Context: an optimization exercise on an open-source flow, tuned for small area. The choices shown serve that exercise and are no tape-out recipe.
The RTL was checked by simulation tests, not by an equivalence proof against the original design.
Not every run is shown, and edits may drop behaviour that the tests do not exercise.

==> flow/design.v <==
module regfile (
    input wire clk, rst,
    input wire [15:0] d,
    input wire [7:0] we,
    input wire [2:0] l_sel, r_sel,
    output wire [15:0] l_out, r_out,
    output wire [7:0] leds
);
reg [127:0] r;
genvar i;
generate
    for (i = 0; i < 8; i = i + 1) begin : gp
        always @(posedge clk)
            if (rst | we[i])
                r[16*i +: 16] <= d & {16{~rst}};
    end
endgenerate
assign l_out = r[16*l_sel +: 16] & {16{~rst}};
assign r_out = r[16*r_sel +: 16] & {16{~rst}};
assign leds = r[7:0] & {8{~rst}};
endmodule
module fadd (
    input wire a, b, c,
    output wire s, co
);
assign s  = a ^ b ^ c;
assign co = (a & b) | (c & (a ^ b));
endmodule
module alu (
    input wire [15:0] a_in,
    input wire [15:0] b_in,
    output wire [15:0] out,
    input wire c_add, c_sub, c_and, c_or, c_xor, c_shl, c_shr, c_mul, c_div, c_pa, c_pb,
    input wire carry_in,
    output wire [4:0] flags
);
wire [16:0] ac;
wire [15:0] as;
assign ac[0] = carry_in ^ c_sub;
genvar k, s;
generate
    for (k = 0; k < 16; k = k + 1) begin : addc
        fadd f(a_in[k], b_in[k] ^ c_sub, ac[k], as[k], ac[k+1]);
    end
endgenerate
wire carry_out = ac[16] ^ c_sub;
wire dv = c_div | c_shr;
wire sh = c_shl | c_shr;
wire [15:0] oh = 16'b1 << b_in[3:0];
wire big = |b_in[15:4];
wire [15:0] y = sh ? oh : b_in;
wire [255:0] rr;    
wire [255:0] sm;    
wire [271:0] cc;    
wire [15:0] q;      
wire [16:0] hz;     
assign hz[16] = 1'b1;
generate
    for (k = 15; k >= 0; k = k - 1) begin : hzc
        assign hz[k] = hz[k+1] & ~y[k];
    end
    for (s = 0; s < 16; s = s + 1) begin : st
        wire [s:0] l;
        if (s == 0) begin : l0
            assign l = dv & a_in[15];
        end else begin : ln
            assign l = {rr[16*(s-1) +: s], dv & a_in[15-s]};
        end
        assign cc[17*s] = dv;
        for (k = 0; k <= s; k = k + 1) begin : cl
            wire yy = dv ? ~y[k] : (a_in[k] & y[15-s]);
            fadd f(l[k], yy, cc[17*s+k], sm[16*s+k], cc[17*s+k+1]);
        end
        assign q[s] = cc[17*s+s+1] & hz[s+1];
        if (s < 15) begin : mx
            assign rr[16*s +: s+1] = (dv & ~q[s]) ? l : sm[16*s +: s+1];
        end
    end
endgenerate
wire [15:0] prod = sm[240 +: 16];
wire [15:0] quot;
generate
    for (k = 0; k < 16; k = k + 1) begin : qr
        assign quot[15-k] = q[k];
    end
endgenerate
wire g3 = c_and | c_or | c_pa | c_pb;
wire g2 = c_or | c_xor | c_pa;
wire g1 = c_or | c_xor | c_pb;
wire [15:0] lu = (a_in & b_in & {16{g3}}) | (a_in & ~b_in & {16{g2}}) | (~a_in & b_in & {16{g1}});
wire sel_p = c_mul | (c_shl & ~big);
wire sel_q = c_div | (c_shr & ~big);
wire sel_a = c_add | c_sub;
assign out = lu | (as & {16{sel_a}}) | (prod & {16{sel_p}}) | (quot & {16{sel_q}});
wire m0 = c_sub | c_or | c_shl | c_mul | c_pa;
assign flags[0] = ~(|out);
assign flags[1] = sel_a & carry_out;
assign flags[2] = out[15];
assign flags[3] = ((a_in[15] ^ b_in[15]) ^ ~m0) & ((b_in[15] ^ out[15]) ^ m0);
assign flags[4] = ^out;
endmodule
module pc (
    input wire [15:0] in,
    output reg [15:0] out,
    input wire clk, inc, ie, irq, rst,
    output reg [15:0] saved_pc,
    output reg chg           
);
wire [15:0] t1 = ie ? in : out;
wire [15:0] t2 = inc ? t1 + 16'b1 : t1;
wire take = irq & (ie | inc);
wire [15:0] nx = take ? 16'b1 : t2;
always @(posedge clk, posedge rst) begin
    if (rst) begin
        out <= 16'b0;
        chg <= 1'b1;
    end else begin
        out <= nx;
        chg <= nx != out;
    end
end
always @(posedge clk) begin
    if (rst)
        saved_pc <= 16'b0;
    else if (take)
        saved_pc <= t2;
end
endmodule
module decoder (
    input wire [15:0] instr,
    output wire pc_inc, pc_ie, reg_in_mux_ctl, alu_r_mux_ctl, alu_cin, ram_write, ram_read,
    output wire alu_flags_ie, reg_sr_in, sr_ie, sr_pc_over, ram_read_done, pc_sr_ie, irq_instr, jtr_op,
    output wire c_add, c_sub, c_and, c_or, c_xor, c_shl, c_shr, c_mul, c_div, c_pa, c_pb,
    output wire [2:0] reg_l_ctl, reg_r_ctl,
    output wire [7:0] gp_reg_ie,
    input wire mem_busy, mem_ready,
    input wire [4:0] flags
);
wire [6:0] op = instr[6:0];
wire [2:0] tg = instr[9:7];
wire [2:0] fo = instr[12:10];
wire [2:0] so = instr[15:13];
wire o_mov = op == 7'h01, o_ldd = op == 7'h02, o_ldo = op == 7'h03, o_ldi = op == 7'h04;
wire o_std = op == 7'h05, o_sto = op == 7'h06, o_add = op == 7'h07, o_adi = op == 7'h08;
wire o_adc = op == 7'h09, o_sub = op == 7'h0A, o_suc = op == 7'h0B, o_cmp = op == 7'h0C;
wire o_cmi = op == 7'h0D, o_jmp = op == 7'h0E, o_jal = op == 7'h0F, o_srl = op == 7'h10;
wire o_srs = op == 7'h11, o_sys = op == 7'h12, o_and = op == 7'h13, o_orr = op == 7'h14;
wire o_xor = op == 7'h15, o_ani = op == 7'h16, o_ori = op == 7'h17, o_xoi = op == 7'h18;
wire o_shl = op == 7'h19, o_shr = op == 7'h1A, o_cai = op == 7'h1B, o_mul = op == 7'h1C;
wire o_div = op == 7'h1D, o_irt = op == 7'h1E;
reg jmp_en;
always @(*) begin
    case (instr[10:7])
        4'b0001: jmp_en = flags[1];
        4'b0010: jmp_en = flags[0];
        4'b0011: jmp_en = flags[2];
        4'b0100: jmp_en = ~(flags[2] | flags[0]);
        4'b0101: jmp_en = flags[0] | flags[2];
        4'b0110: jmp_en = ~flags[2];
        4'b0111: jmp_en = ~flags[0];
        4'b1000: jmp_en = flags[3];
        4'b1001: jmp_en = flags[3];
        default: jmp_en = 1'b1;
    endcase
end
wire ld = o_ldd | o_ldo;
wire st = o_std | o_sto;
wire ld_wait = ld & ~mem_busy & ~mem_ready;
assign pc_inc = ~((ld & (mem_busy | ~mem_ready)) | (st & mem_busy) | (o_jmp & jmp_en) | o_jal | o_irt);
assign pc_ie = (o_jmp & jmp_en) | o_jal | o_irt;
assign reg_in_mux_ctl = ld & ~mem_busy;
assign ram_read_done = ld & ~mem_busy & mem_ready;
assign ram_read = ld_wait;
assign ram_write = st & ~mem_busy;
assign alu_r_mux_ctl = ld | o_ldi | st | o_adi | o_cmi | o_jmp | o_jal | o_ani | o_ori | o_xoi | o_cai;
assign alu_cin = (o_adc | o_suc) & flags[1];
assign alu_flags_ie = o_add | o_adi | o_adc | o_sub | o_suc | o_cmp | o_cmi | o_and | o_orr | o_xor
                    | o_ani | o_ori | o_xoi | o_shl | o_shr | o_cai | o_mul | o_div;
assign reg_sr_in = o_jal | o_srl;
assign sr_ie = o_srs;
assign sr_pc_over = o_jal;
assign pc_sr_ie = o_irt;
assign irq_instr = o_sys;
assign jtr_op = o_jmp | o_jal | o_irt;
assign c_sub = o_sub | o_suc | o_cmp | o_cmi;
assign c_and = o_and | o_ani | o_cai;
assign c_or  = o_orr | o_ori;
assign c_xor = o_xor | o_xoi;
assign c_shl = o_shl;
assign c_shr = o_shr;
assign c_mul = o_mul;
assign c_div = o_div;
assign c_pa  = o_mov;
assign c_pb  = o_ldd | o_ldi | o_std | o_jmp | o_jal | o_srs;
assign c_add = ~(c_sub | c_and | c_or | c_xor | c_shl | c_shr | c_mul | c_div | c_pa | c_pb);
wire l_fo = o_mov | o_ldo | o_add | o_adi | o_adc | o_sub | o_suc | o_cmp | o_cmi | o_and | o_orr | o_xor
          | o_ani | o_ori | o_xoi | o_shl | o_shr | o_cai | o_mul | o_div;
assign reg_l_ctl = l_fo ? fo : o_sto ? so : 3'b0;
wire r_so = o_add | o_adc | o_sub | o_suc | o_cmp | o_and | o_orr | o_xor | o_shl | o_shr | o_mul | o_div;
assign reg_r_ctl = r_so ? so : (o_std | o_sto | o_srs) ? fo : 3'b0;
wire we = o_mov | (ld & ~mem_busy & mem_ready) | o_ldi | o_add | o_adi | o_adc | o_sub | o_suc
        | o_jal | o_srl | o_and | o_orr | o_xor | o_ani | o_ori | o_xoi | o_shl | o_shr | o_mul | o_div;
assign gp_reg_ie = {8{we}} & (8'b1 << tg);
endmodule
module fetch (
    input wire clk,
    input wire [15:0] pc_in,
    input wire pc_chg,               
    input wire [31:0] ram_data,
    input wire ram_busy, ram_cack, ram_data_ready,
    output reg ram_read,
    output reg [31:0] instr_out,
    output wire [15:0] ram_addr,
    output reg ram_addr_ovr,
    output reg pc_hold,
    input wire flag_boot_mode,
    input wire rst,
    input wire irq_in, irq_en,
    output reg irq_p,
    input wire [7:0] pc_page_in
);
reg [1:0] state;
reg c_acked;
reg [31:0] pref_instr;
reg [7:0] prev_pc_page, saved_pc_page;
reg prev_irq;
reg [3:0] ra_hi;
reg [11:0] ra_lo;
assign ram_addr = {ra_hi, ra_lo};
function pok(input [6:0] o);
    pok = o != 7'h02 && o != 7'h03 && o != 7'h05 && o != 7'h06;
endfunction
wire chg = pc_chg | (pc_page_in != prev_pc_page);
wire hit = pc_in == ram_addr && pc_page_in == saved_pc_page;
wire [15:0] pc_nx = pc_in + 16'b1;
reg n_rd, n_ovr, n_hold, n_ack, ld_addr, ld_pref;
reg [1:0] n_state;
reg [15:0] n_addr;
reg [1:0] isel;   
always @(*) begin
    n_rd = ram_read; n_ovr = ram_addr_ovr; n_hold = pc_hold; n_ack = c_acked;
    n_state = state; ld_addr = 1'b0; n_addr = pc_in; ld_pref = 1'b0;
    isel = 2'd0;
    if (chg) begin
        n_hold = 1'b1;
        isel = 2'd1;
    end
    case (state)
        2'd0: begin
            if ((chg | pc_hold) & ~ram_busy) begin
                n_rd = 1'b1; n_ovr = 1'b1; ld_addr = 1'b1; n_addr = pc_in; n_state = 2'd1;
            end else if (pok(instr_out[6:0])) begin
                n_rd = 1'b1; n_ovr = 1'b1; ld_addr = 1'b1; n_addr = pc_nx; n_state = 2'd2;
            end
        end
        2'd1: begin
            if (~ram_cack & ~c_acked) begin
                n_rd = 1'b1; n_ovr = 1'b1;
            end else begin
                n_rd = 1'b0; n_ack = 1'b1;
                if (ram_data_ready) begin
                    n_ack = 1'b0; n_hold = 1'b0; isel = 2'd2;
                    if (pok(ram_data[6:0])) begin
                        n_rd = 1'b1; n_ovr = 1'b1; ld_addr = 1'b1; n_addr = pc_nx; n_state = 2'd2;
                    end else begin
                        n_ovr = 1'b0; n_state = 2'd0;
                    end
                end else
                    n_ovr = 1'b1;
            end
        end
        2'd2: begin
            if (~ram_cack & ~c_acked) begin
                n_rd = 1'b1; n_ovr = 1'b1;
            end else begin
                n_rd = 1'b0; n_ack = 1'b1;
                if (ram_data_ready & (chg | pc_hold)) begin
                    n_ack = 1'b0;
                    if (hit) begin
                        n_ovr = 1'b0; n_hold = 1'b0; isel = 2'd2;
                        if (pok(ram_data[6:0])) begin
                            n_rd = 1'b1; n_ovr = 1'b1; ld_addr = 1'b1; n_addr = pc_nx; n_state = 2'd2;
                        end else begin
                            n_ovr = 1'b0; n_state = 2'd0;
                        end
                    end else begin
                        n_rd = 1'b1; n_ovr = 1'b1; ld_addr = 1'b1; n_addr = pc_in; n_state = 2'd1;
                    end
                end else if (ram_data_ready) begin
                    n_ack = 1'b0; ld_pref = 1'b1; n_state = 2'd3;
                end else
                    n_ovr = 1'b1;
            end
        end
        2'd3: begin
            if (chg | pc_hold) begin
                if (hit) begin
                    n_ack = 1'b0; n_hold = 1'b0; isel = 2'd3;
                    if (pok(pref_instr[6:0])) begin
                        n_rd = 1'b1; n_ovr = 1'b1; ld_addr = 1'b1; n_addr = pc_nx; n_state = 2'd2;
                    end else begin
                        n_ovr = 1'b0; n_state = 2'd0;
                    end
                end else begin
                    n_rd = 1'b1; n_ovr = 1'b1; ld_addr = 1'b1; n_addr = pc_in; n_state = 2'd1;
                end
            end
        end
    endcase
end
wire run = ~flag_boot_mode;
always @(negedge clk, posedge rst) begin
    if (rst) begin
        ram_read <= 1'b0;
        instr_out <= 32'b0;
        ra_hi <= 4'b0;
        ram_addr_ovr <= 1'b0;
        pc_hold <= 1'b0;
        state <= 2'b0;
        c_acked <= 1'b0;
        irq_p <= 1'b0;
        prev_irq <= 1'b0;
    end else begin
        if (run) begin
            ram_read <= n_rd;
            ram_addr_ovr <= n_ovr;
            pc_hold <= n_hold;
            c_acked <= n_ack;
            state <= n_state;
            if (ld_addr)
                ra_hi <= n_addr[15:12];
            case (isel)
                2'd1: instr_out <= 32'b0;
                2'd2: instr_out <= ram_data;
                2'd3: instr_out <= pref_instr;
                default: ;
            endcase
        end
        if (pc_in == 16'b1 && pc_page_in == 8'b0 && irq_p)
            irq_p <= 1'b0;
        else if (irq_in & ~prev_irq & irq_en)
            irq_p <= 1'b1;
        prev_irq <= irq_in;
    end
end
always @(negedge clk) begin
    if (run & ld_addr) begin
        ra_lo <= n_addr[11:0];
        saved_pc_page <= pc_page_in;
    end
    if (run & ld_pref)
        pref_instr <= ram_data;
    prev_pc_page <= pc_page_in;
end
endmodule
module sregs (
    input wire clk,
    input wire rst,
    input wire sr_ie,
    input wire [15:0] sr_sel, sr_in,
    input wire jtr_op,
    output wire [15:0] sr_out,       
    output wire boot_mode, instr_mem_over,
    input wire irq_in, irq_instr,
    output wire irq_en,
    input wire out_addr_ovr, pc_move,
    input wire [4:0] alu_flags_in,
    output reg [4:0] alu_flags,
    input wire alu_flags_ie,
    input wire [15:0] saved_pc,
    output reg [15:0] irq_pc,
    input wire [15:0] addr_in,
    output wire [19:0] addr_out,
    input wire [15:0] prog_in,
    output wire [19:0] prog_out,
    output wire [7:0] prog_page_out
);
reg [3:0] rt_mode;
reg [1:0] jtr_mode, jtr_mode_buff;
reg [3:0] irq_flags;
reg [15:0] virt_scratch_reg;
reg [127:0] mem_page, prog_page;
wire hi0 = sr_sel[15:3] == 13'b0;
wire s1 = hi0 & sr_sel[2:0] == 3'd1;
wire s2 = hi0 & sr_sel[2:0] == 3'd2;
wire s3 = hi0 & sr_sel[2:0] == 3'd3;
wire s4 = hi0 & sr_sel[2:0] == 3'd4;
wire s5 = hi0 & sr_sel[2:0] == 3'd5;
wire s6 = hi0 & sr_sel[2:0] == 3'd6;
wire sel0 = hi0 & sr_sel[2:0] == 3'd0;
wire irq_take = irq_in & rt_mode[2] & pc_move;
always @(posedge clk, posedge rst) begin
    if (rst) begin
        rt_mode <= 4'b0001;
        jtr_mode <= 2'b01;
        jtr_mode_buff <= 2'b01;
        alu_flags <= 5'b0;
    end else begin
        if (sr_ie & s1 & rt_mode[0])
            rt_mode <= sr_in[3:0];
        if (sr_ie & s2)
            jtr_mode_buff <= sr_in[1:0];
        if ((jtr_op | (sr_ie & sel0)) & pc_move)
            jtr_mode <= jtr_mode_buff;
        if (out_addr_ovr)
            rt_mode[2] <= 1'b1;
        if (irq_take) begin
            rt_mode[0] <= 1'b1;
            rt_mode[3] <= 1'b0;
            jtr_mode[1] <= 1'b0;
            jtr_mode_buff[1] <= 1'b0;
            rt_mode[2] <= 1'b0;
        end
        if (alu_flags_ie)
            alu_flags <= alu_flags_in;
        else if (sr_ie & s4)
            alu_flags <= sr_in[4:0];
    end
end
always @(posedge clk) begin
    if (rst) begin
        irq_pc <= 16'b0;
        virt_scratch_reg <= 16'b0;
        irq_flags <= 4'b0;
    end else begin
        if (sr_ie & s3)
            irq_pc <= sr_in;
        if (sr_ie & s6)
            virt_scratch_reg <= sr_in;
        if (irq_take)
            irq_flags <= {irq_instr, rt_mode[0], jtr_mode[1], rt_mode[3]};
    end
end
wire mp_wr = sr_ie & rt_mode[0] & (sr_sel[15:4] == 12'd1);
wire pp_wr = sr_ie & rt_mode[0] & (sr_sel[15:4] == 12'd2);
wire [7:0] pdin = sr_in[7:0] & {8{~rst}};
genvar i;
generate
    for (i = 0; i < 16; i = i + 1) begin : pt
        always @(posedge clk)
            if (rst | (mp_wr & sr_sel[3:0] == i))
                mem_page[8*i +: 8] <= pdin;
        always @(posedge clk)
            if (rst | (pp_wr & sr_sel[3:0] == i))
                prog_page[8*i +: 8] <= pdin;
    end
endgenerate
assign boot_mode = jtr_mode[0];
assign instr_mem_over = rt_mode[1];
assign irq_en = rt_mode[2];
assign sr_out = ({16{s1}} & {12'b0, rt_mode})
              | ({16{s2}} & {14'b0, jtr_mode})
              | ({16{s3}} & saved_pc)
              | ({16{s4}} & {11'b0, alu_flags})
              | ({16{s5}} & {12'b0, irq_flags})
              | ({16{s6}} & virt_scratch_reg);
wire [7:0] mp = mem_page[8*addr_in[15:12] +: 8];
wire [7:0] pp = prog_page[8*prog_in[15:12] +: 8];
assign addr_out = rt_mode[3] ? {mp, addr_in[11:0]} : {4'b0, addr_in};
assign prog_page_out = jtr_mode[1] ? pp : {4'b0, prog_in[15:12]};
assign prog_out = {prog_page_out, prog_in[11:0]};
endmodule
module cpu (
    input wire clk, rst,
    output wire [19:0] e_addr_bus,
    output wire [15:0] e_prog_addr, e_data,
    input wire [15:0] e_mem_bus,
    input wire [31:0] e_instr,
    input wire [31:0] e_sdram_instr,
    input wire e_mem_busy, e_mem_ready, e_mem_cack,
    input wire irq_in,
    output wire ram_read_out, ram_write, ram_instr_access, ram_read_done,
    output wire [7:0] e_reg_leds,
    output wire [3:0] e_pc_leds
);
wire [15:0] reg_l_bus, reg_r_bus, alu_bus, alu_r_mux, reg_in_mux, spec_reg_out, sr_out;
wire [15:0] prog_addr, saved_pc, irq_pc, fetch_addr;
wire [31:0] instr_bus, fetch_instr_bus;
wire [19:0] alu_bus_paged, fetch_addr_paged;
wire [7:0] prog_page;
wire [4:0] alu_flags_f, alu_flags_out;
wire [2:0] reg_l_ctl, reg_r_ctl;
wire [7:0] gp_reg_ie;
wire pc_inc, pc_ie, reg_in_mux_ctl, alu_r_mux_ctl, alu_cin, alu_flags_ie, reg_sr_in, sr_ie, sr_pc_over, ram_read, irq_instr, pc_sr_ie, jtr_op;
wire c_add, c_sub, c_and, c_or, c_xor, c_shl, c_shr, c_mul, c_div, c_pa, c_pb;
wire fetch_ram_read, fetch_wait, fetch_addr_mux, irq_p, irq_en, pc_chg;
wire flag_boot_mode, flag_instr_mem_over;
wire sel0 = instr_bus[31:16] == 16'b0;
wire adv = ~fetch_wait | flag_boot_mode;
wire pc_ie_g = (pc_ie | (sr_ie & sel0)) & adv;
wire pc_inc_g = pc_inc & adv;
regfile gp(clk, rst, reg_in_mux, gp_reg_ie, reg_l_ctl, reg_r_ctl, reg_l_bus, reg_r_bus, e_reg_leds);
alu alu(reg_l_bus, alu_r_mux, alu_bus, c_add, c_sub, c_and, c_or, c_xor, c_shl, c_shr, c_mul, c_div, c_pa, c_pb,
    alu_cin, alu_flags_f);
pc pc(pc_sr_ie ? irq_pc : alu_r_mux, prog_addr, clk, pc_inc_g, pc_ie_g, irq_p | irq_instr, rst, saved_pc, pc_chg);
decoder decoder(instr_bus[15:0], pc_inc, pc_ie, reg_in_mux_ctl, alu_r_mux_ctl, alu_cin, ram_write, ram_read,
    alu_flags_ie, reg_sr_in, sr_ie, sr_pc_over, ram_read_done, pc_sr_ie, irq_instr, jtr_op,
    c_add, c_sub, c_and, c_or, c_xor, c_shl, c_shr, c_mul, c_div, c_pa, c_pb,
    reg_l_ctl, reg_r_ctl, gp_reg_ie, e_mem_busy, e_mem_ready, alu_flags_out);
fetch fetch(clk, prog_addr, pc_chg, e_sdram_instr, e_mem_busy, e_mem_cack, e_mem_ready, fetch_ram_read, fetch_instr_bus,
    fetch_addr, fetch_addr_mux, fetch_wait, flag_boot_mode, rst, irq_in, irq_en, irq_p, prog_page);
sregs sregs(clk, rst, sr_ie, instr_bus[31:16], reg_r_bus, jtr_op, sr_out, flag_boot_mode, flag_instr_mem_over,
    irq_p | irq_instr, irq_instr, irq_en, pc_sr_ie, pc_ie_g | pc_inc_g,
    alu_flags_f, alu_flags_out, alu_flags_ie, saved_pc, irq_pc,
    alu_bus, alu_bus_paged, fetch_addr, fetch_addr_paged, prog_page);
assign spec_reg_out = (sel0 | sr_pc_over) ? prog_addr : sr_out;
assign reg_in_mux = reg_sr_in ? spec_reg_out : reg_in_mux_ctl ? e_mem_bus : alu_bus;
assign alu_r_mux = alu_r_mux_ctl ? instr_bus[31:16] : reg_r_bus;
assign e_addr_bus = fetch_addr_mux ? fetch_addr_paged : alu_bus_paged;
assign instr_bus = flag_boot_mode ? e_instr : fetch_instr_bus;
assign e_prog_addr = prog_addr;
assign e_data = reg_r_bus;
assign e_pc_leds = prog_addr[3:0];
assign ram_read_out = ram_read | fetch_ram_read;
assign ram_instr_access = fetch_addr_mux | flag_instr_mem_over;
endmodule
==> flow/run.sh <==
#!/bin/bash
# synth_recipe.tcl (not shown) runs the flow's synth.tcl, then flattens the netlist and writes it again
# the make line also repeats each setting of config.mk as NAME=value (left out here)
make -C /OpenROAD-flow-scripts/flow DESIGN_CONFIG=/design/flow/config.mk WORK_HOME=/design/flow/orfs CLKGATE_MAP_FILE= SYNTH_SCRIPT=/design/flow/synth_recipe.tcl finish
==> flow/config.mk <==
export PLATFORM = sky130hd
export DESIGN_NAME = cpu
export DESIGN_NICKNAME = cpu
export VERILOG_FILES = /design/flow/design.v
export SDC_FILE = /design/flow/constraint.sdc
export NUM_CORES = 4
export LEC_CHECK = 0
export ABC_AREA = 1
export CAP_MARGIN = 20
export CORE_MARGIN = 2
export CORE_UTILIZATION = 40
export SLEW_MARGIN = 20
==> flow/constraint.sdc <==
create_clock -name core_clock -period 140.0 [get_ports {clk}]
set_input_delay 28.0000 -clock core_clock [delete_from_list [all_inputs] [get_ports {clk}]]
set_output_delay 28.0000 -clock core_clock [all_outputs]
set_load 0.01 [all_outputs]
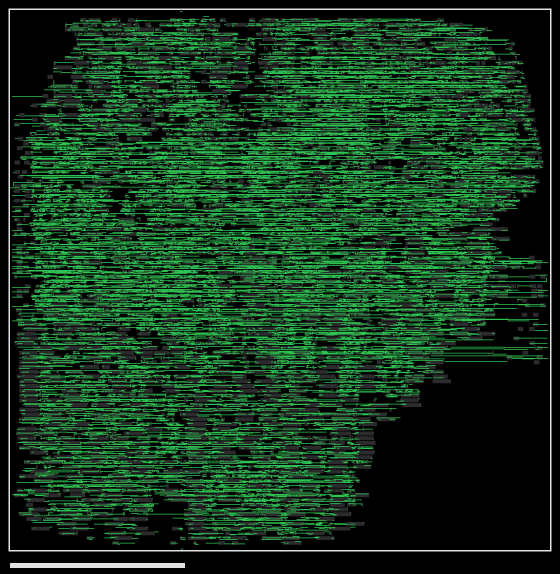
run_1/met1.png
The bar under the picture is 100 um long.
wire length on this layer	61.0 mm
share of all routed wire	42%
longest straight run	88.3 um
main direction	horizontal

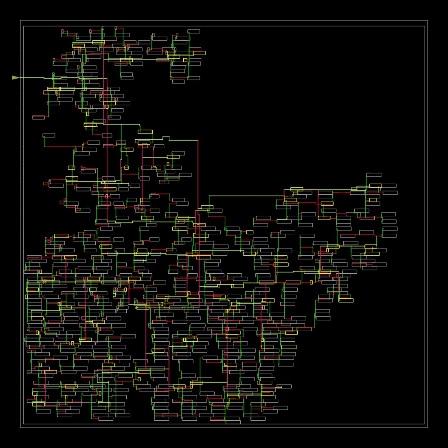
run_1/final_clocks.png
clk latency of the worst-skew pair: 680 ps
Layout Skew: 70.1 ps

==> results.py, run 1 <==
metrics = {
    "finish": {
        "sequential_cell_total": 570,
        "multi_input_gates": 3107,
        "fin_area_sq_um": 48800,
        "top_regs": "gp.r (128), sregs.mem_page (128), sregs.prog_page (128)",
        "drive_above_1_share_pct": 26.8,
        "fin_cells": 6404,
    },
    "synthesis": {
        "synth_flop_cell": "edfxtp_1",
        "synth_cell_types": 80,
        "netlist_instances": 4358,
        "synth-xor-area-share_pct": 1.81,
        "synth_area_sq_um": 37200,
        "synth-compound-area-share_pct": 17.0,
        "yosys.area_share.simple_pct": 20.8,
        "syn_area_per_cell_sq_um": 8.54,
        "synthArstFlopShare_pct": 13.0,
    },
    "clock_tree": {
        "cts-buffers-inserted": 61,
        "cts_tree": "yes",
        "cts_buffer_depth": 3,
        "cts_root_buffer": "clkbuf_16",
        "post_cts_resized": 232,
        "postCtsSetupBuffers": 68,
    },
    "sta": {
        "setup_viol": 20,
        "setup_tns_ps": -105850,
        "rsz0062_at_grt": "yes",
        "setup_slack_ps": -7280,
        "tightest_slew_ps": 1090,
    },
    "hold_path": {
        "min_from": "fetch.pref_instr[13]$_DFFE_NP_",
    },
    "setup_path": {
        "critPathKind": "reg2out",
        "max_stage_delay_ps": 540,
        "rr_startpoint": "fetch.instr_out[4]$_DFFE_NP0P_",
    },
    "place": {
        "gp_congestion": 0.999,
    },
    "run_status": {
        "status": "complete, but fails checks",
        "failed_checks": "setup timing",
    },
    "grt": {
        "grt_start_max_net_pins": 79,
        "grt_overflow": 0,
        "grt_util_met3_pct": 6.85,
        "grt_pass1_vias": 34000,
    },
    "flow_run": {
        "drv_cap": 0,
    },
    "drt": {
        "route.met2.wl_um": 63800,
        "routed-wl-met3_um": 15500,
        "routed_wl_um": 147000,
        "highest_layer": "met4",
    },
}
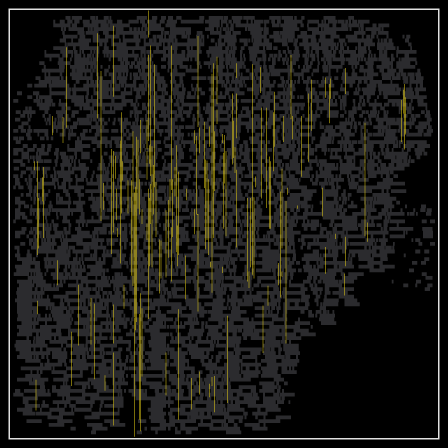
run_1/met4.png
longest straight run	158 um
main direction	vertical

==> inputs of run 2 (changes only) <==
--- a/flow/config.mk
+++ b/flow/config.mk
@@ -7,6 +7,7 @@
 export LEC_CHECK = 0
 export ABC_AREA = 1
-export CAP_MARGIN = 20
+export CAP_MARGIN = 0
 export CORE_MARGIN = 2
-export CORE_UTILIZATION = 40
-export SLEW_MARGIN = 20
+export CORE_UTILIZATION = 60
+export PLACE_DENSITY = 0.7
+export SLEW_MARGIN = 0
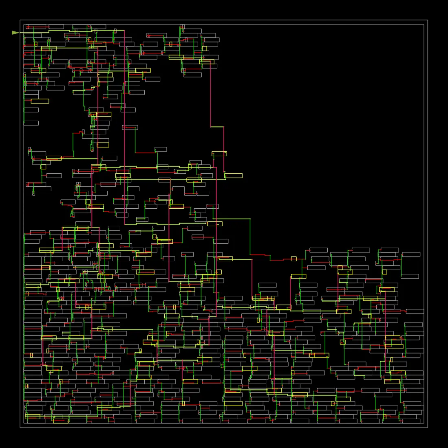
run_2/final_clocks.png
Layout Skew: 94.9 ps
CTS Buf Count: 58
flip-flop and latch count: 570

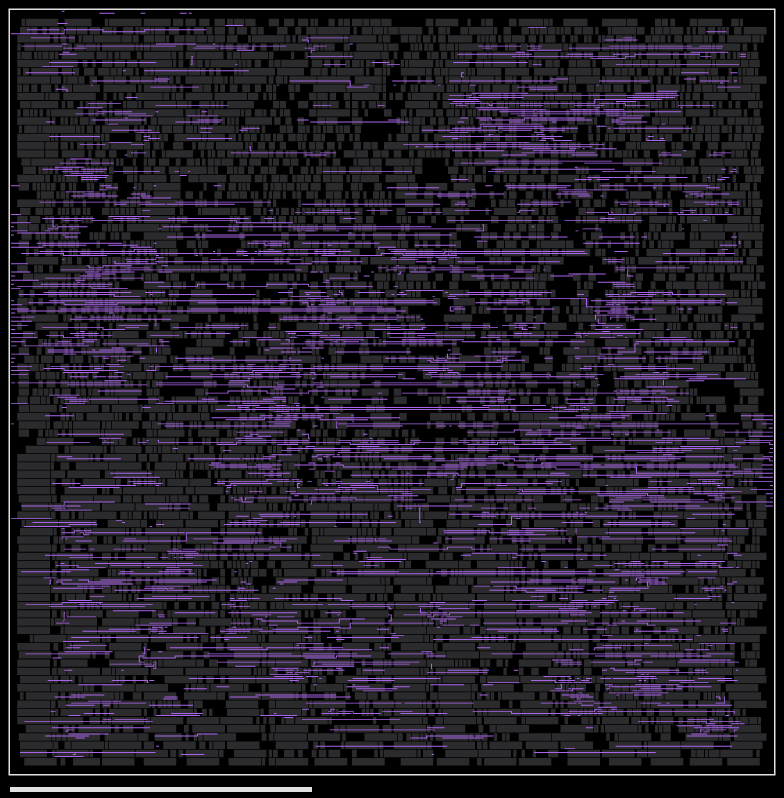
run_2/met3.png
The bar under the picture is 100 um long.
wire length on this layer	18500 um
nets with wire on the layer	878
main direction	horizontal
share of all routed wire	13%

==> run 2 against run 1 <==
- the layout still fails its checks (setup timing)
- sequential cell count is the same
- register-to-register slack gained 30 ps
- first-iteration DRC count grew 39%
- clock skew increased by 25 ps
- critical path depth unchanged
- non-clock buffer count decreased by 45
- routed wire length shrank 1.3%
- area after synthesis stayed put
- critical path type unchanged
- highest routed layer is now met5
- global-route usage increased by 14 points
==> results.py, run 2 <==
metrics = {
    "sta": {
        "setup_viol": 20,
        "rsz0062_at_grt": "yes",
        "setup_tns_ps": -111790,
        "max-slew-margin-rel_pct": 8.44,
        "tightest_slew_ps": 1370,
        "slew_viol_final": 0,
        "setup_slack_ps": -7650,
    },
    "run_status": {
        "failed_checks": "setup timing",
        "status": "complete, but fails checks",
    },
    "clock_tree": {
        "cts_tree": "yes",
        "postCtsSetupBuffers": 37,
        "cts_buffer_depth": 3,
        "cts-hold-fix-buffers": 0,
        "insertion_delay_ps": 670,
        "cts_root_buffer": "clkbuf_16",
    },
    "grt": {
        "grt_overflow": 0,
        "grt_util_met3_pct": 10.1,
        "grt_start_max_net_pins": 89,
        "groute.usage.overall_pct": 44.5,
        "antenna_found_initial": 2,
        "grt_pass1_vias": 35300,
    },
    "finish": {
        "fin_area_sq_um": 47400,
        "sh_seq_area_pct": 34.0,
        "final_cell_mix": "nand2_1 (760), buf_4 (626), o21ai_0 (460), nor2_1 (437), edfxtp_1 (436)",
        "multi_input_gates": 3107,
        "nNetsFinal": 5314,
        "fin_cells": 5895,
        "drive_above_1_share_pct": 25.2,
    },
    "setup_path": {
        "cp_top_family": "adder cells",
        "rr_startpoint": "fetch.instr_out[5]$_DFFE_NP0P_",
        "start_kind": "flip-flop",
        "crit_top_cell": "fa_2",
        "path_depth": 264,
        "critPathKind": "reg2out",
        "max_stage_delay_ps": 500,
    },
    "synthesis": {
        "synth_flop_cell": "edfxtp_1",
        "yosys.area_share.simple_pct": 20.8,
        "syn_area_per_cell_sq_um": 8.54,
        "synth_cell_types": 80,
        "synth-compound-area-share_pct": 17.0,
        "synth-xor-area-share_pct": 1.81,
        "netlist_instances": 4358,
        "synth_area_sq_um": 37200,
        "synthArstFlopShare_pct": 13.0,
    },
    "die": {
        "die-area_sq_um": 64000,
    },
    "drt": {
        "highest_layer": "met5",
        "route.met2.wl_um": 64400,
        "routed_wl_um": 145000,
        "routed-wl-met3_um": 18500,
    },
    "flow_run": {
        "drv_cap": 0,
    },
    "place": {
        "gp_congestion": 1.09,
    },
}
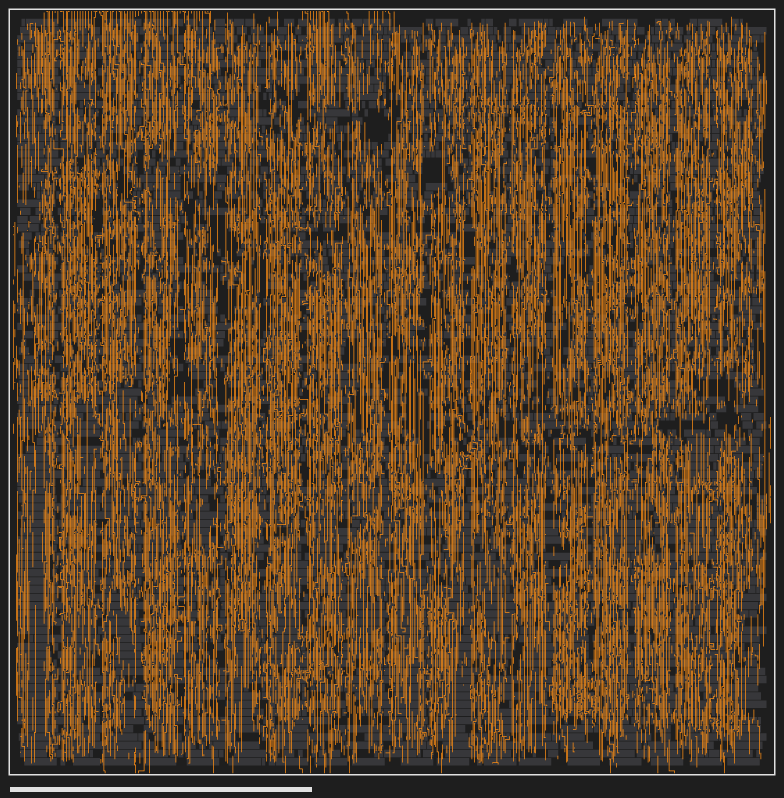
run_2/met2.png
The bar under the picture is 100 um long.
longest straight run	105 um
wire length on this layer	64.4 mm
nets with wire on the layer	4475

==> inputs of run 3 (changes only) <==
--- a/flow/design.v
+++ b/flow/design.v
@@ -38,5 +38,5 @@
 wire [15:0] as;
 assign ac[0] = carry_in ^ c_sub;
-genvar k, s;
+genvar k;
 generate
     for (k = 0; k < 16; k = k + 1) begin : addc
@@ -50,8 +50,4 @@
 wire big = |b_in[15:4];
 wire [15:0] y = sh ? oh : b_in;
-wire [255:0] rr;    
-wire [255:0] sm;    
-wire [271:0] cc;    
-wire [15:0] q;      
 wire [16:0] hz;     
 assign hz[16] = 1'b1;
@@ -60,23 +56,431 @@
         assign hz[k] = hz[k+1] & ~y[k];
     end
-    for (s = 0; s < 16; s = s + 1) begin : st
-        wire [s:0] l;
-        if (s == 0) begin : l0
-            assign l = dv & a_in[15];
-        end else begin : ln
-            assign l = {rr[16*(s-1) +: s], dv & a_in[15-s]};
-        end
-        assign cc[17*s] = dv;
-        for (k = 0; k <= s; k = k + 1) begin : cl
-            wire yy = dv ? ~y[k] : (a_in[k] & y[15-s]);
-            fadd f(l[k], yy, cc[17*s+k], sm[16*s+k], cc[17*s+k+1]);
-        end
-        assign q[s] = cc[17*s+s+1] & hz[s+1];
-        if (s < 15) begin : mx
-            assign rr[16*s +: s+1] = (dv & ~q[s]) ? l : sm[16*s +: s+1];
-        end
-    end
 endgenerate
-wire [15:0] prod = sm[240 +: 16];
+wire [15:0] q;      
+wire [0:0] l0, y0, s0, r0, g0, p0;
+wire [1:0] c0;
+assign l0 = dv & a_in[15];
+assign y0 = dv ? ~y[0:0] : (a_in[0:0] & {1{y[15]}});
+assign g0 = l0 & y0;
+assign p0 = l0 | y0;
+assign c0[0] = dv;
+fadd f0_0(l0[0], y0[0], c0[0], s0[0], c0[1]);
+assign q[0] = c0[1] & hz[1];
+assign r0 = (dv & ~q[0]) ? l0 : s0;
+wire [1:0] l1, y1, s1, r1, g1, p1;
+wire [2:0] c1;
+assign l1 = {r0[0:0], dv & a_in[14]};
+assign y1 = dv ? ~y[1:0] : (a_in[1:0] & {2{y[14]}});
+assign g1 = l1 & y1;
+assign p1 = l1 | y1;
+assign c1[0] = dv;
+wire m1_1;
+fadd f1_0(l1[0], y1[0], c1[0], s1[0], m1_1);
+fadd f1_1(l1[1], y1[1], m1_1, s1[1], c1[2]);
+assign q[1] = c1[2] & hz[2];
+assign r1 = (dv & ~q[1]) ? l1 : s1;
+wire [2:0] l2, y2, s2, r2, g2, p2;
+wire [3:0] c2;
+assign l2 = {r1[1:0], dv & a_in[13]};
+assign y2 = dv ? ~y[2:0] : (a_in[2:0] & {3{y[13]}});
+assign g2 = l2 & y2;
+assign p2 = l2 | y2;
+assign c2[0] = dv;
+wire m2_1;
+fadd f2_0(l2[0], y2[0], c2[0], s2[0], m2_1);
+wire m2_2;
+fadd f2_1(l2[1], y2[1], m2_1, s2[1], m2_2);
+fadd f2_2(l2[2], y2[2], m2_2, s2[2], c2[3]);
+assign q[2] = c2[3] & hz[3];
+assign r2 = (dv & ~q[2]) ? l2 : s2;
+wire [3:0] l3, y3, s3, r3, g3, p3;
+wire [4:0] c3;
+assign l3 = {r2[2:0], dv & a_in[12]};
+assign y3 = dv ? ~y[3:0] : (a_in[3:0] & {4{y[12]}});
+assign g3 = l3 & y3;
+assign p3 = l3 | y3;
+assign c3[0] = dv;
+wire m3_1;
+fadd f3_0(l3[0], y3[0], c3[0], s3[0], m3_1);
+wire m3_2;
+fadd f3_1(l3[1], y3[1], m3_1, s3[1], m3_2);
+wire m3_3;
+fadd f3_2(l3[2], y3[2], m3_2, s3[2], m3_3);
+fadd f3_3(l3[3], y3[3], m3_3, s3[3], c3[4]);
+assign q[3] = c3[4] & hz[4];
+assign r3 = (dv & ~q[3]) ? l3 : s3;
+wire [4:0] l4, y4, s4, r4, g4, p4;
+wire [5:0] c4;
+assign l4 = {r3[3:0], dv & a_in[11]};
+assign y4 = dv ? ~y[4:0] : (a_in[4:0] & {5{y[11]}});
+assign g4 = l4 & y4;
+assign p4 = l4 | y4;
+assign c4[0] = dv;
+wire m4_1;
+fadd f4_0(l4[0], y4[0], c4[0], s4[0], m4_1);
+wire m4_2;
+fadd f4_1(l4[1], y4[1], m4_1, s4[1], m4_2);
+wire m4_3;
+fadd f4_2(l4[2], y4[2], m4_2, s4[2], m4_3);
+fadd f4_3(l4[3], y4[3], m4_3, s4[3], c4[4]);
+fadd f4_4(l4[4], y4[4], c4[4], s4[4], c4[5]);
+assign q[4] = c4[5] & hz[5];
+assign r4 = (dv & ~q[4]) ? l4 : s4;
+wire [5:0] l5, y5, s5, r5, g5, p5;
+wire [6:0] c5;
+assign l5 = {r4[4:0], dv & a_in[10]};
+assign y5 = dv ? ~y[5:0] : (a_in[5:0] & {6{y[10]}});
+assign g5 = l5 & y5;
+assign p5 = l5 | y5;
+assign c5[0] = dv;
+wire m5_1;
+fadd f5_0(l5[0], y5[0], c5[0], s5[0], m5_1);
+wire m5_2;
+fadd f5_1(l5[1], y5[1], m5_1, s5[1], m5_2);
+wire m5_3;
+fadd f5_2(l5[2], y5[2], m5_2, s5[2], m5_3);
+fadd f5_3(l5[3], y5[3], m5_3, s5[3], c5[4]);
+wire m5_5;
+fadd f5_4(l5[4], y5[4], c5[4], s5[4], m5_5);
+fadd f5_5(l5[5], y5[5], m5_5, s5[5], c5[6]);
+assign q[5] = c5[6] & hz[6];
+assign r5 = (dv & ~q[5]) ? l5 : s5;
+wire [6:0] l6, y6, s6, r6, g6, p6;
+wire [7:0] c6;
+assign l6 = {r5[5:0], dv & a_in[9]};
+assign y6 = dv ? ~y[6:0] : (a_in[6:0] & {7{y[9]}});
+assign g6 = l6 & y6;
+assign p6 = l6 | y6;
+assign c6[0] = dv;
+wire m6_1;
+fadd f6_0(l6[0], y6[0], c6[0], s6[0], m6_1);
+wire m6_2;
+fadd f6_1(l6[1], y6[1], m6_1, s6[1], m6_2);
+wire m6_3;
+fadd f6_2(l6[2], y6[2], m6_2, s6[2], m6_3);
+fadd f6_3(l6[3], y6[3], m6_3, s6[3], c6[4]);
+wire m6_5;
+fadd f6_4(l6[4], y6[4], c6[4], s6[4], m6_5);
+wire m6_6;
+fadd f6_5(l6[5], y6[5], m6_5, s6[5], m6_6);
+fadd f6_6(l6[6], y6[6], m6_6, s6[6], c6[7]);
+assign q[6] = c6[7] & hz[7];
+assign r6 = (dv & ~q[6]) ? l6 : s6;
+wire [7:0] l7, y7, s7, r7, g7, p7;
+wire [8:0] c7;
+assign l7 = {r6[6:0], dv & a_in[8]};
+assign y7 = dv ? ~y[7:0] : (a_in[7:0] & {8{y[8]}});
+assign g7 = l7 & y7;
+assign p7 = l7 | y7;
+assign c7[0] = dv;
+wire m7_1;
+fadd f7_0(l7[0], y7[0], c7[0], s7[0], m7_1);
+wire m7_2;
+fadd f7_1(l7[1], y7[1], m7_1, s7[1], m7_2);
+wire m7_3;
+fadd f7_2(l7[2], y7[2], m7_2, s7[2], m7_3);
+wire m7_4;
+fadd f7_3(l7[3], y7[3], m7_3, s7[3], m7_4);
+assign c7[4] = (g7[0] & p7[1] & p7[2] & p7[3]) | (g7[1] & p7[2] & p7[3]) | (g7[2] & p7[3]) | (g7[3]) | (p7[0] & p7[1] & p7[2] & p7[3] & c7[0]);
+wire m7_5;
+fadd f7_4(l7[4], y7[4], c7[4], s7[4], m7_5);
+wire m7_6;
+fadd f7_5(l7[5], y7[5], m7_5, s7[5], m7_6);
+wire m7_7;
+fadd f7_6(l7[6], y7[6], m7_6, s7[6], m7_7);
+wire m7_8;
+fadd f7_7(l7[7], y7[7], m7_7, s7[7], m7_8);
+assign c7[8] = (g7[4] & p7[5] & p7[6] & p7[7]) | (g7[5] & p7[6] & p7[7]) | (g7[6] & p7[7]) | (g7[7]) | (p7[4] & p7[5] & p7[6] & p7[7] & c7[4]);
+assign q[7] = c7[8] & hz[8];
+assign r7 = (dv & ~q[7]) ? l7 : s7;
+wire [8:0] l8, y8, s8, r8, g8, p8;
+wire [9:0] c8;
+assign l8 = {r7[7:0], dv & a_in[7]};
+assign y8 = dv ? ~y[8:0] : (a_in[8:0] & {9{y[7]}});
+assign g8 = l8 & y8;
+assign p8 = l8 | y8;
+assign c8[0] = dv;
+wire m8_1;
+fadd f8_0(l8[0], y8[0], c8[0], s8[0], m8_1);
+wire m8_2;
+fadd f8_1(l8[1], y8[1], m8_1, s8[1], m8_2);
+wire m8_3;
+fadd f8_2(l8[2], y8[2], m8_2, s8[2], m8_3);
+wire m8_4;
+fadd f8_3(l8[3], y8[3], m8_3, s8[3], m8_4);
+assign c8[4] = (g8[0] & p8[1] & p8[2] & p8[3]) | (g8[1] & p8[2] & p8[3]) | (g8[2] & p8[3]) | (g8[3]) | (p8[0] & p8[1] & p8[2] & p8[3] & c8[0]);
+wire m8_5;
+fadd f8_4(l8[4], y8[4], c8[4], s8[4], m8_5);
+wire m8_6;
+fadd f8_5(l8[5], y8[5], m8_5, s8[5], m8_6);
+wire m8_7;
+fadd f8_6(l8[6], y8[6], m8_6, s8[6], m8_7);
+wire m8_8;
+fadd f8_7(l8[7], y8[7], m8_7, s8[7], m8_8);
+assign c8[8] = (g8[4] & p8[5] & p8[6] & p8[7]) | (g8[5] & p8[6] & p8[7]) | (g8[6] & p8[7]) | (g8[7]) | (p8[4] & p8[5] & p8[6] & p8[7] & c8[4]);
+fadd f8_8(l8[8], y8[8], c8[8], s8[8], c8[9]);
+assign q[8] = c8[9] & hz[9];
+assign r8 = (dv & ~q[8]) ? l8 : s8;
+wire [9:0] l9, y9, s9, r9, g9, p9;
+wire [10:0] c9;
+assign l9 = {r8[8:0], dv & a_in[6]};
+assign y9 = dv ? ~y[9:0] : (a_in[9:0] & {10{y[6]}});
+assign g9 = l9 & y9;
+assign p9 = l9 | y9;
+assign c9[0] = dv;
+wire m9_1;
+fadd f9_0(l9[0], y9[0], c9[0], s9[0], m9_1);
+wire m9_2;
+fadd f9_1(l9[1], y9[1], m9_1, s9[1], m9_2);
+wire m9_3;
+fadd f9_2(l9[2], y9[2], m9_2, s9[2], m9_3);
+wire m9_4;
+fadd f9_3(l9[3], y9[3], m9_3, s9[3], m9_4);
+assign c9[4] = (g9[0] & p9[1] & p9[2] & p9[3]) | (g9[1] & p9[2] & p9[3]) | (g9[2] & p9[3]) | (g9[3]) | (p9[0] & p9[1] & p9[2] & p9[3] & c9[0]);
+wire m9_5;
+fadd f9_4(l9[4], y9[4], c9[4], s9[4], m9_5);
+wire m9_6;
+fadd f9_5(l9[5], y9[5], m9_5, s9[5], m9_6);
+wire m9_7;
+fadd f9_6(l9[6], y9[6], m9_6, s9[6], m9_7);
+wire m9_8;
+fadd f9_7(l9[7], y9[7], m9_7, s9[7], m9_8);
+assign c9[8] = (g9[4] & p9[5] & p9[6] & p9[7]) | (g9[5] & p9[6] & p9[7]) | (g9[6] & p9[7]) | (g9[7]) | (p9[4] & p9[5] & p9[6] & p9[7] & c9[4]);
+wire m9_9;
+fadd f9_8(l9[8], y9[8], c9[8], s9[8], m9_9);
+fadd f9_9(l9[9], y9[9], m9_9, s9[9], c9[10]);
+assign q[9] = c9[10] & hz[10];
+assign r9 = (dv & ~q[9]) ? l9 : s9;
+wire [10:0] l10, y10, s10, r10, g10, p10;
+wire [11:0] c10;
+assign l10 = {r9[9:0], dv & a_in[5]};
+assign y10 = dv ? ~y[10:0] : (a_in[10:0] & {11{y[5]}});
+assign g10 = l10 & y10;
+assign p10 = l10 | y10;
+assign c10[0] = dv;
+wire m10_1;
+fadd f10_0(l10[0], y10[0], c10[0], s10[0], m10_1);
+wire m10_2;
+fadd f10_1(l10[1], y10[1], m10_1, s10[1], m10_2);
+wire m10_3;
+fadd f10_2(l10[2], y10[2], m10_2, s10[2], m10_3);
+wire m10_4;
+fadd f10_3(l10[3], y10[3], m10_3, s10[3], m10_4);
+assign c10[4] = (g10[0] & p10[1] & p10[2] & p10[3]) | (g10[1] & p10[2] & p10[3]) | (g10[2] & p10[3]) | (g10[3]) | (p10[0] & p10[1] & p10[2] & p10[3] & c10[0]);
+wire m10_5;
+fadd f10_4(l10[4], y10[4], c10[4], s10[4], m10_5);
+wire m10_6;
+fadd f10_5(l10[5], y10[5], m10_5, s10[5], m10_6);
+wire m10_7;
+fadd f10_6(l10[6], y10[6], m10_6, s10[6], m10_7);
+wire m10_8;
+fadd f10_7(l10[7], y10[7], m10_7, s10[7], m10_8);
+assign c10[8] = (g10[4] & p10[5] & p10[6] & p10[7]) | (g10[5] & p10[6] & p10[7]) | (g10[6] & p10[7]) | (g10[7]) | (p10[4] & p10[5] & p10[6] & p10[7] & c10[4]);
+wire m10_9;
+fadd f10_8(l10[8], y10[8], c10[8], s10[8], m10_9);
+wire m10_10;
+fadd f10_9(l10[9], y10[9], m10_9, s10[9], m10_10);
+fadd f10_10(l10[10], y10[10], m10_10, s10[10], c10[11]);
+assign q[10] = c10[11] & hz[11];
+assign r10 = (dv & ~q[10]) ? l10 : s10;
+wire [11:0] l11, y11, s11, r11, g11, p11;
+wire [12:0] c11;
+assign l11 = {r10[10:0], dv & a_in[4]};
+assign y11 = dv ? ~y[11:0] : (a_in[11:0] & {12{y[4]}});
+assign g11 = l11 & y11;
+assign p11 = l11 | y11;
+assign c11[0] = dv;
+wire m11_1;
+fadd f11_0(l11[0], y11[0], c11[0], s11[0], m11_1);
+wire m11_2;
+fadd f11_1(l11[1], y11[1], m11_1, s11[1], m11_2);
+wire m11_3;
+fadd f11_2(l11[2], y11[2], m11_2, s11[2], m11_3);
+wire m11_4;
+fadd f11_3(l11[3], y11[3], m11_3, s11[3], m11_4);
+assign c11[4] = (g11[0] & p11[1] & p11[2] & p11[3]) | (g11[1] & p11[2] & p11[3]) | (g11[2] & p11[3]) | (g11[3]) | (p11[0] & p11[1] & p11[2] & p11[3] & c11[0]);
+wire m11_5;
+fadd f11_4(l11[4], y11[4], c11[4], s11[4], m11_5);
+wire m11_6;
+fadd f11_5(l11[5], y11[5], m11_5, s11[5], m11_6);
+wire m11_7;
+fadd f11_6(l11[6], y11[6], m11_6, s11[6], m11_7);
+wire m11_8;
+fadd f11_7(l11[7], y11[7], m11_7, s11[7], m11_8);
+assign c11[8] = (g11[4] & p11[5] & p11[6] & p11[7]) | (g11[5] & p11[6] & p11[7]) | (g11[6] & p11[7]) | (g11[7]) | (p11[4] & p11[5] & p11[6] & p11[7] & c11[4]);
+wire m11_9;
+fadd f11_8(l11[8], y11[8], c11[8], s11[8], m11_9);
+wire m11_10;
+fadd f11_9(l11[9], y11[9], m11_9, s11[9], m11_10);
+wire m11_11;
+fadd f11_10(l11[10], y11[10], m11_10, s11[10], m11_11);
+wire m11_12;
+fadd f11_11(l11[11], y11[11], m11_11, s11[11], m11_12);
+assign c11[12] = (g11[8] & p11[9] & p11[10] & p11[11]) | (g11[9] & p11[10] & p11[11]) | (g11[10] & p11[11]) | (g11[11]) | (p11[8] & p11[9] & p11[10] & p11[11] & c11[8]);
+assign q[11] = c11[12] & hz[12];
+assign r11 = (dv & ~q[11]) ? l11 : s11;
+wire [12:0] l12, y12, s12, r12, g12, p12;
+wire [13:0] c12;
+assign l12 = {r11[11:0], dv & a_in[3]};
+assign y12 = dv ? ~y[12:0] : (a_in[12:0] & {13{y[3]}});
+assign g12 = l12 & y12;
+assign p12 = l12 | y12;
+assign c12[0] = dv;
+wire m12_1;
+fadd f12_0(l12[0], y12[0], c12[0], s12[0], m12_1);
+wire m12_2;
+fadd f12_1(l12[1], y12[1], m12_1, s12[1], m12_2);
+wire m12_3;
+fadd f12_2(l12[2], y12[2], m12_2, s12[2], m12_3);
+wire m12_4;
+fadd f12_3(l12[3], y12[3], m12_3, s12[3], m12_4);
+assign c12[4] = (g12[0] & p12[1] & p12[2] & p12[3]) | (g12[1] & p12[2] & p12[3]) | (g12[2] & p12[3]) | (g12[3]) | (p12[0] & p12[1] & p12[2] & p12[3] & c12[0]);
+wire m12_5;
+fadd f12_4(l12[4], y12[4], c12[4], s12[4], m12_5);
+wire m12_6;
+fadd f12_5(l12[5], y12[5], m12_5, s12[5], m12_6);
+wire m12_7;
+fadd f12_6(l12[6], y12[6], m12_6, s12[6], m12_7);
+wire m12_8;
+fadd f12_7(l12[7], y12[7], m12_7, s12[7], m12_8);
+assign c12[8] = (g12[4] & p12[5] & p12[6] & p12[7]) | (g12[5] & p12[6] & p12[7]) | (g12[6] & p12[7]) | (g12[7]) | (p12[4] & p12[5] & p12[6] & p12[7] & c12[4]);
+wire m12_9;
+fadd f12_8(l12[8], y12[8], c12[8], s12[8], m12_9);
+wire m12_10;
+fadd f12_9(l12[9], y12[9], m12_9, s12[9], m12_10);
+wire m12_11;
+fadd f12_10(l12[10], y12[10], m12_10, s12[10], m12_11);
+wire m12_12;
+fadd f12_11(l12[11], y12[11], m12_11, s12[11], m12_12);
+assign c12[12] = (g12[8] & p12[9] & p12[10] & p12[11]) | (g12[9] & p12[10] & p12[11]) | (g12[10] & p12[11]) | (g12[11]) | (p12[8] & p12[9] & p12[10] & p12[11] & c12[8]);
+fadd f12_12(l12[12], y12[12], c12[12], s12[12], c12[13]);
+assign q[12] = c12[13] & hz[13];
+assign r12 = (dv & ~q[12]) ? l12 : s12;
+wire [13:0] l13, y13, s13, r13, g13, p13;
+wire [14:0] c13;
+assign l13 = {r12[12:0], dv & a_in[2]};
+assign y13 = dv ? ~y[13:0] : (a_in[13:0] & {14{y[2]}});
+assign g13 = l13 & y13;
+assign p13 = l13 | y13;
+assign c13[0] = dv;
+wire m13_1;
+fadd f13_0(l13[0], y13[0], c13[0], s13[0], m13_1);
+wire m13_2;
+fadd f13_1(l13[1], y13[1], m13_1, s13[1], m13_2);
+wire m13_3;
+fadd f13_2(l13[2], y13[2], m13_2, s13[2], m13_3);
+wire m13_4;
+fadd f13_3(l13[3], y13[3], m13_3, s13[3], m13_4);
+assign c13[4] = (g13[0] & p13[1] & p13[2] & p13[3]) | (g13[1] & p13[2] & p13[3]) | (g13[2] & p13[3]) | (g13[3]) | (p13[0] & p13[1] & p13[2] & p13[3] & c13[0]);
+wire m13_5;
+fadd f13_4(l13[4], y13[4], c13[4], s13[4], m13_5);
+wire m13_6;
+fadd f13_5(l13[5], y13[5], m13_5, s13[5], m13_6);
+wire m13_7;
+fadd f13_6(l13[6], y13[6], m13_6, s13[6], m13_7);
+wire m13_8;
+fadd f13_7(l13[7], y13[7], m13_7, s13[7], m13_8);
+assign c13[8] = (g13[4] & p13[5] & p13[6] & p13[7]) | (g13[5] & p13[6] & p13[7]) | (g13[6] & p13[7]) | (g13[7]) | (p13[4] & p13[5] & p13[6] & p13[7] & c13[4]);
+wire m13_9;
+fadd f13_8(l13[8], y13[8], c13[8], s13[8], m13_9);
+wire m13_10;
+fadd f13_9(l13[9], y13[9], m13_9, s13[9], m13_10);
+wire m13_11;
+fadd f13_10(l13[10], y13[10], m13_10, s13[10], m13_11);
+wire m13_12;
+fadd f13_11(l13[11], y13[11], m13_11, s13[11], m13_12);
+assign c13[12] = (g13[8] & p13[9] & p13[10] & p13[11]) | (g13[9] & p13[10] & p13[11]) | (g13[10] & p13[11]) | (g13[11]) | (p13[8] & p13[9] & p13[10] & p13[11] & c13[8]);
+wire m13_13;
+fadd f13_12(l13[12], y13[12], c13[12], s13[12], m13_13);
+fadd f13_13(l13[13], y13[13], m13_13, s13[13], c13[14]);
+assign q[13] = c13[14] & hz[14];
+assign r13 = (dv & ~q[13]) ? l13 : s13;
+wire [14:0] l14, y14, s14, r14, g14, p14;
+wire [15:0] c14;
+assign l14 = {r13[13:0], dv & a_in[1]};
+assign y14 = dv ? ~y[14:0] : (a_in[14:0] & {15{y[1]}});
+assign g14 = l14 & y14;
+assign p14 = l14 | y14;
+assign c14[0] = dv;
+wire m14_1;
+fadd f14_0(l14[0], y14[0], c14[0], s14[0], m14_1);
+wire m14_2;
+fadd f14_1(l14[1], y14[1], m14_1, s14[1], m14_2);
+wire m14_3;
+fadd f14_2(l14[2], y14[2], m14_2, s14[2], m14_3);
+wire m14_4;
+fadd f14_3(l14[3], y14[3], m14_3, s14[3], m14_4);
+assign c14[4] = (g14[0] & p14[1] & p14[2] & p14[3]) | (g14[1] & p14[2] & p14[3]) | (g14[2] & p14[3]) | (g14[3]) | (p14[0] & p14[1] & p14[2] & p14[3] & c14[0]);
+wire m14_5;
+fadd f14_4(l14[4], y14[4], c14[4], s14[4], m14_5);
+wire m14_6;
+fadd f14_5(l14[5], y14[5], m14_5, s14[5], m14_6);
+wire m14_7;
+fadd f14_6(l14[6], y14[6], m14_6, s14[6], m14_7);
+wire m14_8;
+fadd f14_7(l14[7], y14[7], m14_7, s14[7], m14_8);
+assign c14[8] = (g14[4] & p14[5] & p14[6] & p14[7]) | (g14[5] & p14[6] & p14[7]) | (g14[6] & p14[7]) | (g14[7]) | (p14[4] & p14[5] & p14[6] & p14[7] & c14[4]);
+wire m14_9;
+fadd f14_8(l14[8], y14[8], c14[8], s14[8], m14_9);
+wire m14_10;
+fadd f14_9(l14[9], y14[9], m14_9, s14[9], m14_10);
+wire m14_11;
+fadd f14_10(l14[10], y14[10], m14_10, s14[10], m14_11);
+wire m14_12;
+fadd f14_11(l14[11], y14[11], m14_11, s14[11], m14_12);
+assign c14[12] = (g14[8] & p14[9] & p14[10] & p14[11]) | (g14[9] & p14[10] & p14[11]) | (g14[10] & p14[11]) | (g14[11]) | (p14[8] & p14[9] & p14[10] & p14[11] & c14[8]);
+wire m14_13;
+fadd f14_12(l14[12], y14[12], c14[12], s14[12], m14_13);
+wire m14_14;
+fadd f14_13(l14[13], y14[13], m14_13, s14[13], m14_14);
+fadd f14_14(l14[14], y14[14], m14_14, s14[14], c14[15]);
+assign q[14] = c14[15] & hz[15];
+assign r14 = (dv & ~q[14]) ? l14 : s14;
+wire [15:0] l15, y15, s15, r15, g15, p15;
+wire [16:0] c15;
+assign l15 = {r14[14:0], dv & a_in[0]};
+assign y15 = dv ? ~y[15:0] : (a_in[15:0] & {16{y[0]}});
+assign g15 = l15 & y15;
+assign p15 = l15 | y15;
+assign c15[0] = dv;
+wire m15_1;
+fadd f15_0(l15[0], y15[0], c15[0], s15[0], m15_1);
+wire m15_2;
+fadd f15_1(l15[1], y15[1], m15_1, s15[1], m15_2);
+wire m15_3;
+fadd f15_2(l15[2], y15[2], m15_2, s15[2], m15_3);
+wire m15_4;
+fadd f15_3(l15[3], y15[3], m15_3, s15[3], m15_4);
+assign c15[4] = (g15[0] & p15[1] & p15[2] & p15[3]) | (g15[1] & p15[2] & p15[3]) | (g15[2] & p15[3]) | (g15[3]) | (p15[0] & p15[1] & p15[2] & p15[3] & c15[0]);
+wire m15_5;
+fadd f15_4(l15[4], y15[4], c15[4], s15[4], m15_5);
+wire m15_6;
+fadd f15_5(l15[5], y15[5], m15_5, s15[5], m15_6);
+wire m15_7;
+fadd f15_6(l15[6], y15[6], m15_6, s15[6], m15_7);
+wire m15_8;
+fadd f15_7(l15[7], y15[7], m15_7, s15[7], m15_8);
+assign c15[8] = (g15[4] & p15[5] & p15[6] & p15[7]) | (g15[5] & p15[6] & p15[7]) | (g15[6] & p15[7]) | (g15[7]) | (p15[4] & p15[5] & p15[6] & p15[7] & c15[4]);
+wire m15_9;
+fadd f15_8(l15[8], y15[8], c15[8], s15[8], m15_9);
+wire m15_10;
+fadd f15_9(l15[9], y15[9], m15_9, s15[9], m15_10);
+wire m15_11;
+fadd f15_10(l15[10], y15[10], m15_10, s15[10], m15_11);
+wire m15_12;
+fadd f15_11(l15[11], y15[11], m15_11, s15[11], m15_12);
+assign c15[12] = (g15[8] & p15[9] & p15[10] & p15[11]) | (g15[9] & p15[10] & p15[11]) | (g15[10] & p15[11]) | (g15[11]) | (p15[8] & p15[9] & p15[10] & p15[11] & c15[8]);
+wire m15_13;
+fadd f15_12(l15[12], y15[12], c15[12], s15[12], m15_13);
+wire m15_14;
+fadd f15_13(l15[13], y15[13], m15_13, s15[13], m15_14);
+wire m15_15;
+fadd f15_14(l15[14], y15[14], m15_14, s15[14], m15_15);
+wire m15_16;
+fadd f15_15(l15[15], y15[15], m15_15, s15[15], m15_16);
+assign c15[16] = (g15[12] & p15[13] & p15[14] & p15[15]) | (g15[13] & p15[14] & p15[15]) | (g15[14] & p15[15]) | (g15[15]) | (p15[12] & p15[13] & p15[14] & p15[15] & c15[12]);
+assign q[15] = c15[16];
+assign r15 = s15;
+wire [15:0] prod = r15;
 wire [15:0] quot;
 generate
@@ -85,8 +489,8 @@
     end
 endgenerate
-wire g3 = c_and | c_or | c_pa | c_pb;
-wire g2 = c_or | c_xor | c_pa;
-wire g1 = c_or | c_xor | c_pb;
-wire [15:0] lu = (a_in & b_in & {16{g3}}) | (a_in & ~b_in & {16{g2}}) | (~a_in & b_in & {16{g1}});
+wire lg3 = c_and | c_or | c_pa | c_pb;
+wire lg2 = c_or | c_xor | c_pa;
+wire lg1 = c_or | c_xor | c_pb;
+wire [15:0] lu = (a_in & b_in & {16{lg3}}) | (a_in & ~b_in & {16{lg2}}) | (~a_in & b_in & {16{lg1}});
 wire sel_p = c_mul | (c_shl & ~big);
 wire sel_q = c_div | (c_shr & ~big);
--- a/flow/config.mk
+++ b/flow/config.mk
@@ -7,7 +7,6 @@
 export LEC_CHECK = 0
 export ABC_AREA = 1
-export CAP_MARGIN = 0
+export CAP_MARGIN = 20
 export CORE_MARGIN = 2
-export CORE_UTILIZATION = 60
-export PLACE_DENSITY = 0.7
-export SLEW_MARGIN = 0
+export CORE_UTILIZATION = 40
+export SLEW_MARGIN = 20
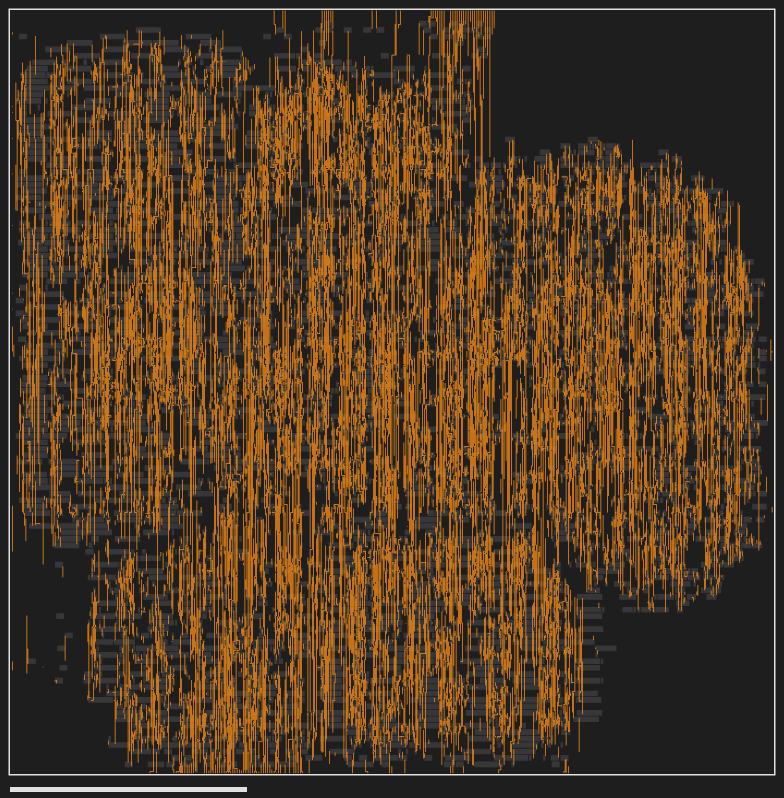
run_3/met2.png
The bar under the picture is 100 um long.
share of all routed wire	48%
longest straight run	125 um
wire length on this layer	72.1 mm
nets with wire on the layer	4282
main direction	vertical

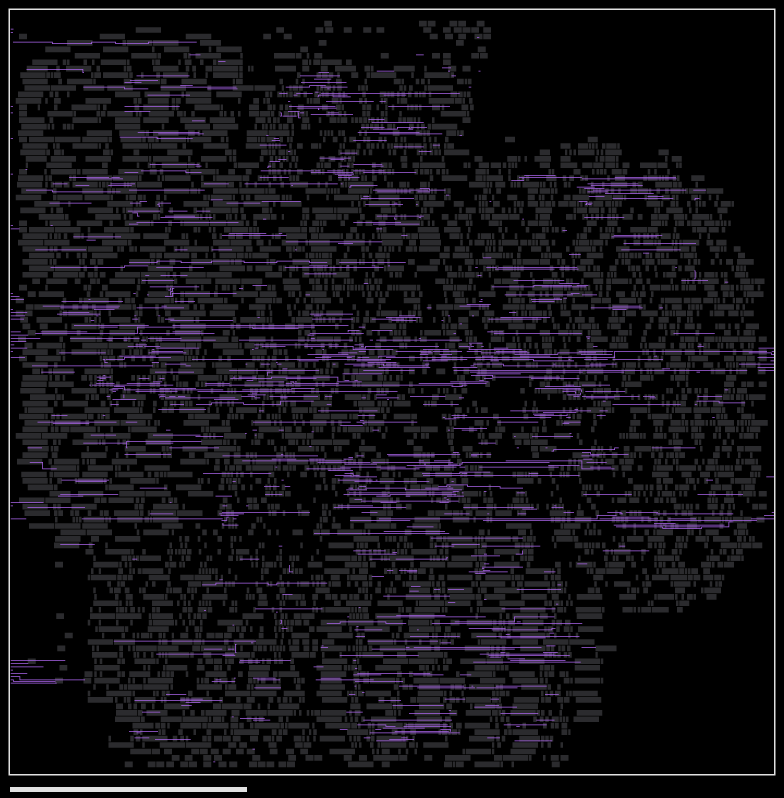
run_3/met3.png
The bar under the picture is 100 um long.
wire length on this layer	11100 um
longest straight run	124 um
nets with wire on the layer	515
share of all routed wire	7.4%

==> run 3 against run 2 <==
- the run now finishes clean
- routed wire length is 3.6% higher
- utilization is 31 points lower
- cell count increased by 10%
- largest cell class unchanged
==> results.py, run 3 <==
metrics = {
    "run_status": {
        "status": "complete, no violations",
    },
    "clock_tree": {
        "cts_buffer_depth": 3,
        "cts_root_buffer": "clkbuf_16",
        "cts-hold-fix-buffers": 0,
        "postCtsSetupBuffers": 0,
    },
    "finish": {
        "multi_input_gates": 3357,
        "sequential_cell_total": 570,
        "top_regs": "gp.r (128), sregs.mem_page (128), sregs.prog_page (128)",
        "final_cell_mix": "inv_1 (742), nand2_1 (737), o21ai_0 (593), edfxtp_1 (436), nor2_1 (430)",
        "nNetsFinal": 5505,
        "drive_above_1_share_pct": 9.90,
    },
    "drt": {
        "routed-wl-met3_um": 11100,
        "highest_layer": "met5",
    },
    "synthesis": {
        "synthArstFlopShare_pct": 13.0,
        "synth_cell_types": 78,
        "synth_flop_cell": "edfxtp_1",
        "synth_area_sq_um": 40600,
    },
    "sta": {
        "setup_viol": 0,
        "setup_tns_ps": 0,
        "max-slew-margin-rel_pct": 22.7,
    },
    "place": {
        "gp_congestion": 0.987,
    },
    "setup_path": {
        "start_kind": "flip-flop",
        "critPathKind": "reg2out",
    },
    "grt": {
        "antenna_found_initial": 3,
    },
    "die": {
        "die-area_sq_um": 104000,
    },
}
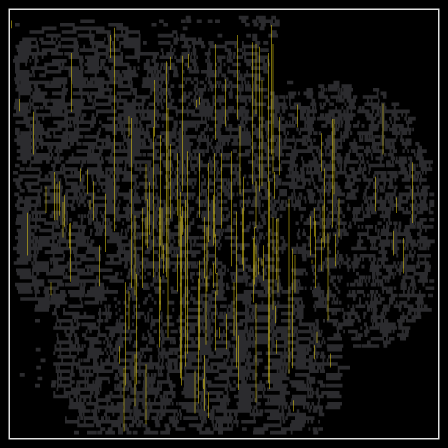
run_3/met4.png
longest straight run	173 um
main direction	vertical

==> run 4: too many edits to list; what changed since run 3 <==
flow/design.v: 920 -> 964 lines; modules unchanged: 7
  alu: edited, 477 -> 521 lines
==> flow/flow/run.sh (new file) <==
#!/bin/bash
# Own layout flow: the standard ORFS flow, except that
#  - ABC maps the logic with an area-oriented script, then resizes for delay (flow/amap.abc),
#  - ports are buffered with the smallest buffer,
#  - CTS inserts no dummy loads,
#  - half-adder cells are not used (synthesis keeps full adders only).
# Every tool's output goes to a log in this folder (make_*.log) and under orfs/logs.
set -euo pipefail
W=$(pwd)
# synthesis script: the standard flow's, with the ABC mapping script replaced
{
  head -n 1 synth_recipe.tcl
  cat <<'T'
proc abc {args} {
  set i [lsearch -exact $args -script]
  if { $i >= 0 } { set args [lreplace $args [expr {$i+1}] [expr {$i+1}] $::env(MY_ABC_SCRIPT)] }
  yosys abc {*}$args
}
T
  tail -n +2 synth_recipe.tcl
} > my_synth.tcl
sed -e "s#SYNTH_SCRIPT=[^ ]*#SYNTH_SCRIPT=$W/my_synth.tcl#" \
    -e 's#CLKGATE_MAP_FILE= #CLKGATE_MAP_FILE= "DONT_USE_CELLS=${DU_LIST}" #' standard.sh > my_standard.sh
export MY_ABC_SCRIPT=$W/flow/amap.abc
export BUFFER_PORTS_ARGS="-buffer_cell sky130_fd_sc_hd__buf_1"
export CTS_ARGS="-sink_clustering_enable -repair_clock_nets -dont_use_dummy_load"
# the platform's don't-use cells, and the half adders
DU_LIST=$(sed -n '/^export DONT_USE_CELLS/,/^$/p' "$FLOW_HOME/platforms/$FLOW_PLATFORM/config.mk" \
  | sed -e 's/export DONT_USE_CELLS += //' -e 's/\\//' | tr -s ' \n' '  ')
export DU_LIST="$DU_LIST sky130_fd_sc_hd__ha_1 sky130_fd_sc_hd__ha_2 sky130_fd_sc_hd__ha_4"
bash my_standard.sh "${1:-finish}" > make_${1:-finish}.log 2>&1
[ -n "${1:-}" ] || test -f out/final.def
==> flow/flow/amap.abc (new file) <==
strash
dch -f
amap
topo
stime -c
buffer -c
upsize -c
dnsize -c
==> flow/standard.sh (new file) <==
#!/bin/bash
# synth_recipe.tcl (not shown) runs the flow's synth.tcl, then flattens the netlist and writes it again
# the make line also repeats each setting of config.mk as NAME=value (left out here)
make -C /OpenROAD-flow-scripts/flow DESIGN_CONFIG=/design/flow/config.mk WORK_HOME=/design/flow/orfs CLKGATE_MAP_FILE= SYNTH_SCRIPT=/design/flow/synth_recipe.tcl "${@:-finish}"
--- a/flow/config.mk
+++ b/flow/config.mk
@@ -7,4 +7,5 @@
 export LEC_CHECK = 0
 export ABC_AREA = 1
+export ABC_CLOCK_PERIOD_IN_PS = 36000
 export CAP_MARGIN = 20
 export CORE_MARGIN = 2
removed: flow/run.sh
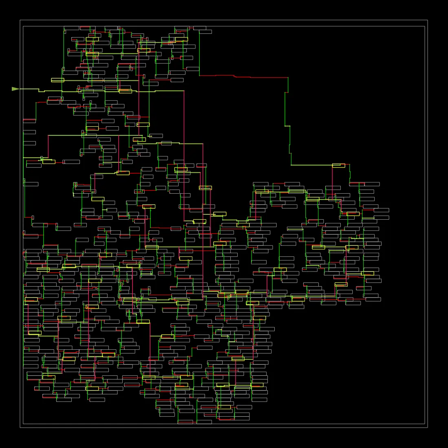
run_4/final_clocks.png
CTS Buf Count: 59
Layout Skew: 114 ps

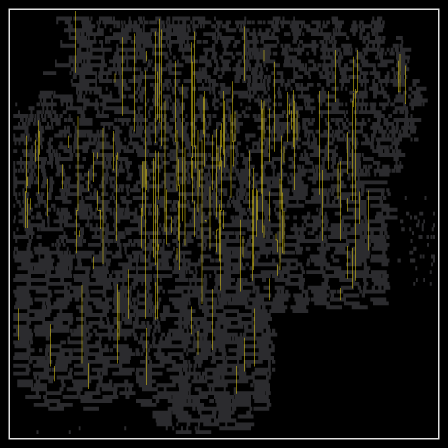
run_4/met4.png
nets with wire on the layer	107
longest straight run	173 um
main direction	vertical
wire length on this layer	5570 um
share of all routed wire	4.1%

==> run 4 against run 3 <==
- largest cell class unchanged
- utilization grew 0.085 points
- still clean
- non-clock buffer count grew 102
- global-route usage grew 0.72 points
==> results.py, run 4 <==
metrics = {
    "setup_path": {
        "rr_startpoint": "fetch.instr_out[2]$_DFFE_NP0P_",
        "max_stage_delay_ps": 500,
        "cp_top_family": "compound AO/OA/AOI/OAI gates",
        "path_depth": 229,
        "crit_top_cell": "o21ai_0",
        "cp.required_ps": 112000,
        "critPathKind": "reg2out",
    },
    "clock_tree": {
        "insertion_delay_ps": 680,
        "postCtsSetupBuffers": 0,
        "cts_buffer_depth": 3,
        "cts_tree": "yes",
        "post_cts_resized": 7,
        "cts-hold-fix-buffers": 0,
    },
    "drt": {
        "highest_layer": "met5",
        "route.met2.wl_um": 58900,
    },
    "grt": {
        "antenna_found_initial": 3,
        "grt_pass1_vias": 30300,
        "grt_util_met3_pct": 5.72,
        "groute.usage.overall_pct": 29.1,
        "grt_overflow": 0,
        "grt_start_max_net_pins": 93,
    },
    "synthesis": {
        "syn_area_per_cell_sq_um": 9.53,
        "synth_flop_cell": "edfxtp_1",
        "synth_area_sq_um": 34600,
        "synth_cell_types": 92,
        "synth-xor-area-share_pct": 0.0758,
        "synth-compound-area-share_pct": 30.5,
        "yosys.area_share.simple_pct": 11.7,
        "synth_common_cells": "o22ai_1 (508), edfxtp_1 (436), nor2_1 (397), o21ai_0 (307), inv_1 (226)",
        "netlist_instances": 3634,
        "synthArstFlopShare_pct": 13.0,
    },
    "finish": {
        "fin_cells": 5070,
        "sh_seq_area_pct": 40.5,
        "multi_input_gates": 2562,
        "sequential_cell_total": 570,
        "drive_above_1_share_pct": 14.1,
        "final_cell_mix": "o22ai_1 (490), edfxtp_1 (436), nor2_1 (379), o21ai_0 (291), inv_1 (277)",
        "fin_area_sq_um": 39900,
        "top_regs": "gp.r (128), sregs.mem_page (128), sregs.prog_page (128)",
    },
    "sta": {
        "max-slew-margin-rel_pct": 24.9,
        "setup_viol": 0,
        "slew_viol_final": 0,
        "tightest_slew_ps": 1120,
    },
    "run_status": {
        "status": "complete, no violations",
    },
    "hold_path": {
        "min_from": "fetch.instr_out[13]$_DFFE_NP0P_",
    },
    "die": {
        "die-area_sq_um": 89000,
    },
    "place": {
        "gp_congestion": 1.01,
    },
    "flow_run": {
        "drv_cap": 0,
    },
}
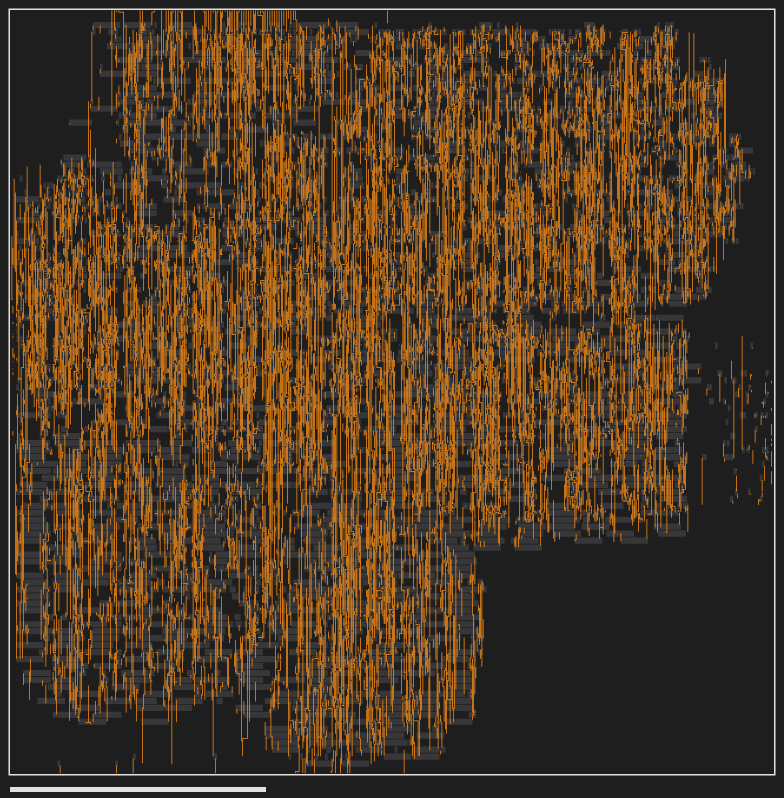
run_4/met2.png
The bar under the picture is 100 um long.
main direction	vertical
wire length on this layer	58.9 mm
nets with wire on the layer	3479
longest straight run	99.3 um

==> inputs of run 5 (changes only) <==
--- a/flow/design.v
+++ b/flow/design.v
@@ -769,4 +769,8 @@
         irq_p <= 1'b0;
         prev_irq <= 1'b0;
+        ra_lo <= 12'b0;
+        saved_pc_page <= 8'b0;
+        pref_instr <= 32'b0;
+        prev_pc_page <= 8'b0;
     end else begin
         if (run) begin
@@ -776,6 +780,11 @@
             c_acked <= n_ack;
             state <= n_state;
-            if (ld_addr)
+            if (ld_addr) begin
                 ra_hi <= n_addr[15:12];
+                ra_lo <= n_addr[11:0];
+                saved_pc_page <= pc_page_in;
+            end
+            if (ld_pref)
+                pref_instr <= ram_data;
             case (isel)
                 2'd1: instr_out <= 32'b0;
@@ -790,15 +799,7 @@
             irq_p <= 1'b1;
         prev_irq <= irq_in;
+        prev_pc_page <= pc_page_in;
     end
 end
-always @(negedge clk) begin
-    if (run & ld_addr) begin
-        ra_lo <= n_addr[11:0];
-        saved_pc_page <= pc_page_in;
-    end
-    if (run & ld_pref)
-        pref_instr <= ram_data;
-    prev_pc_page <= pc_page_in;
-end
 endmodule
 module sregs (
--- a/flow/flow/run.sh
+++ b/flow/flow/run.sh
@@ -3,5 +3,5 @@
 #  - ABC maps the logic with an area-oriented script, then resizes for delay (flow/amap.abc),
 #  - ports are buffered with the smallest buffer,
-#  - CTS inserts no dummy loads,
+#  - CTS inserts no dummy loads and uses the smaller clock buffers,
 #  - half-adder cells are not used (synthesis keeps full adders only).
 # Every tool's output goes to a log in this folder (make_*.log) and under orfs/logs.
@@ -24,5 +24,5 @@
 export MY_ABC_SCRIPT=$W/flow/amap.abc
 export BUFFER_PORTS_ARGS="-buffer_cell sky130_fd_sc_hd__buf_1"
-export CTS_ARGS="-sink_clustering_enable -repair_clock_nets -dont_use_dummy_load"
+export CTS_ARGS="-sink_clustering_enable -repair_clock_nets -dont_use_dummy_load -buf_list {sky130_fd_sc_hd__clkbuf_4 sky130_fd_sc_hd__clkbuf_8}"
 # the platform's don't-use cells, and the half adders
 DU_LIST=$(sed -n '/^export DONT_USE_CELLS/,/^$/p' "$FLOW_HOME/platforms/$FLOW_PLATFORM/config.mk" \
--- a/flow/config.mk
+++ b/flow/config.mk
@@ -10,4 +10,4 @@
 export CAP_MARGIN = 20
 export CORE_MARGIN = 2
-export CORE_UTILIZATION = 40
+export CORE_UTILIZATION = 55
 export SLEW_MARGIN = 20
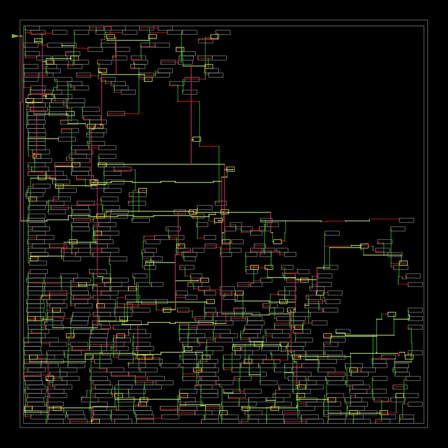
run_5/final_clocks.png
clock buffers: 93
clk latency of the worst-skew pair: 750 ps
Layout Skew: 186 ps
CTS Buf Count: 93

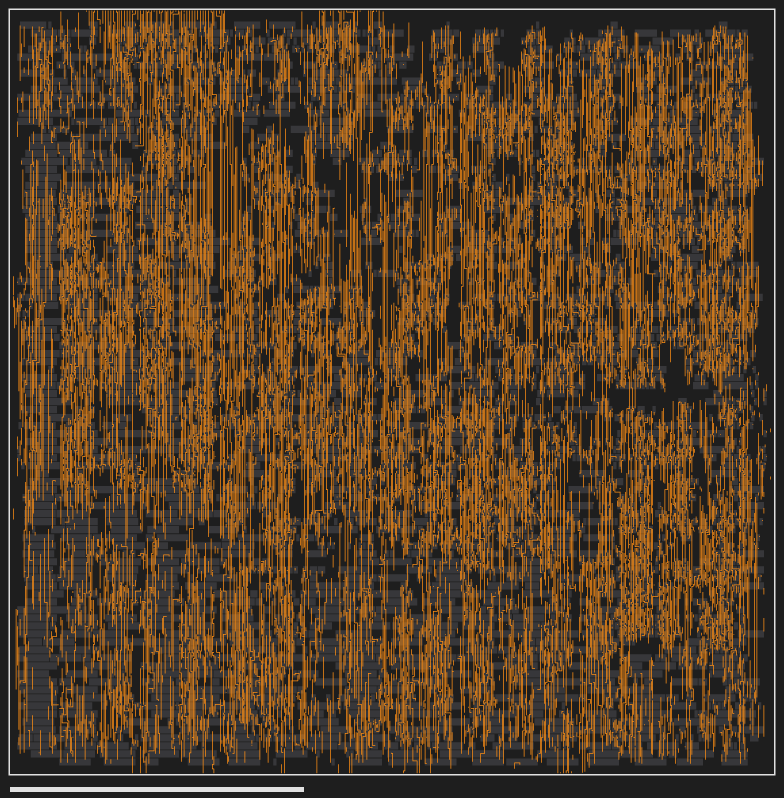
run_5/met2.png
The bar under the picture is 100 um long.
main direction	vertical
share of all routed wire	43%
wire length on this layer	60.1 mm
nets with wire on the layer	3594

==> run 5 against run 4 <==
- global-route usage is 11 points higher
- first-iteration DRC count grew 26%
- design area down 0.81%
- clock-buffer cell count is 34 higher
- utilization grew 15 points
- sequential share of layout area is 0.22 points lower
- sequential cell count did not move
- die area decreased by 24%
==> results.py, run 5 <==
metrics = {
    "synthesis": {
        "netlist_instances": 3785,
        "synth-xor-area-share_pct": 0.0976,
        "synth-compound-area-share_pct": 31.7,
        "syn_area_per_cell_sq_um": 9.48,
        "yosys.area_share.simple_pct": 11.8,
        "synth_cell_types": 114,
        "synth_area_sq_um": 35900,
    },
    "setup_path": {
        "path_depth": 220,
        "crit_top_cell": "o21ai_0",
        "rr_startpoint": "fetch.instr_out[2]$_DFFE_NP0P_",
    },
    "hold_path": {
        "min_from": "fetch.instr_out[19]$_DFFE_NP0P_",
    },
    "run_status": {
        "status": "complete, no violations",
    },
    "flow_run": {
        "drv_cap": 0,
    },
    "die": {
        "die-area_sq_um": 67300,
    },
    "clock_tree": {
        "cts-hold-fix-buffers": 0,
        "postCtsSetupBuffers": 1,
    },
    "grt": {
        "grt_overflow": 0,
        "grt_util_met3_pct": 11.2,
        "antenna_found_initial": 6,
        "grt_pass1_vias": 32200,
        "grt_start_max_net_pins": 107,
    },
    "finish": {
        "sh_seq_area_pct": 40.2,
        "final_cell_mix": "o22ai_1 (464), nor2_1 (401), edfxtp_1 (384), o21ai_0 (343), inv_1 (251)",
        "drive_above_1_share_pct": 15.3,
    },
    "sta": {
        "setup_tns_ps": 0,
        "setup_viol": 0,
        "max-slew-margin-rel_pct": 14.3,
    },
    "drt": {
        "routed_wl_um": 140000,
        "routed-wl-met3_um": 18500,
        "highest_layer": "met5",
    },
}
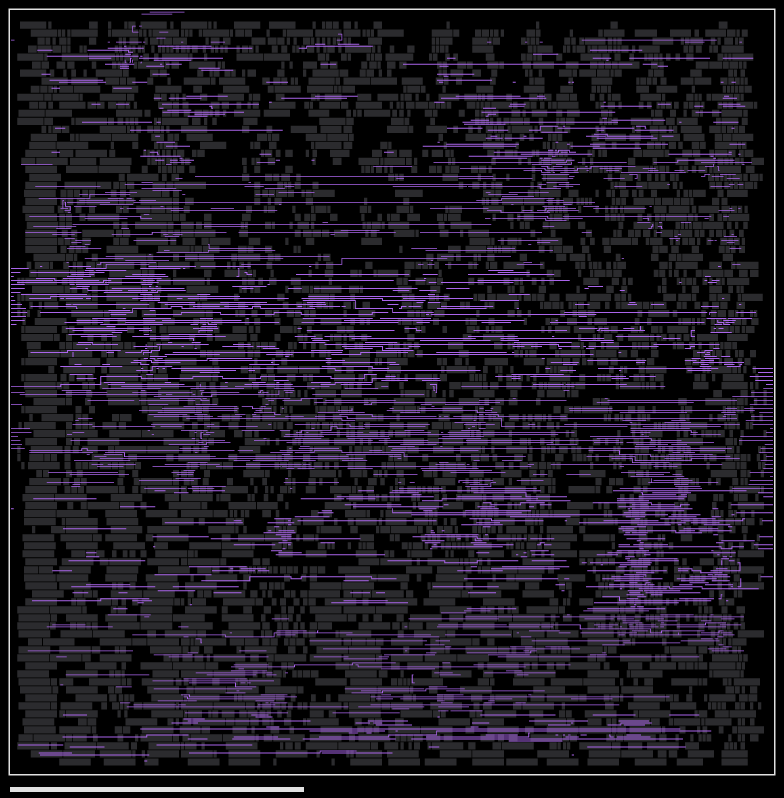
run_5/met3.png
The bar under the picture is 100 um long.
share of all routed wire	13%
main direction	horizontal

==> inputs of run 6 (changes only) <==
--- a/flow/design.v
+++ b/flow/design.v
@@ -16,6 +16,17 @@
     end
 endgenerate
-assign l_out = r[16*l_sel +: 16] & {16{~rst}};
-assign r_out = r[16*r_sel +: 16] & {16{~rst}};
+wire [7:0] ls = (8'b1 << l_sel) & {8{~rst}};
+wire [7:0] rs = (8'b1 << r_sel) & {8{~rst}};
+reg [15:0] lo, ro;
+integer j;
+always @(*) begin
+    lo = 16'b0; ro = 16'b0;
+    for (j = 0; j < 8; j = j + 1) begin
+        lo = lo | (r[16*j +: 16] & {16{ls[j]}});
+        ro = ro | (r[16*j +: 16] & {16{rs[j]}});
+    end
+end
+assign l_out = lo;
+assign r_out = ro;
 assign leds = r[7:0] & {8{~rst}};
 endmodule
@@ -51,10 +62,35 @@
 wire [15:0] y = sh ? oh : b_in;
 wire [16:0] hz;     
-assign hz[16] = 1'b1;
+wire [3:0] gz;      
+wire [16:0] hl;     
 generate
-    for (k = 15; k >= 0; k = k - 1) begin : hzc
-        assign hz[k] = hz[k+1] & ~y[k];
+    for (k = 0; k < 4; k = k + 1) begin : gzc
+        assign gz[k] = ~|y[4*k+3:4*k];
+    end
+    for (k = 15; k >= 0; k = k - 1) begin : hlc
+        if (k % 4 == 3) begin : t
+            assign hl[k] = ~y[k];
+        end else begin : c
+            assign hl[k] = hl[k+1] & ~y[k];
+        end
     end
 endgenerate
+assign hz[16] = 1'b1;
+assign hz[15] = hl[15];
+assign hz[14] = hl[14];
+assign hz[13] = hl[13];
+assign hz[12] = hl[12];
+assign hz[11] = hl[11] & gz[3];
+assign hz[10] = hl[10] & gz[3];
+assign hz[9]  = hl[9]  & gz[3];
+assign hz[8]  = hl[8]  & gz[3];
+assign hz[7]  = hl[7]  & gz[3] & gz[2];
+assign hz[6]  = hl[6]  & gz[3] & gz[2];
+assign hz[5]  = hl[5]  & gz[3] & gz[2];
+assign hz[4]  = hl[4]  & gz[3] & gz[2];
+assign hz[3]  = hl[3]  & gz[3] & gz[2] & gz[1];
+assign hz[2]  = hl[2]  & gz[3] & gz[2] & gz[1];
+assign hz[1]  = hl[1]  & gz[3] & gz[2] & gz[1];
+assign hz[0]  = hl[0]  & gz[3] & gz[2] & gz[1];
 wire [15:0] q;      
 wire [0:0] l0, y0, s0, r0, g0, p0;
--- a/flow/config.mk
+++ b/flow/config.mk
@@ -8,6 +8,7 @@
 export ABC_AREA = 1
 export ABC_CLOCK_PERIOD_IN_PS = 36000
-export CAP_MARGIN = 20
+export CAP_MARGIN = 0
 export CORE_MARGIN = 2
 export CORE_UTILIZATION = 55
-export SLEW_MARGIN = 20
+export GPL_TIMING_DRIVEN = 0
+export SLEW_MARGIN = 0
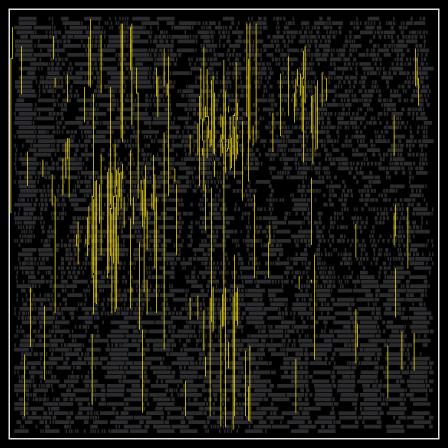
run_6/met4.png
longest straight run	130 um
main direction	vertical
share of all routed wire	4.4%
wire length on this layer	5960 um

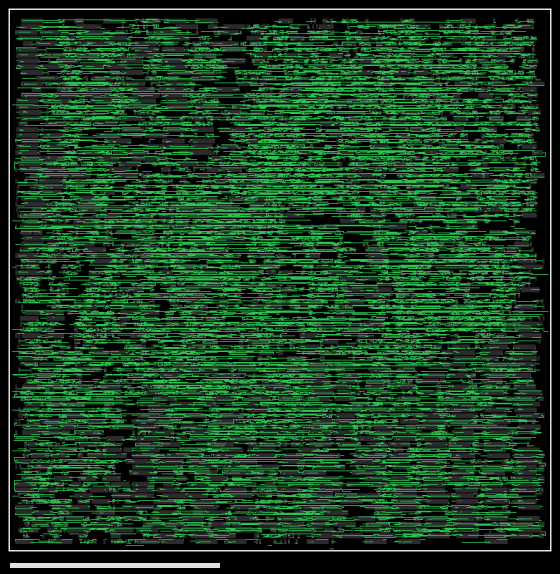
run_6/met1.png
The bar under the picture is 100 um long.
wire length on this layer	53.9 mm
main direction	horizontal
share of all routed wire	39%
longest straight run	96.6 um

==> run 6 against run 5 <==
- the layout now fails its checks (capacitance limit, slew limit)
- routed wire length is 2.2% lower
- critical path depth rose by 3
- sequential cell count unchanged
- first-iteration DRC count is 8.1% lower
- setup slack worse by 17 ps
- global-route usage rose by 0.38 points
- via count down 0.55%
- utilization rose by 1.7 points
- sequential share of layout area fell by 0.24 points
- design area up 0.59%
- critical path type unchanged
==> results.py, run 6 <==
metrics = {
    "grt": {
        "antenna_found_initial": 6,
        "grt_start_max_net_pins": 60,
        "grt_overflow": 0,
        "groute.usage.overall_pct": 40.2,
    },
    "sta": {
        "setup_viol": 0,
        "tightest_slew_ps": 1580,
        "slew_viol_final": 5,
        "clock_skew_ps": 123,
    },
    "clock_tree": {
        "cts_buffer_depth": 3,
        "cts_root_buffer": "clkbuf_8",
    },
    "finish": {
        "sh_seq_area_pct": 40.0,
        "drive_above_1_share_pct": 12.5,
        "nNetsFinal": 4352,
        "final_cell_mix": "nor2_1 (411), edfxtp_1 (384), o22ai_1 (372), inv_1 (371), o21ai_0 (305)",
        "top_regs": "gp.r (128), sregs.mem_page (128), sregs.prog_page (128)",
    },
    "setup_path": {
        "path_depth": 223,
        "cp_top_family": "compound AO/OA/AOI/OAI gates",
    },
    "run_status": {
        "failed_checks": "capacitance limit, slew limit",
        "status": "complete, but fails checks",
    },
    "drt": {
        "highest_layer": "met4",
        "routed-wl-met3_um": 19600,
        "route.met2.wl_um": 57200,
        "routed_wl_um": 137000,
    },
    "flow_run": {
        "drv_cap": 1,
    },
    "hold_path": {
        "min_from": "fetch.instr_out[15]$_DFFE_NP0P_",
    },
}
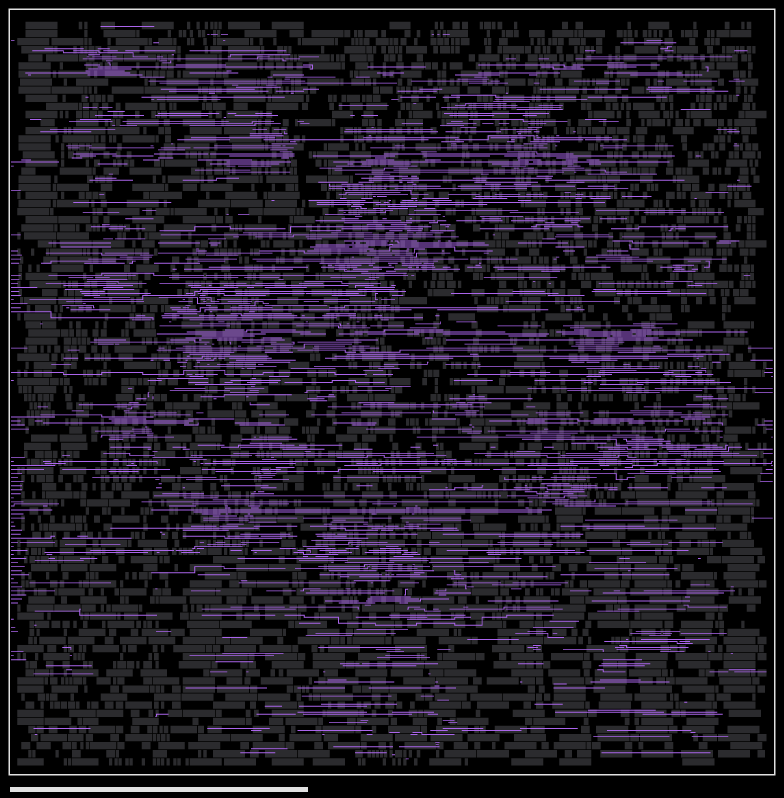
run_6/met3.png
The bar under the picture is 100 um long.
main direction	horizontal
wire length on this layer	19600 um
nets with wire on the layer	872

==> inputs of run 7 (changes only) <==
--- a/flow/design.v
+++ b/flow/design.v
@@ -16,17 +16,6 @@
     end
 endgenerate
-wire [7:0] ls = (8'b1 << l_sel) & {8{~rst}};
-wire [7:0] rs = (8'b1 << r_sel) & {8{~rst}};
-reg [15:0] lo, ro;
-integer j;
-always @(*) begin
-    lo = 16'b0; ro = 16'b0;
-    for (j = 0; j < 8; j = j + 1) begin
-        lo = lo | (r[16*j +: 16] & {16{ls[j]}});
-        ro = ro | (r[16*j +: 16] & {16{rs[j]}});
-    end
-end
-assign l_out = lo;
-assign r_out = ro;
+assign l_out = r[16*l_sel +: 16] & {16{~rst}};
+assign r_out = r[16*r_sel +: 16] & {16{~rst}};
 assign leds = r[7:0] & {8{~rst}};
 endmodule
@@ -805,8 +794,4 @@
         irq_p <= 1'b0;
         prev_irq <= 1'b0;
-        ra_lo <= 12'b0;
-        saved_pc_page <= 8'b0;
-        pref_instr <= 32'b0;
-        prev_pc_page <= 8'b0;
     end else begin
         if (run) begin
@@ -816,11 +801,6 @@
             c_acked <= n_ack;
             state <= n_state;
-            if (ld_addr) begin
+            if (ld_addr)
                 ra_hi <= n_addr[15:12];
-                ra_lo <= n_addr[11:0];
-                saved_pc_page <= pc_page_in;
-            end
-            if (ld_pref)
-                pref_instr <= ram_data;
             case (isel)
                 2'd1: instr_out <= 32'b0;
@@ -835,7 +815,15 @@
             irq_p <= 1'b1;
         prev_irq <= irq_in;
-        prev_pc_page <= pc_page_in;
     end
 end
+always @(negedge clk) begin
+    if (run & ld_addr) begin
+        ra_lo <= n_addr[11:0];
+        saved_pc_page <= pc_page_in;
+    end
+    if (run & ld_pref)
+        pref_instr <= ram_data;
+    prev_pc_page <= pc_page_in;
+end
 endmodule
 module sregs (
--- a/flow/config.mk
+++ b/flow/config.mk
@@ -8,7 +8,6 @@
 export ABC_AREA = 1
 export ABC_CLOCK_PERIOD_IN_PS = 36000
-export CAP_MARGIN = 0
+export CAP_MARGIN = 20
 export CORE_MARGIN = 2
 export CORE_UTILIZATION = 55
-export GPL_TIMING_DRIVEN = 0
-export SLEW_MARGIN = 0
+export SLEW_MARGIN = 20
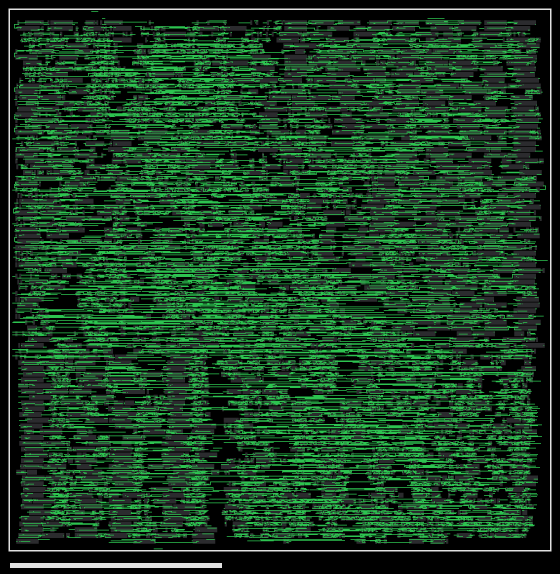
run_7/met1.png
The bar under the picture is 100 um long.
wire length on this layer	50.7 mm
main direction	horizontal
longest straight run	69.0 um
share of all routed wire	39%

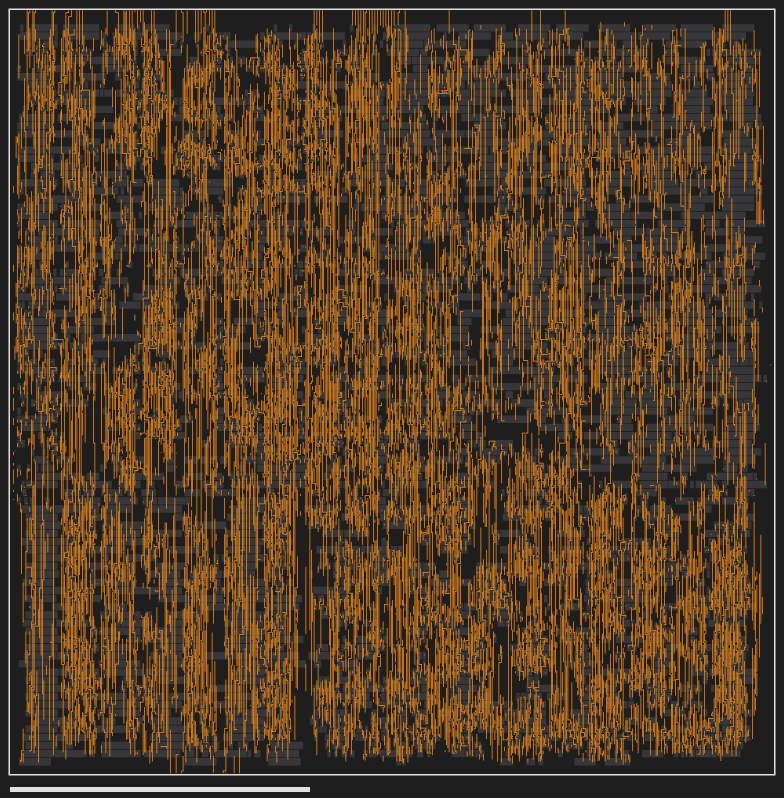
run_7/met2.png
The bar under the picture is 100 um long.
wire length on this layer	56.8 mm
share of all routed wire	43%

==> run 7 against run 6 <==
- now clean on timing, DRC and antenna
- clock skew up 15 ps
- utilization down 0.68 points
- global-route usage down 0.89 points
- routed wire length down 4.2%
- area after synthesis down 1.6%
- design area down 2.9%
- via count down 2.7%
- setup slack better by 360 ps
- critical endpoint is now e_addr_bus[16]
- largest cell class unchanged
==> results.py, run 7 <==
metrics = {
    "run_status": {
        "status": "complete, no violations",
    },
    "finish": {
        "sequential_cell_total": 570,
        "final_cell_mix": "o22ai_1 (486), edfxtp_1 (436), nor2_1 (398), o21ai_0 (302), inv_1 (285)",
        "sh_seq_area_pct": 41.7,
        "clkbuf_count": 94,
        "nNetsFinal": 4073,
        "fin_area_sq_um": 38700,
        "multi_input_gates": 2579,
    },
    "grt": {
        "groute.usage.overall_pct": 39.3,
        "grt_overflow": 0,
        "antenna_found_initial": 1,
        "grt_start_max_net_pins": 79,
        "grt_util_met3_pct": 10.1,
        "grt_pass1_vias": 31600,
    },
    "setup_path": {
        "path_depth": 226,
        "crit_top_cell": "o22ai_2",
        "critPathKind": "reg2out",
        "cp.required_ps": 112000,
        "max_stage_delay_ps": 520,
        "cp_top_family": "compound AO/OA/AOI/OAI gates",
        "start_kind": "flip-flop",
    },
    "sta": {
        "setup_viol": 0,
        "tightest_slew_ps": 1120,
        "slew_viol_final": 0,
        "clock_skew_ps": 138,
        "setup_slack_ps": 2370,
        "max-slew-margin-rel_pct": 24.8,
        "setup_tns_ps": 0,
    },
    "die": {
        "die-area_sq_um": 64900,
    },
    "clock_tree": {
        "cts-hold-fix-buffers": 0,
        "insertion_delay_ps": 710,
        "cts_buffer_depth": 3,
        "postCtsSetupBuffers": 0,
    },
    "drt": {
        "routed_wl_um": 131000,
        "routed-wl-met3_um": 16400,
    },
    "place": {
        "gp_congestion": 1.01,
    },
    "synthesis": {
        "synth_cell_types": 93,
        "synth_flop_cell": "edfxtp_1",
        "syn_area_per_cell_sq_um": 9.46,
        "synth-xor-area-share_pct": 0.0506,
        "netlist_instances": 3657,
        "yosys.area_share.simple_pct": 12.1,
        "synth-compound-area-share_pct": 30.2,
    },
    "hold_path": {
        "min_from": "fetch.instr_out[15]$_DFFE_NP0P_",
    },
    "flow_run": {
        "drv_cap": 0,
    },
}
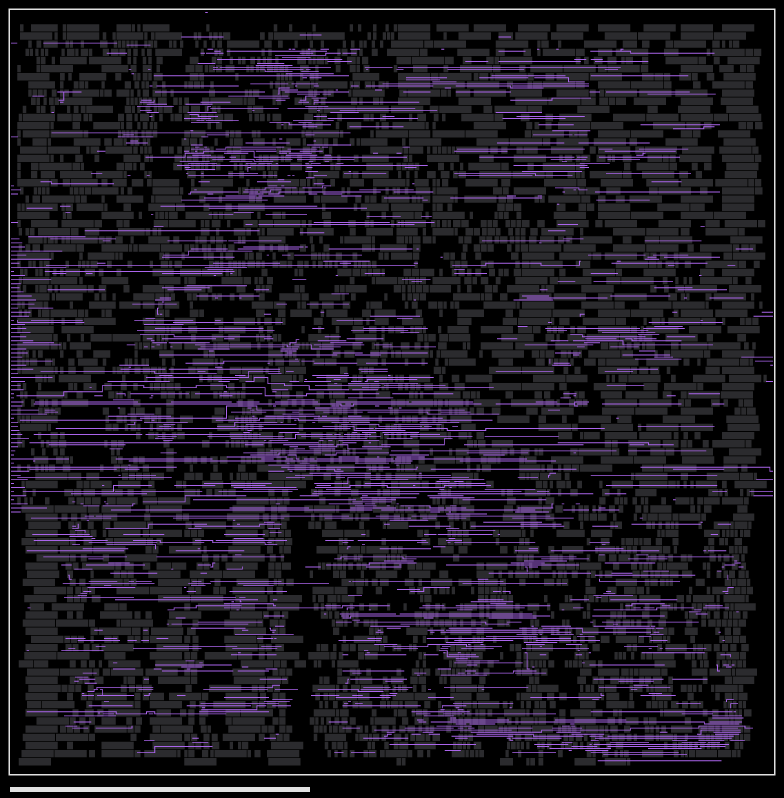
run_7/met3.png
The bar under the picture is 100 um long.
longest straight run	123 um
nets with wire on the layer	735

==> inputs of run 8 (changes only) <==
--- a/flow/config.mk
+++ b/flow/config.mk
@@ -11,3 +11,4 @@
 export CORE_MARGIN = 2
 export CORE_UTILIZATION = 55
+export PLACE_DENSITY = 0.75
 export SLEW_MARGIN = 20
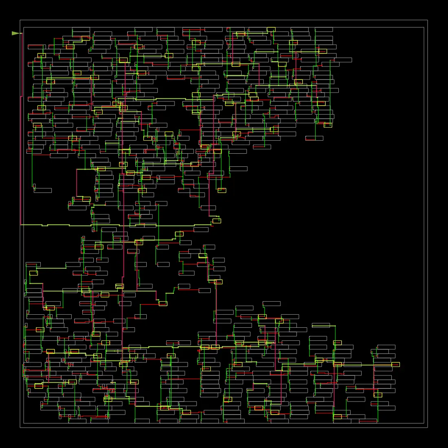
run_8/final_clocks.png
clk latency of the worst-skew pair: 700 ps
CTS sink count: 570
Layout Skew: 106 ps
CTS Buf Count: 92

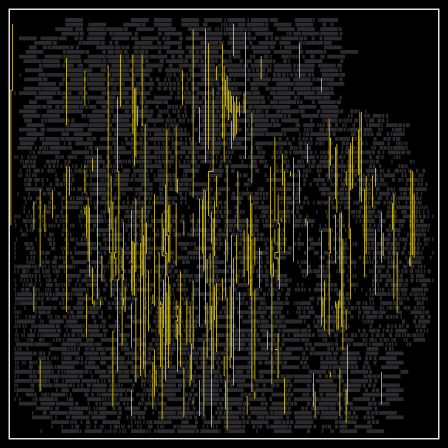
run_8/met4.png
share of all routed wire	6.1%
nets with wire on the layer	177
wire length on this layer	7710 um
longest straight run	150 um

==> run 8 against run 7 <==
- routed wire length fell by 2.8%
- non-clock buffer count shrank 16
- area after synthesis is the same
- die area is the same
- critical path depth decreased by 10
- via count is 0.78% lower
- sequential share of layout area is 0.17 points higher
- clock skew shrank 32 ps
- design area is 0.41% lower
- largest cell class unchanged
==> results.py, run 8 <==
metrics = {
    "run_status": {
        "status": "complete, no violations",
    },
    "setup_path": {
        "crit_top_cell": "o22ai_1",
        "cp.required_ps": 112000,
        "path_depth": 216,
    },
    "finish": {
        "clkbuf_count": 92,
        "fin_area_sq_um": 38500,
        "final_cell_mix": "o22ai_1 (481), edfxtp_1 (436), nor2_1 (399), o21ai_0 (299), inv_1 (285)",
    },
    "hold_path": {
        "min_from": "fetch.instr_out[10]$_DFFE_NP0P_",
    },
    "synthesis": {
        "synth_cell_types": 93,
        "synth-compound-area-share_pct": 30.2,
        "syn_area_per_cell_sq_um": 9.46,
        "synthArstFlopShare_pct": 13.0,
        "synth_common_cells": "o22ai_1 (503), edfxtp_1 (436), nor2_1 (413), o21ai_0 (313), inv_1 (232)",
        "yosys.area_share.simple_pct": 12.1,
    },
    "sta": {
        "max-slew-margin-rel_pct": 20.9,
        "setup_viol": 0,
        "setup_tns_ps": 0,
        "tightest_slew_ps": 1180,
    },
    "clock_tree": {
        "cts_tree": "yes",
        "post_cts_resized": 7,
    },
    "place": {
        "gp_congestion": 1.09,
    },
    "flow_run": {
        "drv_cap": 0,
    },
    "grt": {
        "groute.usage.overall_pct": 38.3,
        "grt_overflow": 0,
        "grt_start_max_net_pins": 122,
        "grt_pass1_vias": 30700,
    },
    "drt": {
        "highest_layer": "met5",
    },
}
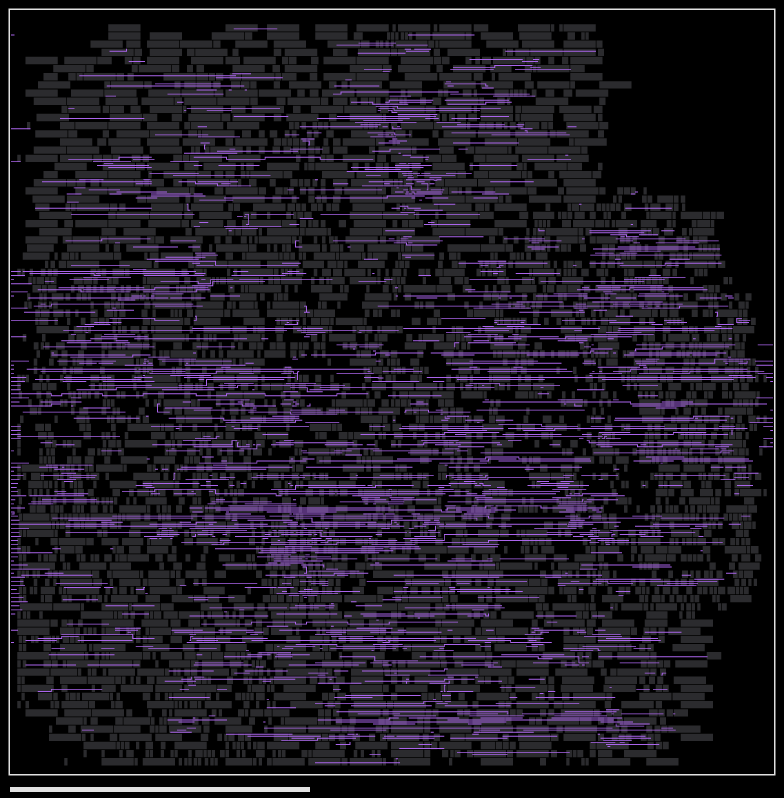
run_8/met3.png
The bar under the picture is 100 um long.
longest straight run	116 um
wire length on this layer	16800 um
main direction	horizontal
share of all routed wire	13%

==> inputs of run 9 (changes only) <==
--- a/flow/flow/run.sh
+++ b/flow/flow/run.sh
@@ -24,5 +24,5 @@
 export MY_ABC_SCRIPT=$W/flow/amap.abc
 export BUFFER_PORTS_ARGS="-buffer_cell sky130_fd_sc_hd__buf_1"
-export CTS_ARGS="-sink_clustering_enable -repair_clock_nets -dont_use_dummy_load -buf_list {sky130_fd_sc_hd__clkbuf_4 sky130_fd_sc_hd__clkbuf_8}"
+export CTS_ARGS="-sink_clustering_enable -repair_clock_nets -dont_use_dummy_load -buf_list {sky130_fd_sc_hd__clkbuf_4}"
 # the platform's don't-use cells, and the half adders
 DU_LIST=$(sed -n '/^export DONT_USE_CELLS/,/^$/p' "$FLOW_HOME/platforms/$FLOW_PLATFORM/config.mk" \
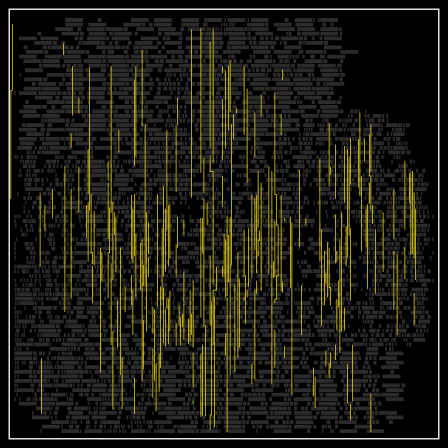
run_9/met4.png
nets with wire on the layer	168
main direction	vertical
longest straight run	102 um

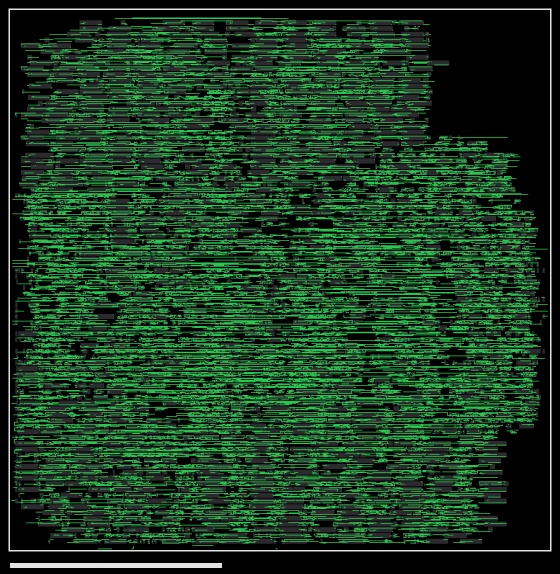
run_9/met1.png
The bar under the picture is 100 um long.
nets with wire on the layer	3919
wire length on this layer	47.7 mm

==> run 9 against run 8 <==
- utilization down 0.26 points
- first-iteration DRC count up 1.3%
- synthesized cell count unchanged
- register-to-register slack better by 240 ps
- sequential cell count unchanged
- area after synthesis unchanged
- setup slack worse by 100 ps
- die area unchanged
- cell count up 1.2%
- critical path type unchanged
==> results.py, run 9 <==
metrics = {
    "clock_tree": {
        "post_cts_resized": 8,
        "cts_tree": "yes",
        "cts_buffer_depth": 3,
        "cts-hold-fix-buffers": 0,
        "postCtsSetupBuffers": 0,
        "cts_root_buffer": "clkbuf_4",
    },
    "finish": {
        "nNetsFinal": 4110,
        "fin_cells": 4778,
        "final_cell_mix": "o22ai_1 (483), edfxtp_1 (436), nor2_1 (398), o21ai_0 (299), inv_1 (285)",
        "sequential_cell_total": 570,
        "clkbuf_count": 147,
        "fin_area_sq_um": 38400,
        "top_regs": "gp.r (128), sregs.mem_page (128), sregs.prog_page (128)",
        "drive_above_1_share_pct": 13.5,
        "final-clk-cell-share_pct": 3.46,
        "sh_seq_area_pct": 42.1,
    },
    "grt": {
        "grt_pass1_vias": 31200,
        "grt_start_max_net_pins": 122,
        "groute.usage.overall_pct": 38.6,
        "grt_overflow": 0,
        "antenna_found_initial": 6,
    },
    "sta": {
        "setup_tns_ps": 0,
        "tightest_slew_ps": 1190,
        "slew_viol_final": 0,
        "setup_slack_ps": 2410,
        "max-slew-margin-rel_pct": 20.4,
        "setup_viol": 0,
    },
    "drt": {
        "routed-wl-met3_um": 17300,
        "routed_wl_um": 128000,
        "route.met2.wl_um": 55100,
        "highest_layer": "met5",
    },
    "flow_run": {
        "drv_cap": 0,
    },
    "setup_path": {
        "cp_top_family": "compound AO/OA/AOI/OAI gates",
        "crit_top_cell": "o22ai_1",
        "rr_startpoint": "fetch.instr_out[3]$_DFFE_NP0P_",
        "critPathKind": "reg2out",
        "start_kind": "flip-flop",
        "cp.required_ps": 112000,
    },
    "synthesis": {
        "synth_common_cells": "o22ai_1 (503), edfxtp_1 (436), nor2_1 (413), o21ai_0 (313), inv_1 (232)",
        "synthArstFlopShare_pct": 13.0,
        "syn_area_per_cell_sq_um": 9.46,
        "netlist_instances": 3657,
        "synth-xor-area-share_pct": 0.0506,
        "yosys.area_share.simple_pct": 12.1,
    },
    "die": {
        "die-area_sq_um": 64900,
    },
    "hold_path": {
        "min_from": "fetch.instr_out[10]$_DFFE_NP0P_",
    },
    "place": {
        "gp_congestion": 1.09,
    },
    "run_status": {
        "status": "complete, no violations",
    },
}
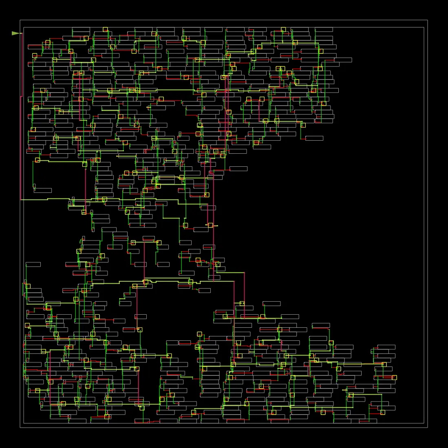
run_9/final_clocks.png
clk latency of the worst-skew pair: 980 ps

==> inputs of run 10 (changes only) <==
--- a/flow/config.mk
+++ b/flow/config.mk
@@ -10,5 +10,4 @@
 export CAP_MARGIN = 20
 export CORE_MARGIN = 2
-export CORE_UTILIZATION = 55
-export PLACE_DENSITY = 0.75
+export CORE_UTILIZATION = 65
 export SLEW_MARGIN = 20
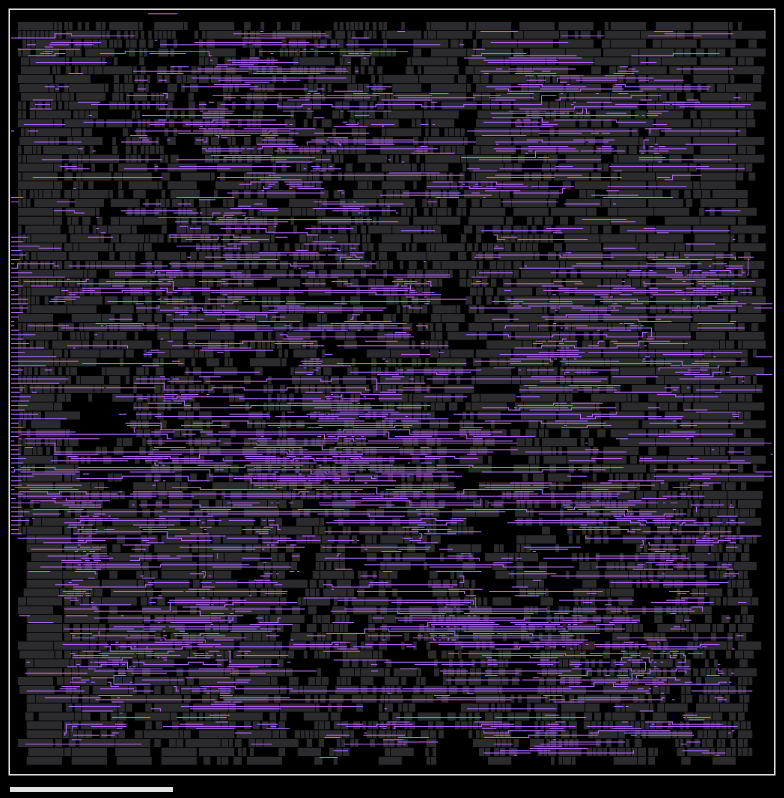
run_10/met3.png
The bar under the picture is 50 um long.
wire length on this layer	20.8 mm
share of all routed wire	16%
longest straight run	110 um
nets with wire on the layer	940
main direction	horizontal

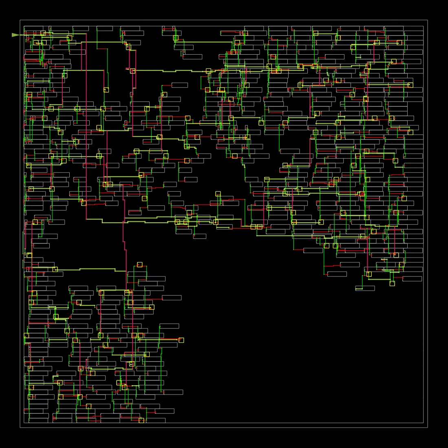
run_10/final_clocks.png
Layout Skew: 223 ps
clk latency of the worst-skew pair: 990 ps
CTS Buf Count: 146

==> run 10 against run 9 <==
- setup slack worse by 400 ps
- design area grew 0.14%
- still clean on timing, DRC and antenna
- first-iteration DRC count up 17%
==> results.py, run 10 <==
metrics = {
    "sta": {
        "setup_viol": 0,
        "max-slew-margin-rel_pct": 17.8,
        "slew_viol_final": 0,
    },
    "setup_path": {
        "cp_top_family": "compound AO/OA/AOI/OAI gates",
        "max_stage_delay_ps": 530,
        "start_kind": "flip-flop",
        "critPathKind": "reg2out",
        "path_depth": 221,
        "crit_top_cell": "o22ai_1",
    },
    "finish": {
        "fin_area_sq_um": 38400,
        "sequential_cell_total": 570,
        "final-clk-cell-share_pct": 3.44,
        "drive_above_1_share_pct": 14.5,
        "sh_seq_area_pct": 42.0,
        "fin_cells": 4648,
        "multi_input_gates": 2579,
        "top_regs": "gp.r (128), sregs.mem_page (128), sregs.prog_page (128)",
        "final_cell_mix": "o22ai_1 (485), edfxtp_1 (436), nor2_1 (394), o21ai_0 (302), inv_1 (283)",
    },
    "synthesis": {
        "yosys.area_share.simple_pct": 12.1,
        "synth-xor-area-share_pct": 0.0506,
        "synth_flop_cell": "edfxtp_1",
        "synth_common_cells": "o22ai_1 (503), edfxtp_1 (436), nor2_1 (413), o21ai_0 (313), inv_1 (232)",
        "synth-compound-area-share_pct": 30.2,
        "syn_area_per_cell_sq_um": 9.46,
        "synth_cell_types": 93,
    },
    "grt": {
        "grt_pass1_vias": 33000,
        "grt_start_max_net_pins": 83,
        "grt_overflow": 0,
        "antenna_found_initial": 2,
        "grt_util_met3_pct": 14.9,
        "groute.usage.overall_pct": 45.2,
    },
    "hold_path": {
        "min_from": "fetch.instr_out[10]$_DFFE_NP0P_",
    },
    "flow_run": {
        "drv_cap": 0,
    },
    "place": {
        "gp_congestion": 1.06,
    },
    "clock_tree": {
        "postCtsSetupBuffers": 0,
        "cts_buffer_depth": 3,
        "cts_tree": "yes",
        "clock-sinks": 570,
        "cts_root_buffer": "clkbuf_4",
    },
    "run_status": {
        "status": "complete, no violations",
    },
    "drt": {
        "routed-wl-met3_um": 20800,
        "routed_wl_um": 131000,
        "highest_layer": "met5",
    },
}
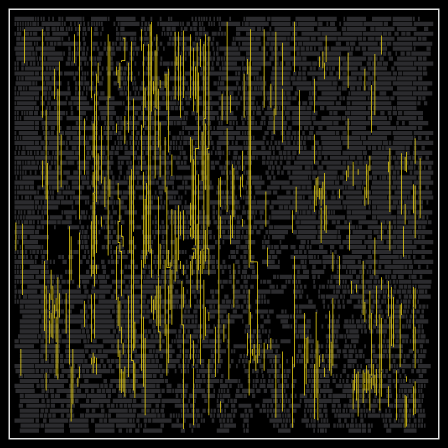
run_10/met4.png
main direction	vertical
share of all routed wire	6.5%
wire length on this layer	8460 um
nets with wire on the layer	268

==> inputs of run 11 (changes only) <==
--- a/flow/flow/run.sh
+++ b/flow/flow/run.sh
@@ -24,5 +24,5 @@
 export MY_ABC_SCRIPT=$W/flow/amap.abc
 export BUFFER_PORTS_ARGS="-buffer_cell sky130_fd_sc_hd__buf_1"
-export CTS_ARGS="-sink_clustering_enable -repair_clock_nets -dont_use_dummy_load -buf_list {sky130_fd_sc_hd__clkbuf_4}"
+export CTS_ARGS="-sink_clustering_enable -repair_clock_nets -dont_use_dummy_load -buf_list {sky130_fd_sc_hd__clkbuf_8} -sink_clustering_size 12 -sink_clustering_max_diameter 80"
 # the platform's don't-use cells, and the half adders
 DU_LIST=$(sed -n '/^export DONT_USE_CELLS/,/^$/p' "$FLOW_HOME/platforms/$FLOW_PLATFORM/config.mk" \
--- a/flow/config.mk
+++ b/flow/config.mk
@@ -10,4 +10,5 @@
 export CAP_MARGIN = 20
 export CORE_MARGIN = 2
-export CORE_UTILIZATION = 65
+export CORE_UTILIZATION = 55
+export PLACE_DENSITY = 0.75
 export SLEW_MARGIN = 20
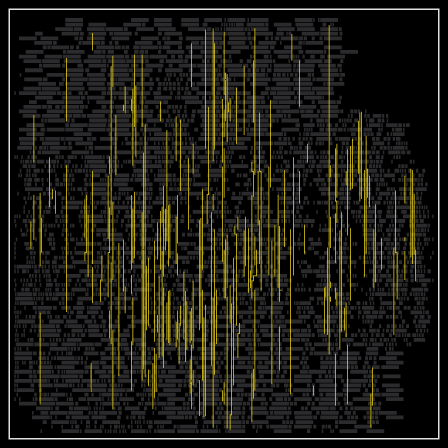
run_11/met4.png
longest straight run	196 um
share of all routed wire	6.2%

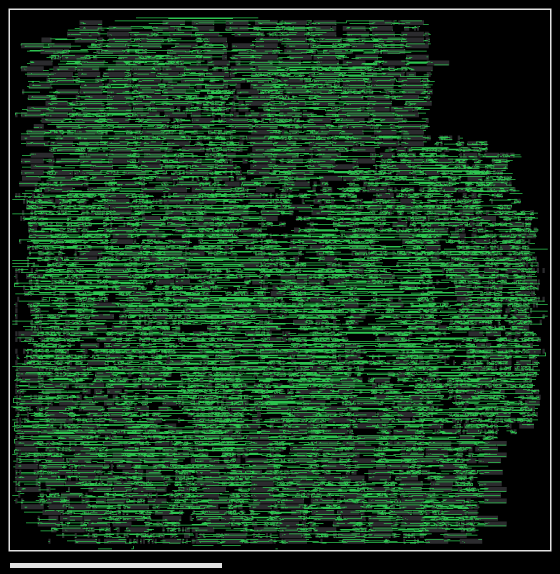
run_11/met1.png
The bar under the picture is 100 um long.
main direction	horizontal
wire length on this layer	48.4 mm
nets with wire on the layer	3820

==> run 11 against run 10 <==
- design area fell by 1.2%
- clock-buffer cell count fell by 92
- largest cell class unchanged
- utilization fell by 12 points
- setup slack improved by 680 ps
- sequential cell count did not move
- synthesized cell count did not move
- still clean on timing, DRC and antenna
- first-iteration DRC count fell by 18%
- critical path type unchanged
- area after synthesis did not move
- worst hold slack got worse by 0.85 ps
==> results.py, run 11 <==
metrics = {
    "sta": {
        "setup_tns_ps": 0,
        "slew_viol_final": 0,
        "setup_viol": 0,
        "tightest_slew_ps": 1200,
        "max-slew-margin-rel_pct": 19.4,
        "setup_slack_ps": 2700,
        "clock_skew_ps": 103,
    },
    "clock_tree": {
        "cts-buffers-inserted": 54,
        "cts-hold-fix-buffers": 0,
        "clock-sinks": 570,
        "cts_tree": "yes",
        "postCtsSetupBuffers": 0,
        "insertion_delay_ps": 700,
        "post_cts_resized": 3,
    },
    "finish": {
        "fin_area_sq_um": 38000,
        "fin_cells": 4683,
        "final_cell_mix": "o22ai_1 (486), edfxtp_1 (436), nor2_1 (397), o21ai_0 (299), inv_1 (285)",
        "multi_input_gates": 2579,
        "top_regs": "gp.r (128), sregs.mem_page (128), sregs.prog_page (128)",
        "sh_seq_area_pct": 42.5,
        "nNetsFinal": 4020,
        "clkbuf_count": 54,
        "buffer_area_share_pct": 4.66,
        "sequential_cell_total": 570,
    },
    "drt": {
        "routed-wl-met3_um": 16000,
        "highest_layer": "met4",
        "routed_wl_um": 127000,
        "route.met2.wl_um": 54400,
    },
    "synthesis": {
        "syn_area_per_cell_sq_um": 9.46,
        "synth_top_family_by_area": "compound AO/OA/AOI/OAI gates",
        "synth_cell_types": 93,
        "synth-compound-area-share_pct": 30.2,
        "netlist_instances": 3657,
        "synth_common_cells": "o22ai_1 (503), edfxtp_1 (436), nor2_1 (413), o21ai_0 (313), inv_1 (232)",
        "synth-xor-area-share_pct": 0.0506,
    },
    "setup_path": {
        "rr_startpoint": "fetch.instr_out[3]$_DFFE_NP0P_",
        "max_stage_delay_ps": 570,
        "cp-endpoint": "e_addr_bus[13]",
        "path_depth": 215,
        "crit_top_cell": "o22ai_1",
        "cp.required_ps": 112000,
        "rrSetupSlack_ps": 31290,
        "cp_top_family": "compound AO/OA/AOI/OAI gates",
    },
    "place": {
        "gp_congestion": 1.09,
    },
    "die": {
        "die-area_sq_um": 64900,
    },
    "grt": {
        "grt_util_met3_pct": 8.73,
        "grt_start_max_net_pins": 122,
        "antenna_found_initial": 4,
        "grt_overflow": 0,
        "grt_pass1_vias": 30400,
    },
    "hold_path": {
        "min_from": "fetch.instr_out[10]$_DFFE_NP0P_",
    },
    "flow_run": {
        "drv_cap": 0,
    },
    "run_status": {
        "status": "complete, no violations",
    },
}
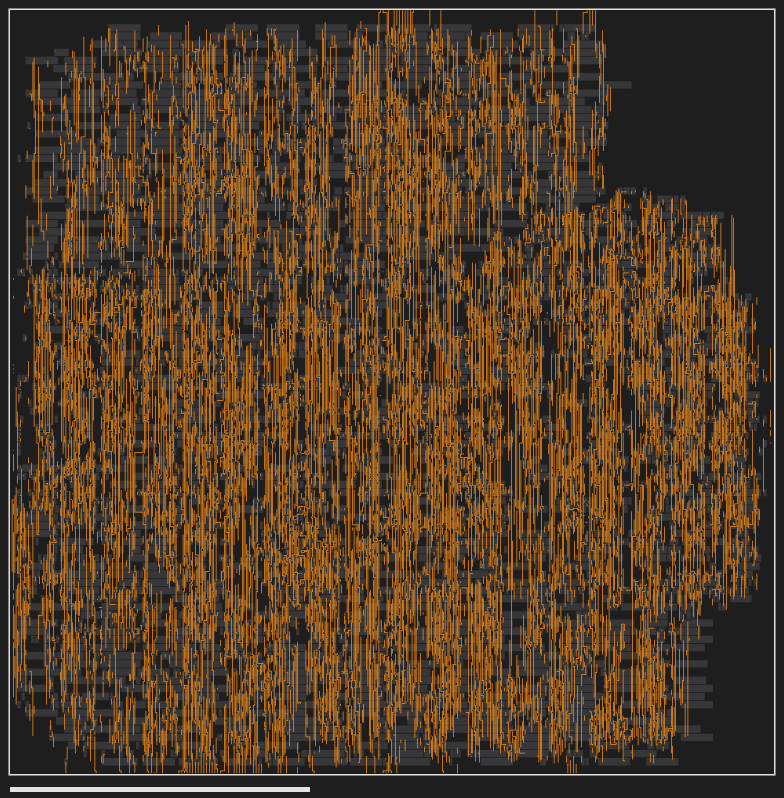
run_11/met2.png
The bar under the picture is 100 um long.
share of all routed wire	43%
nets with wire on the layer	3415
main direction	vertical
longest straight run	80.6 um

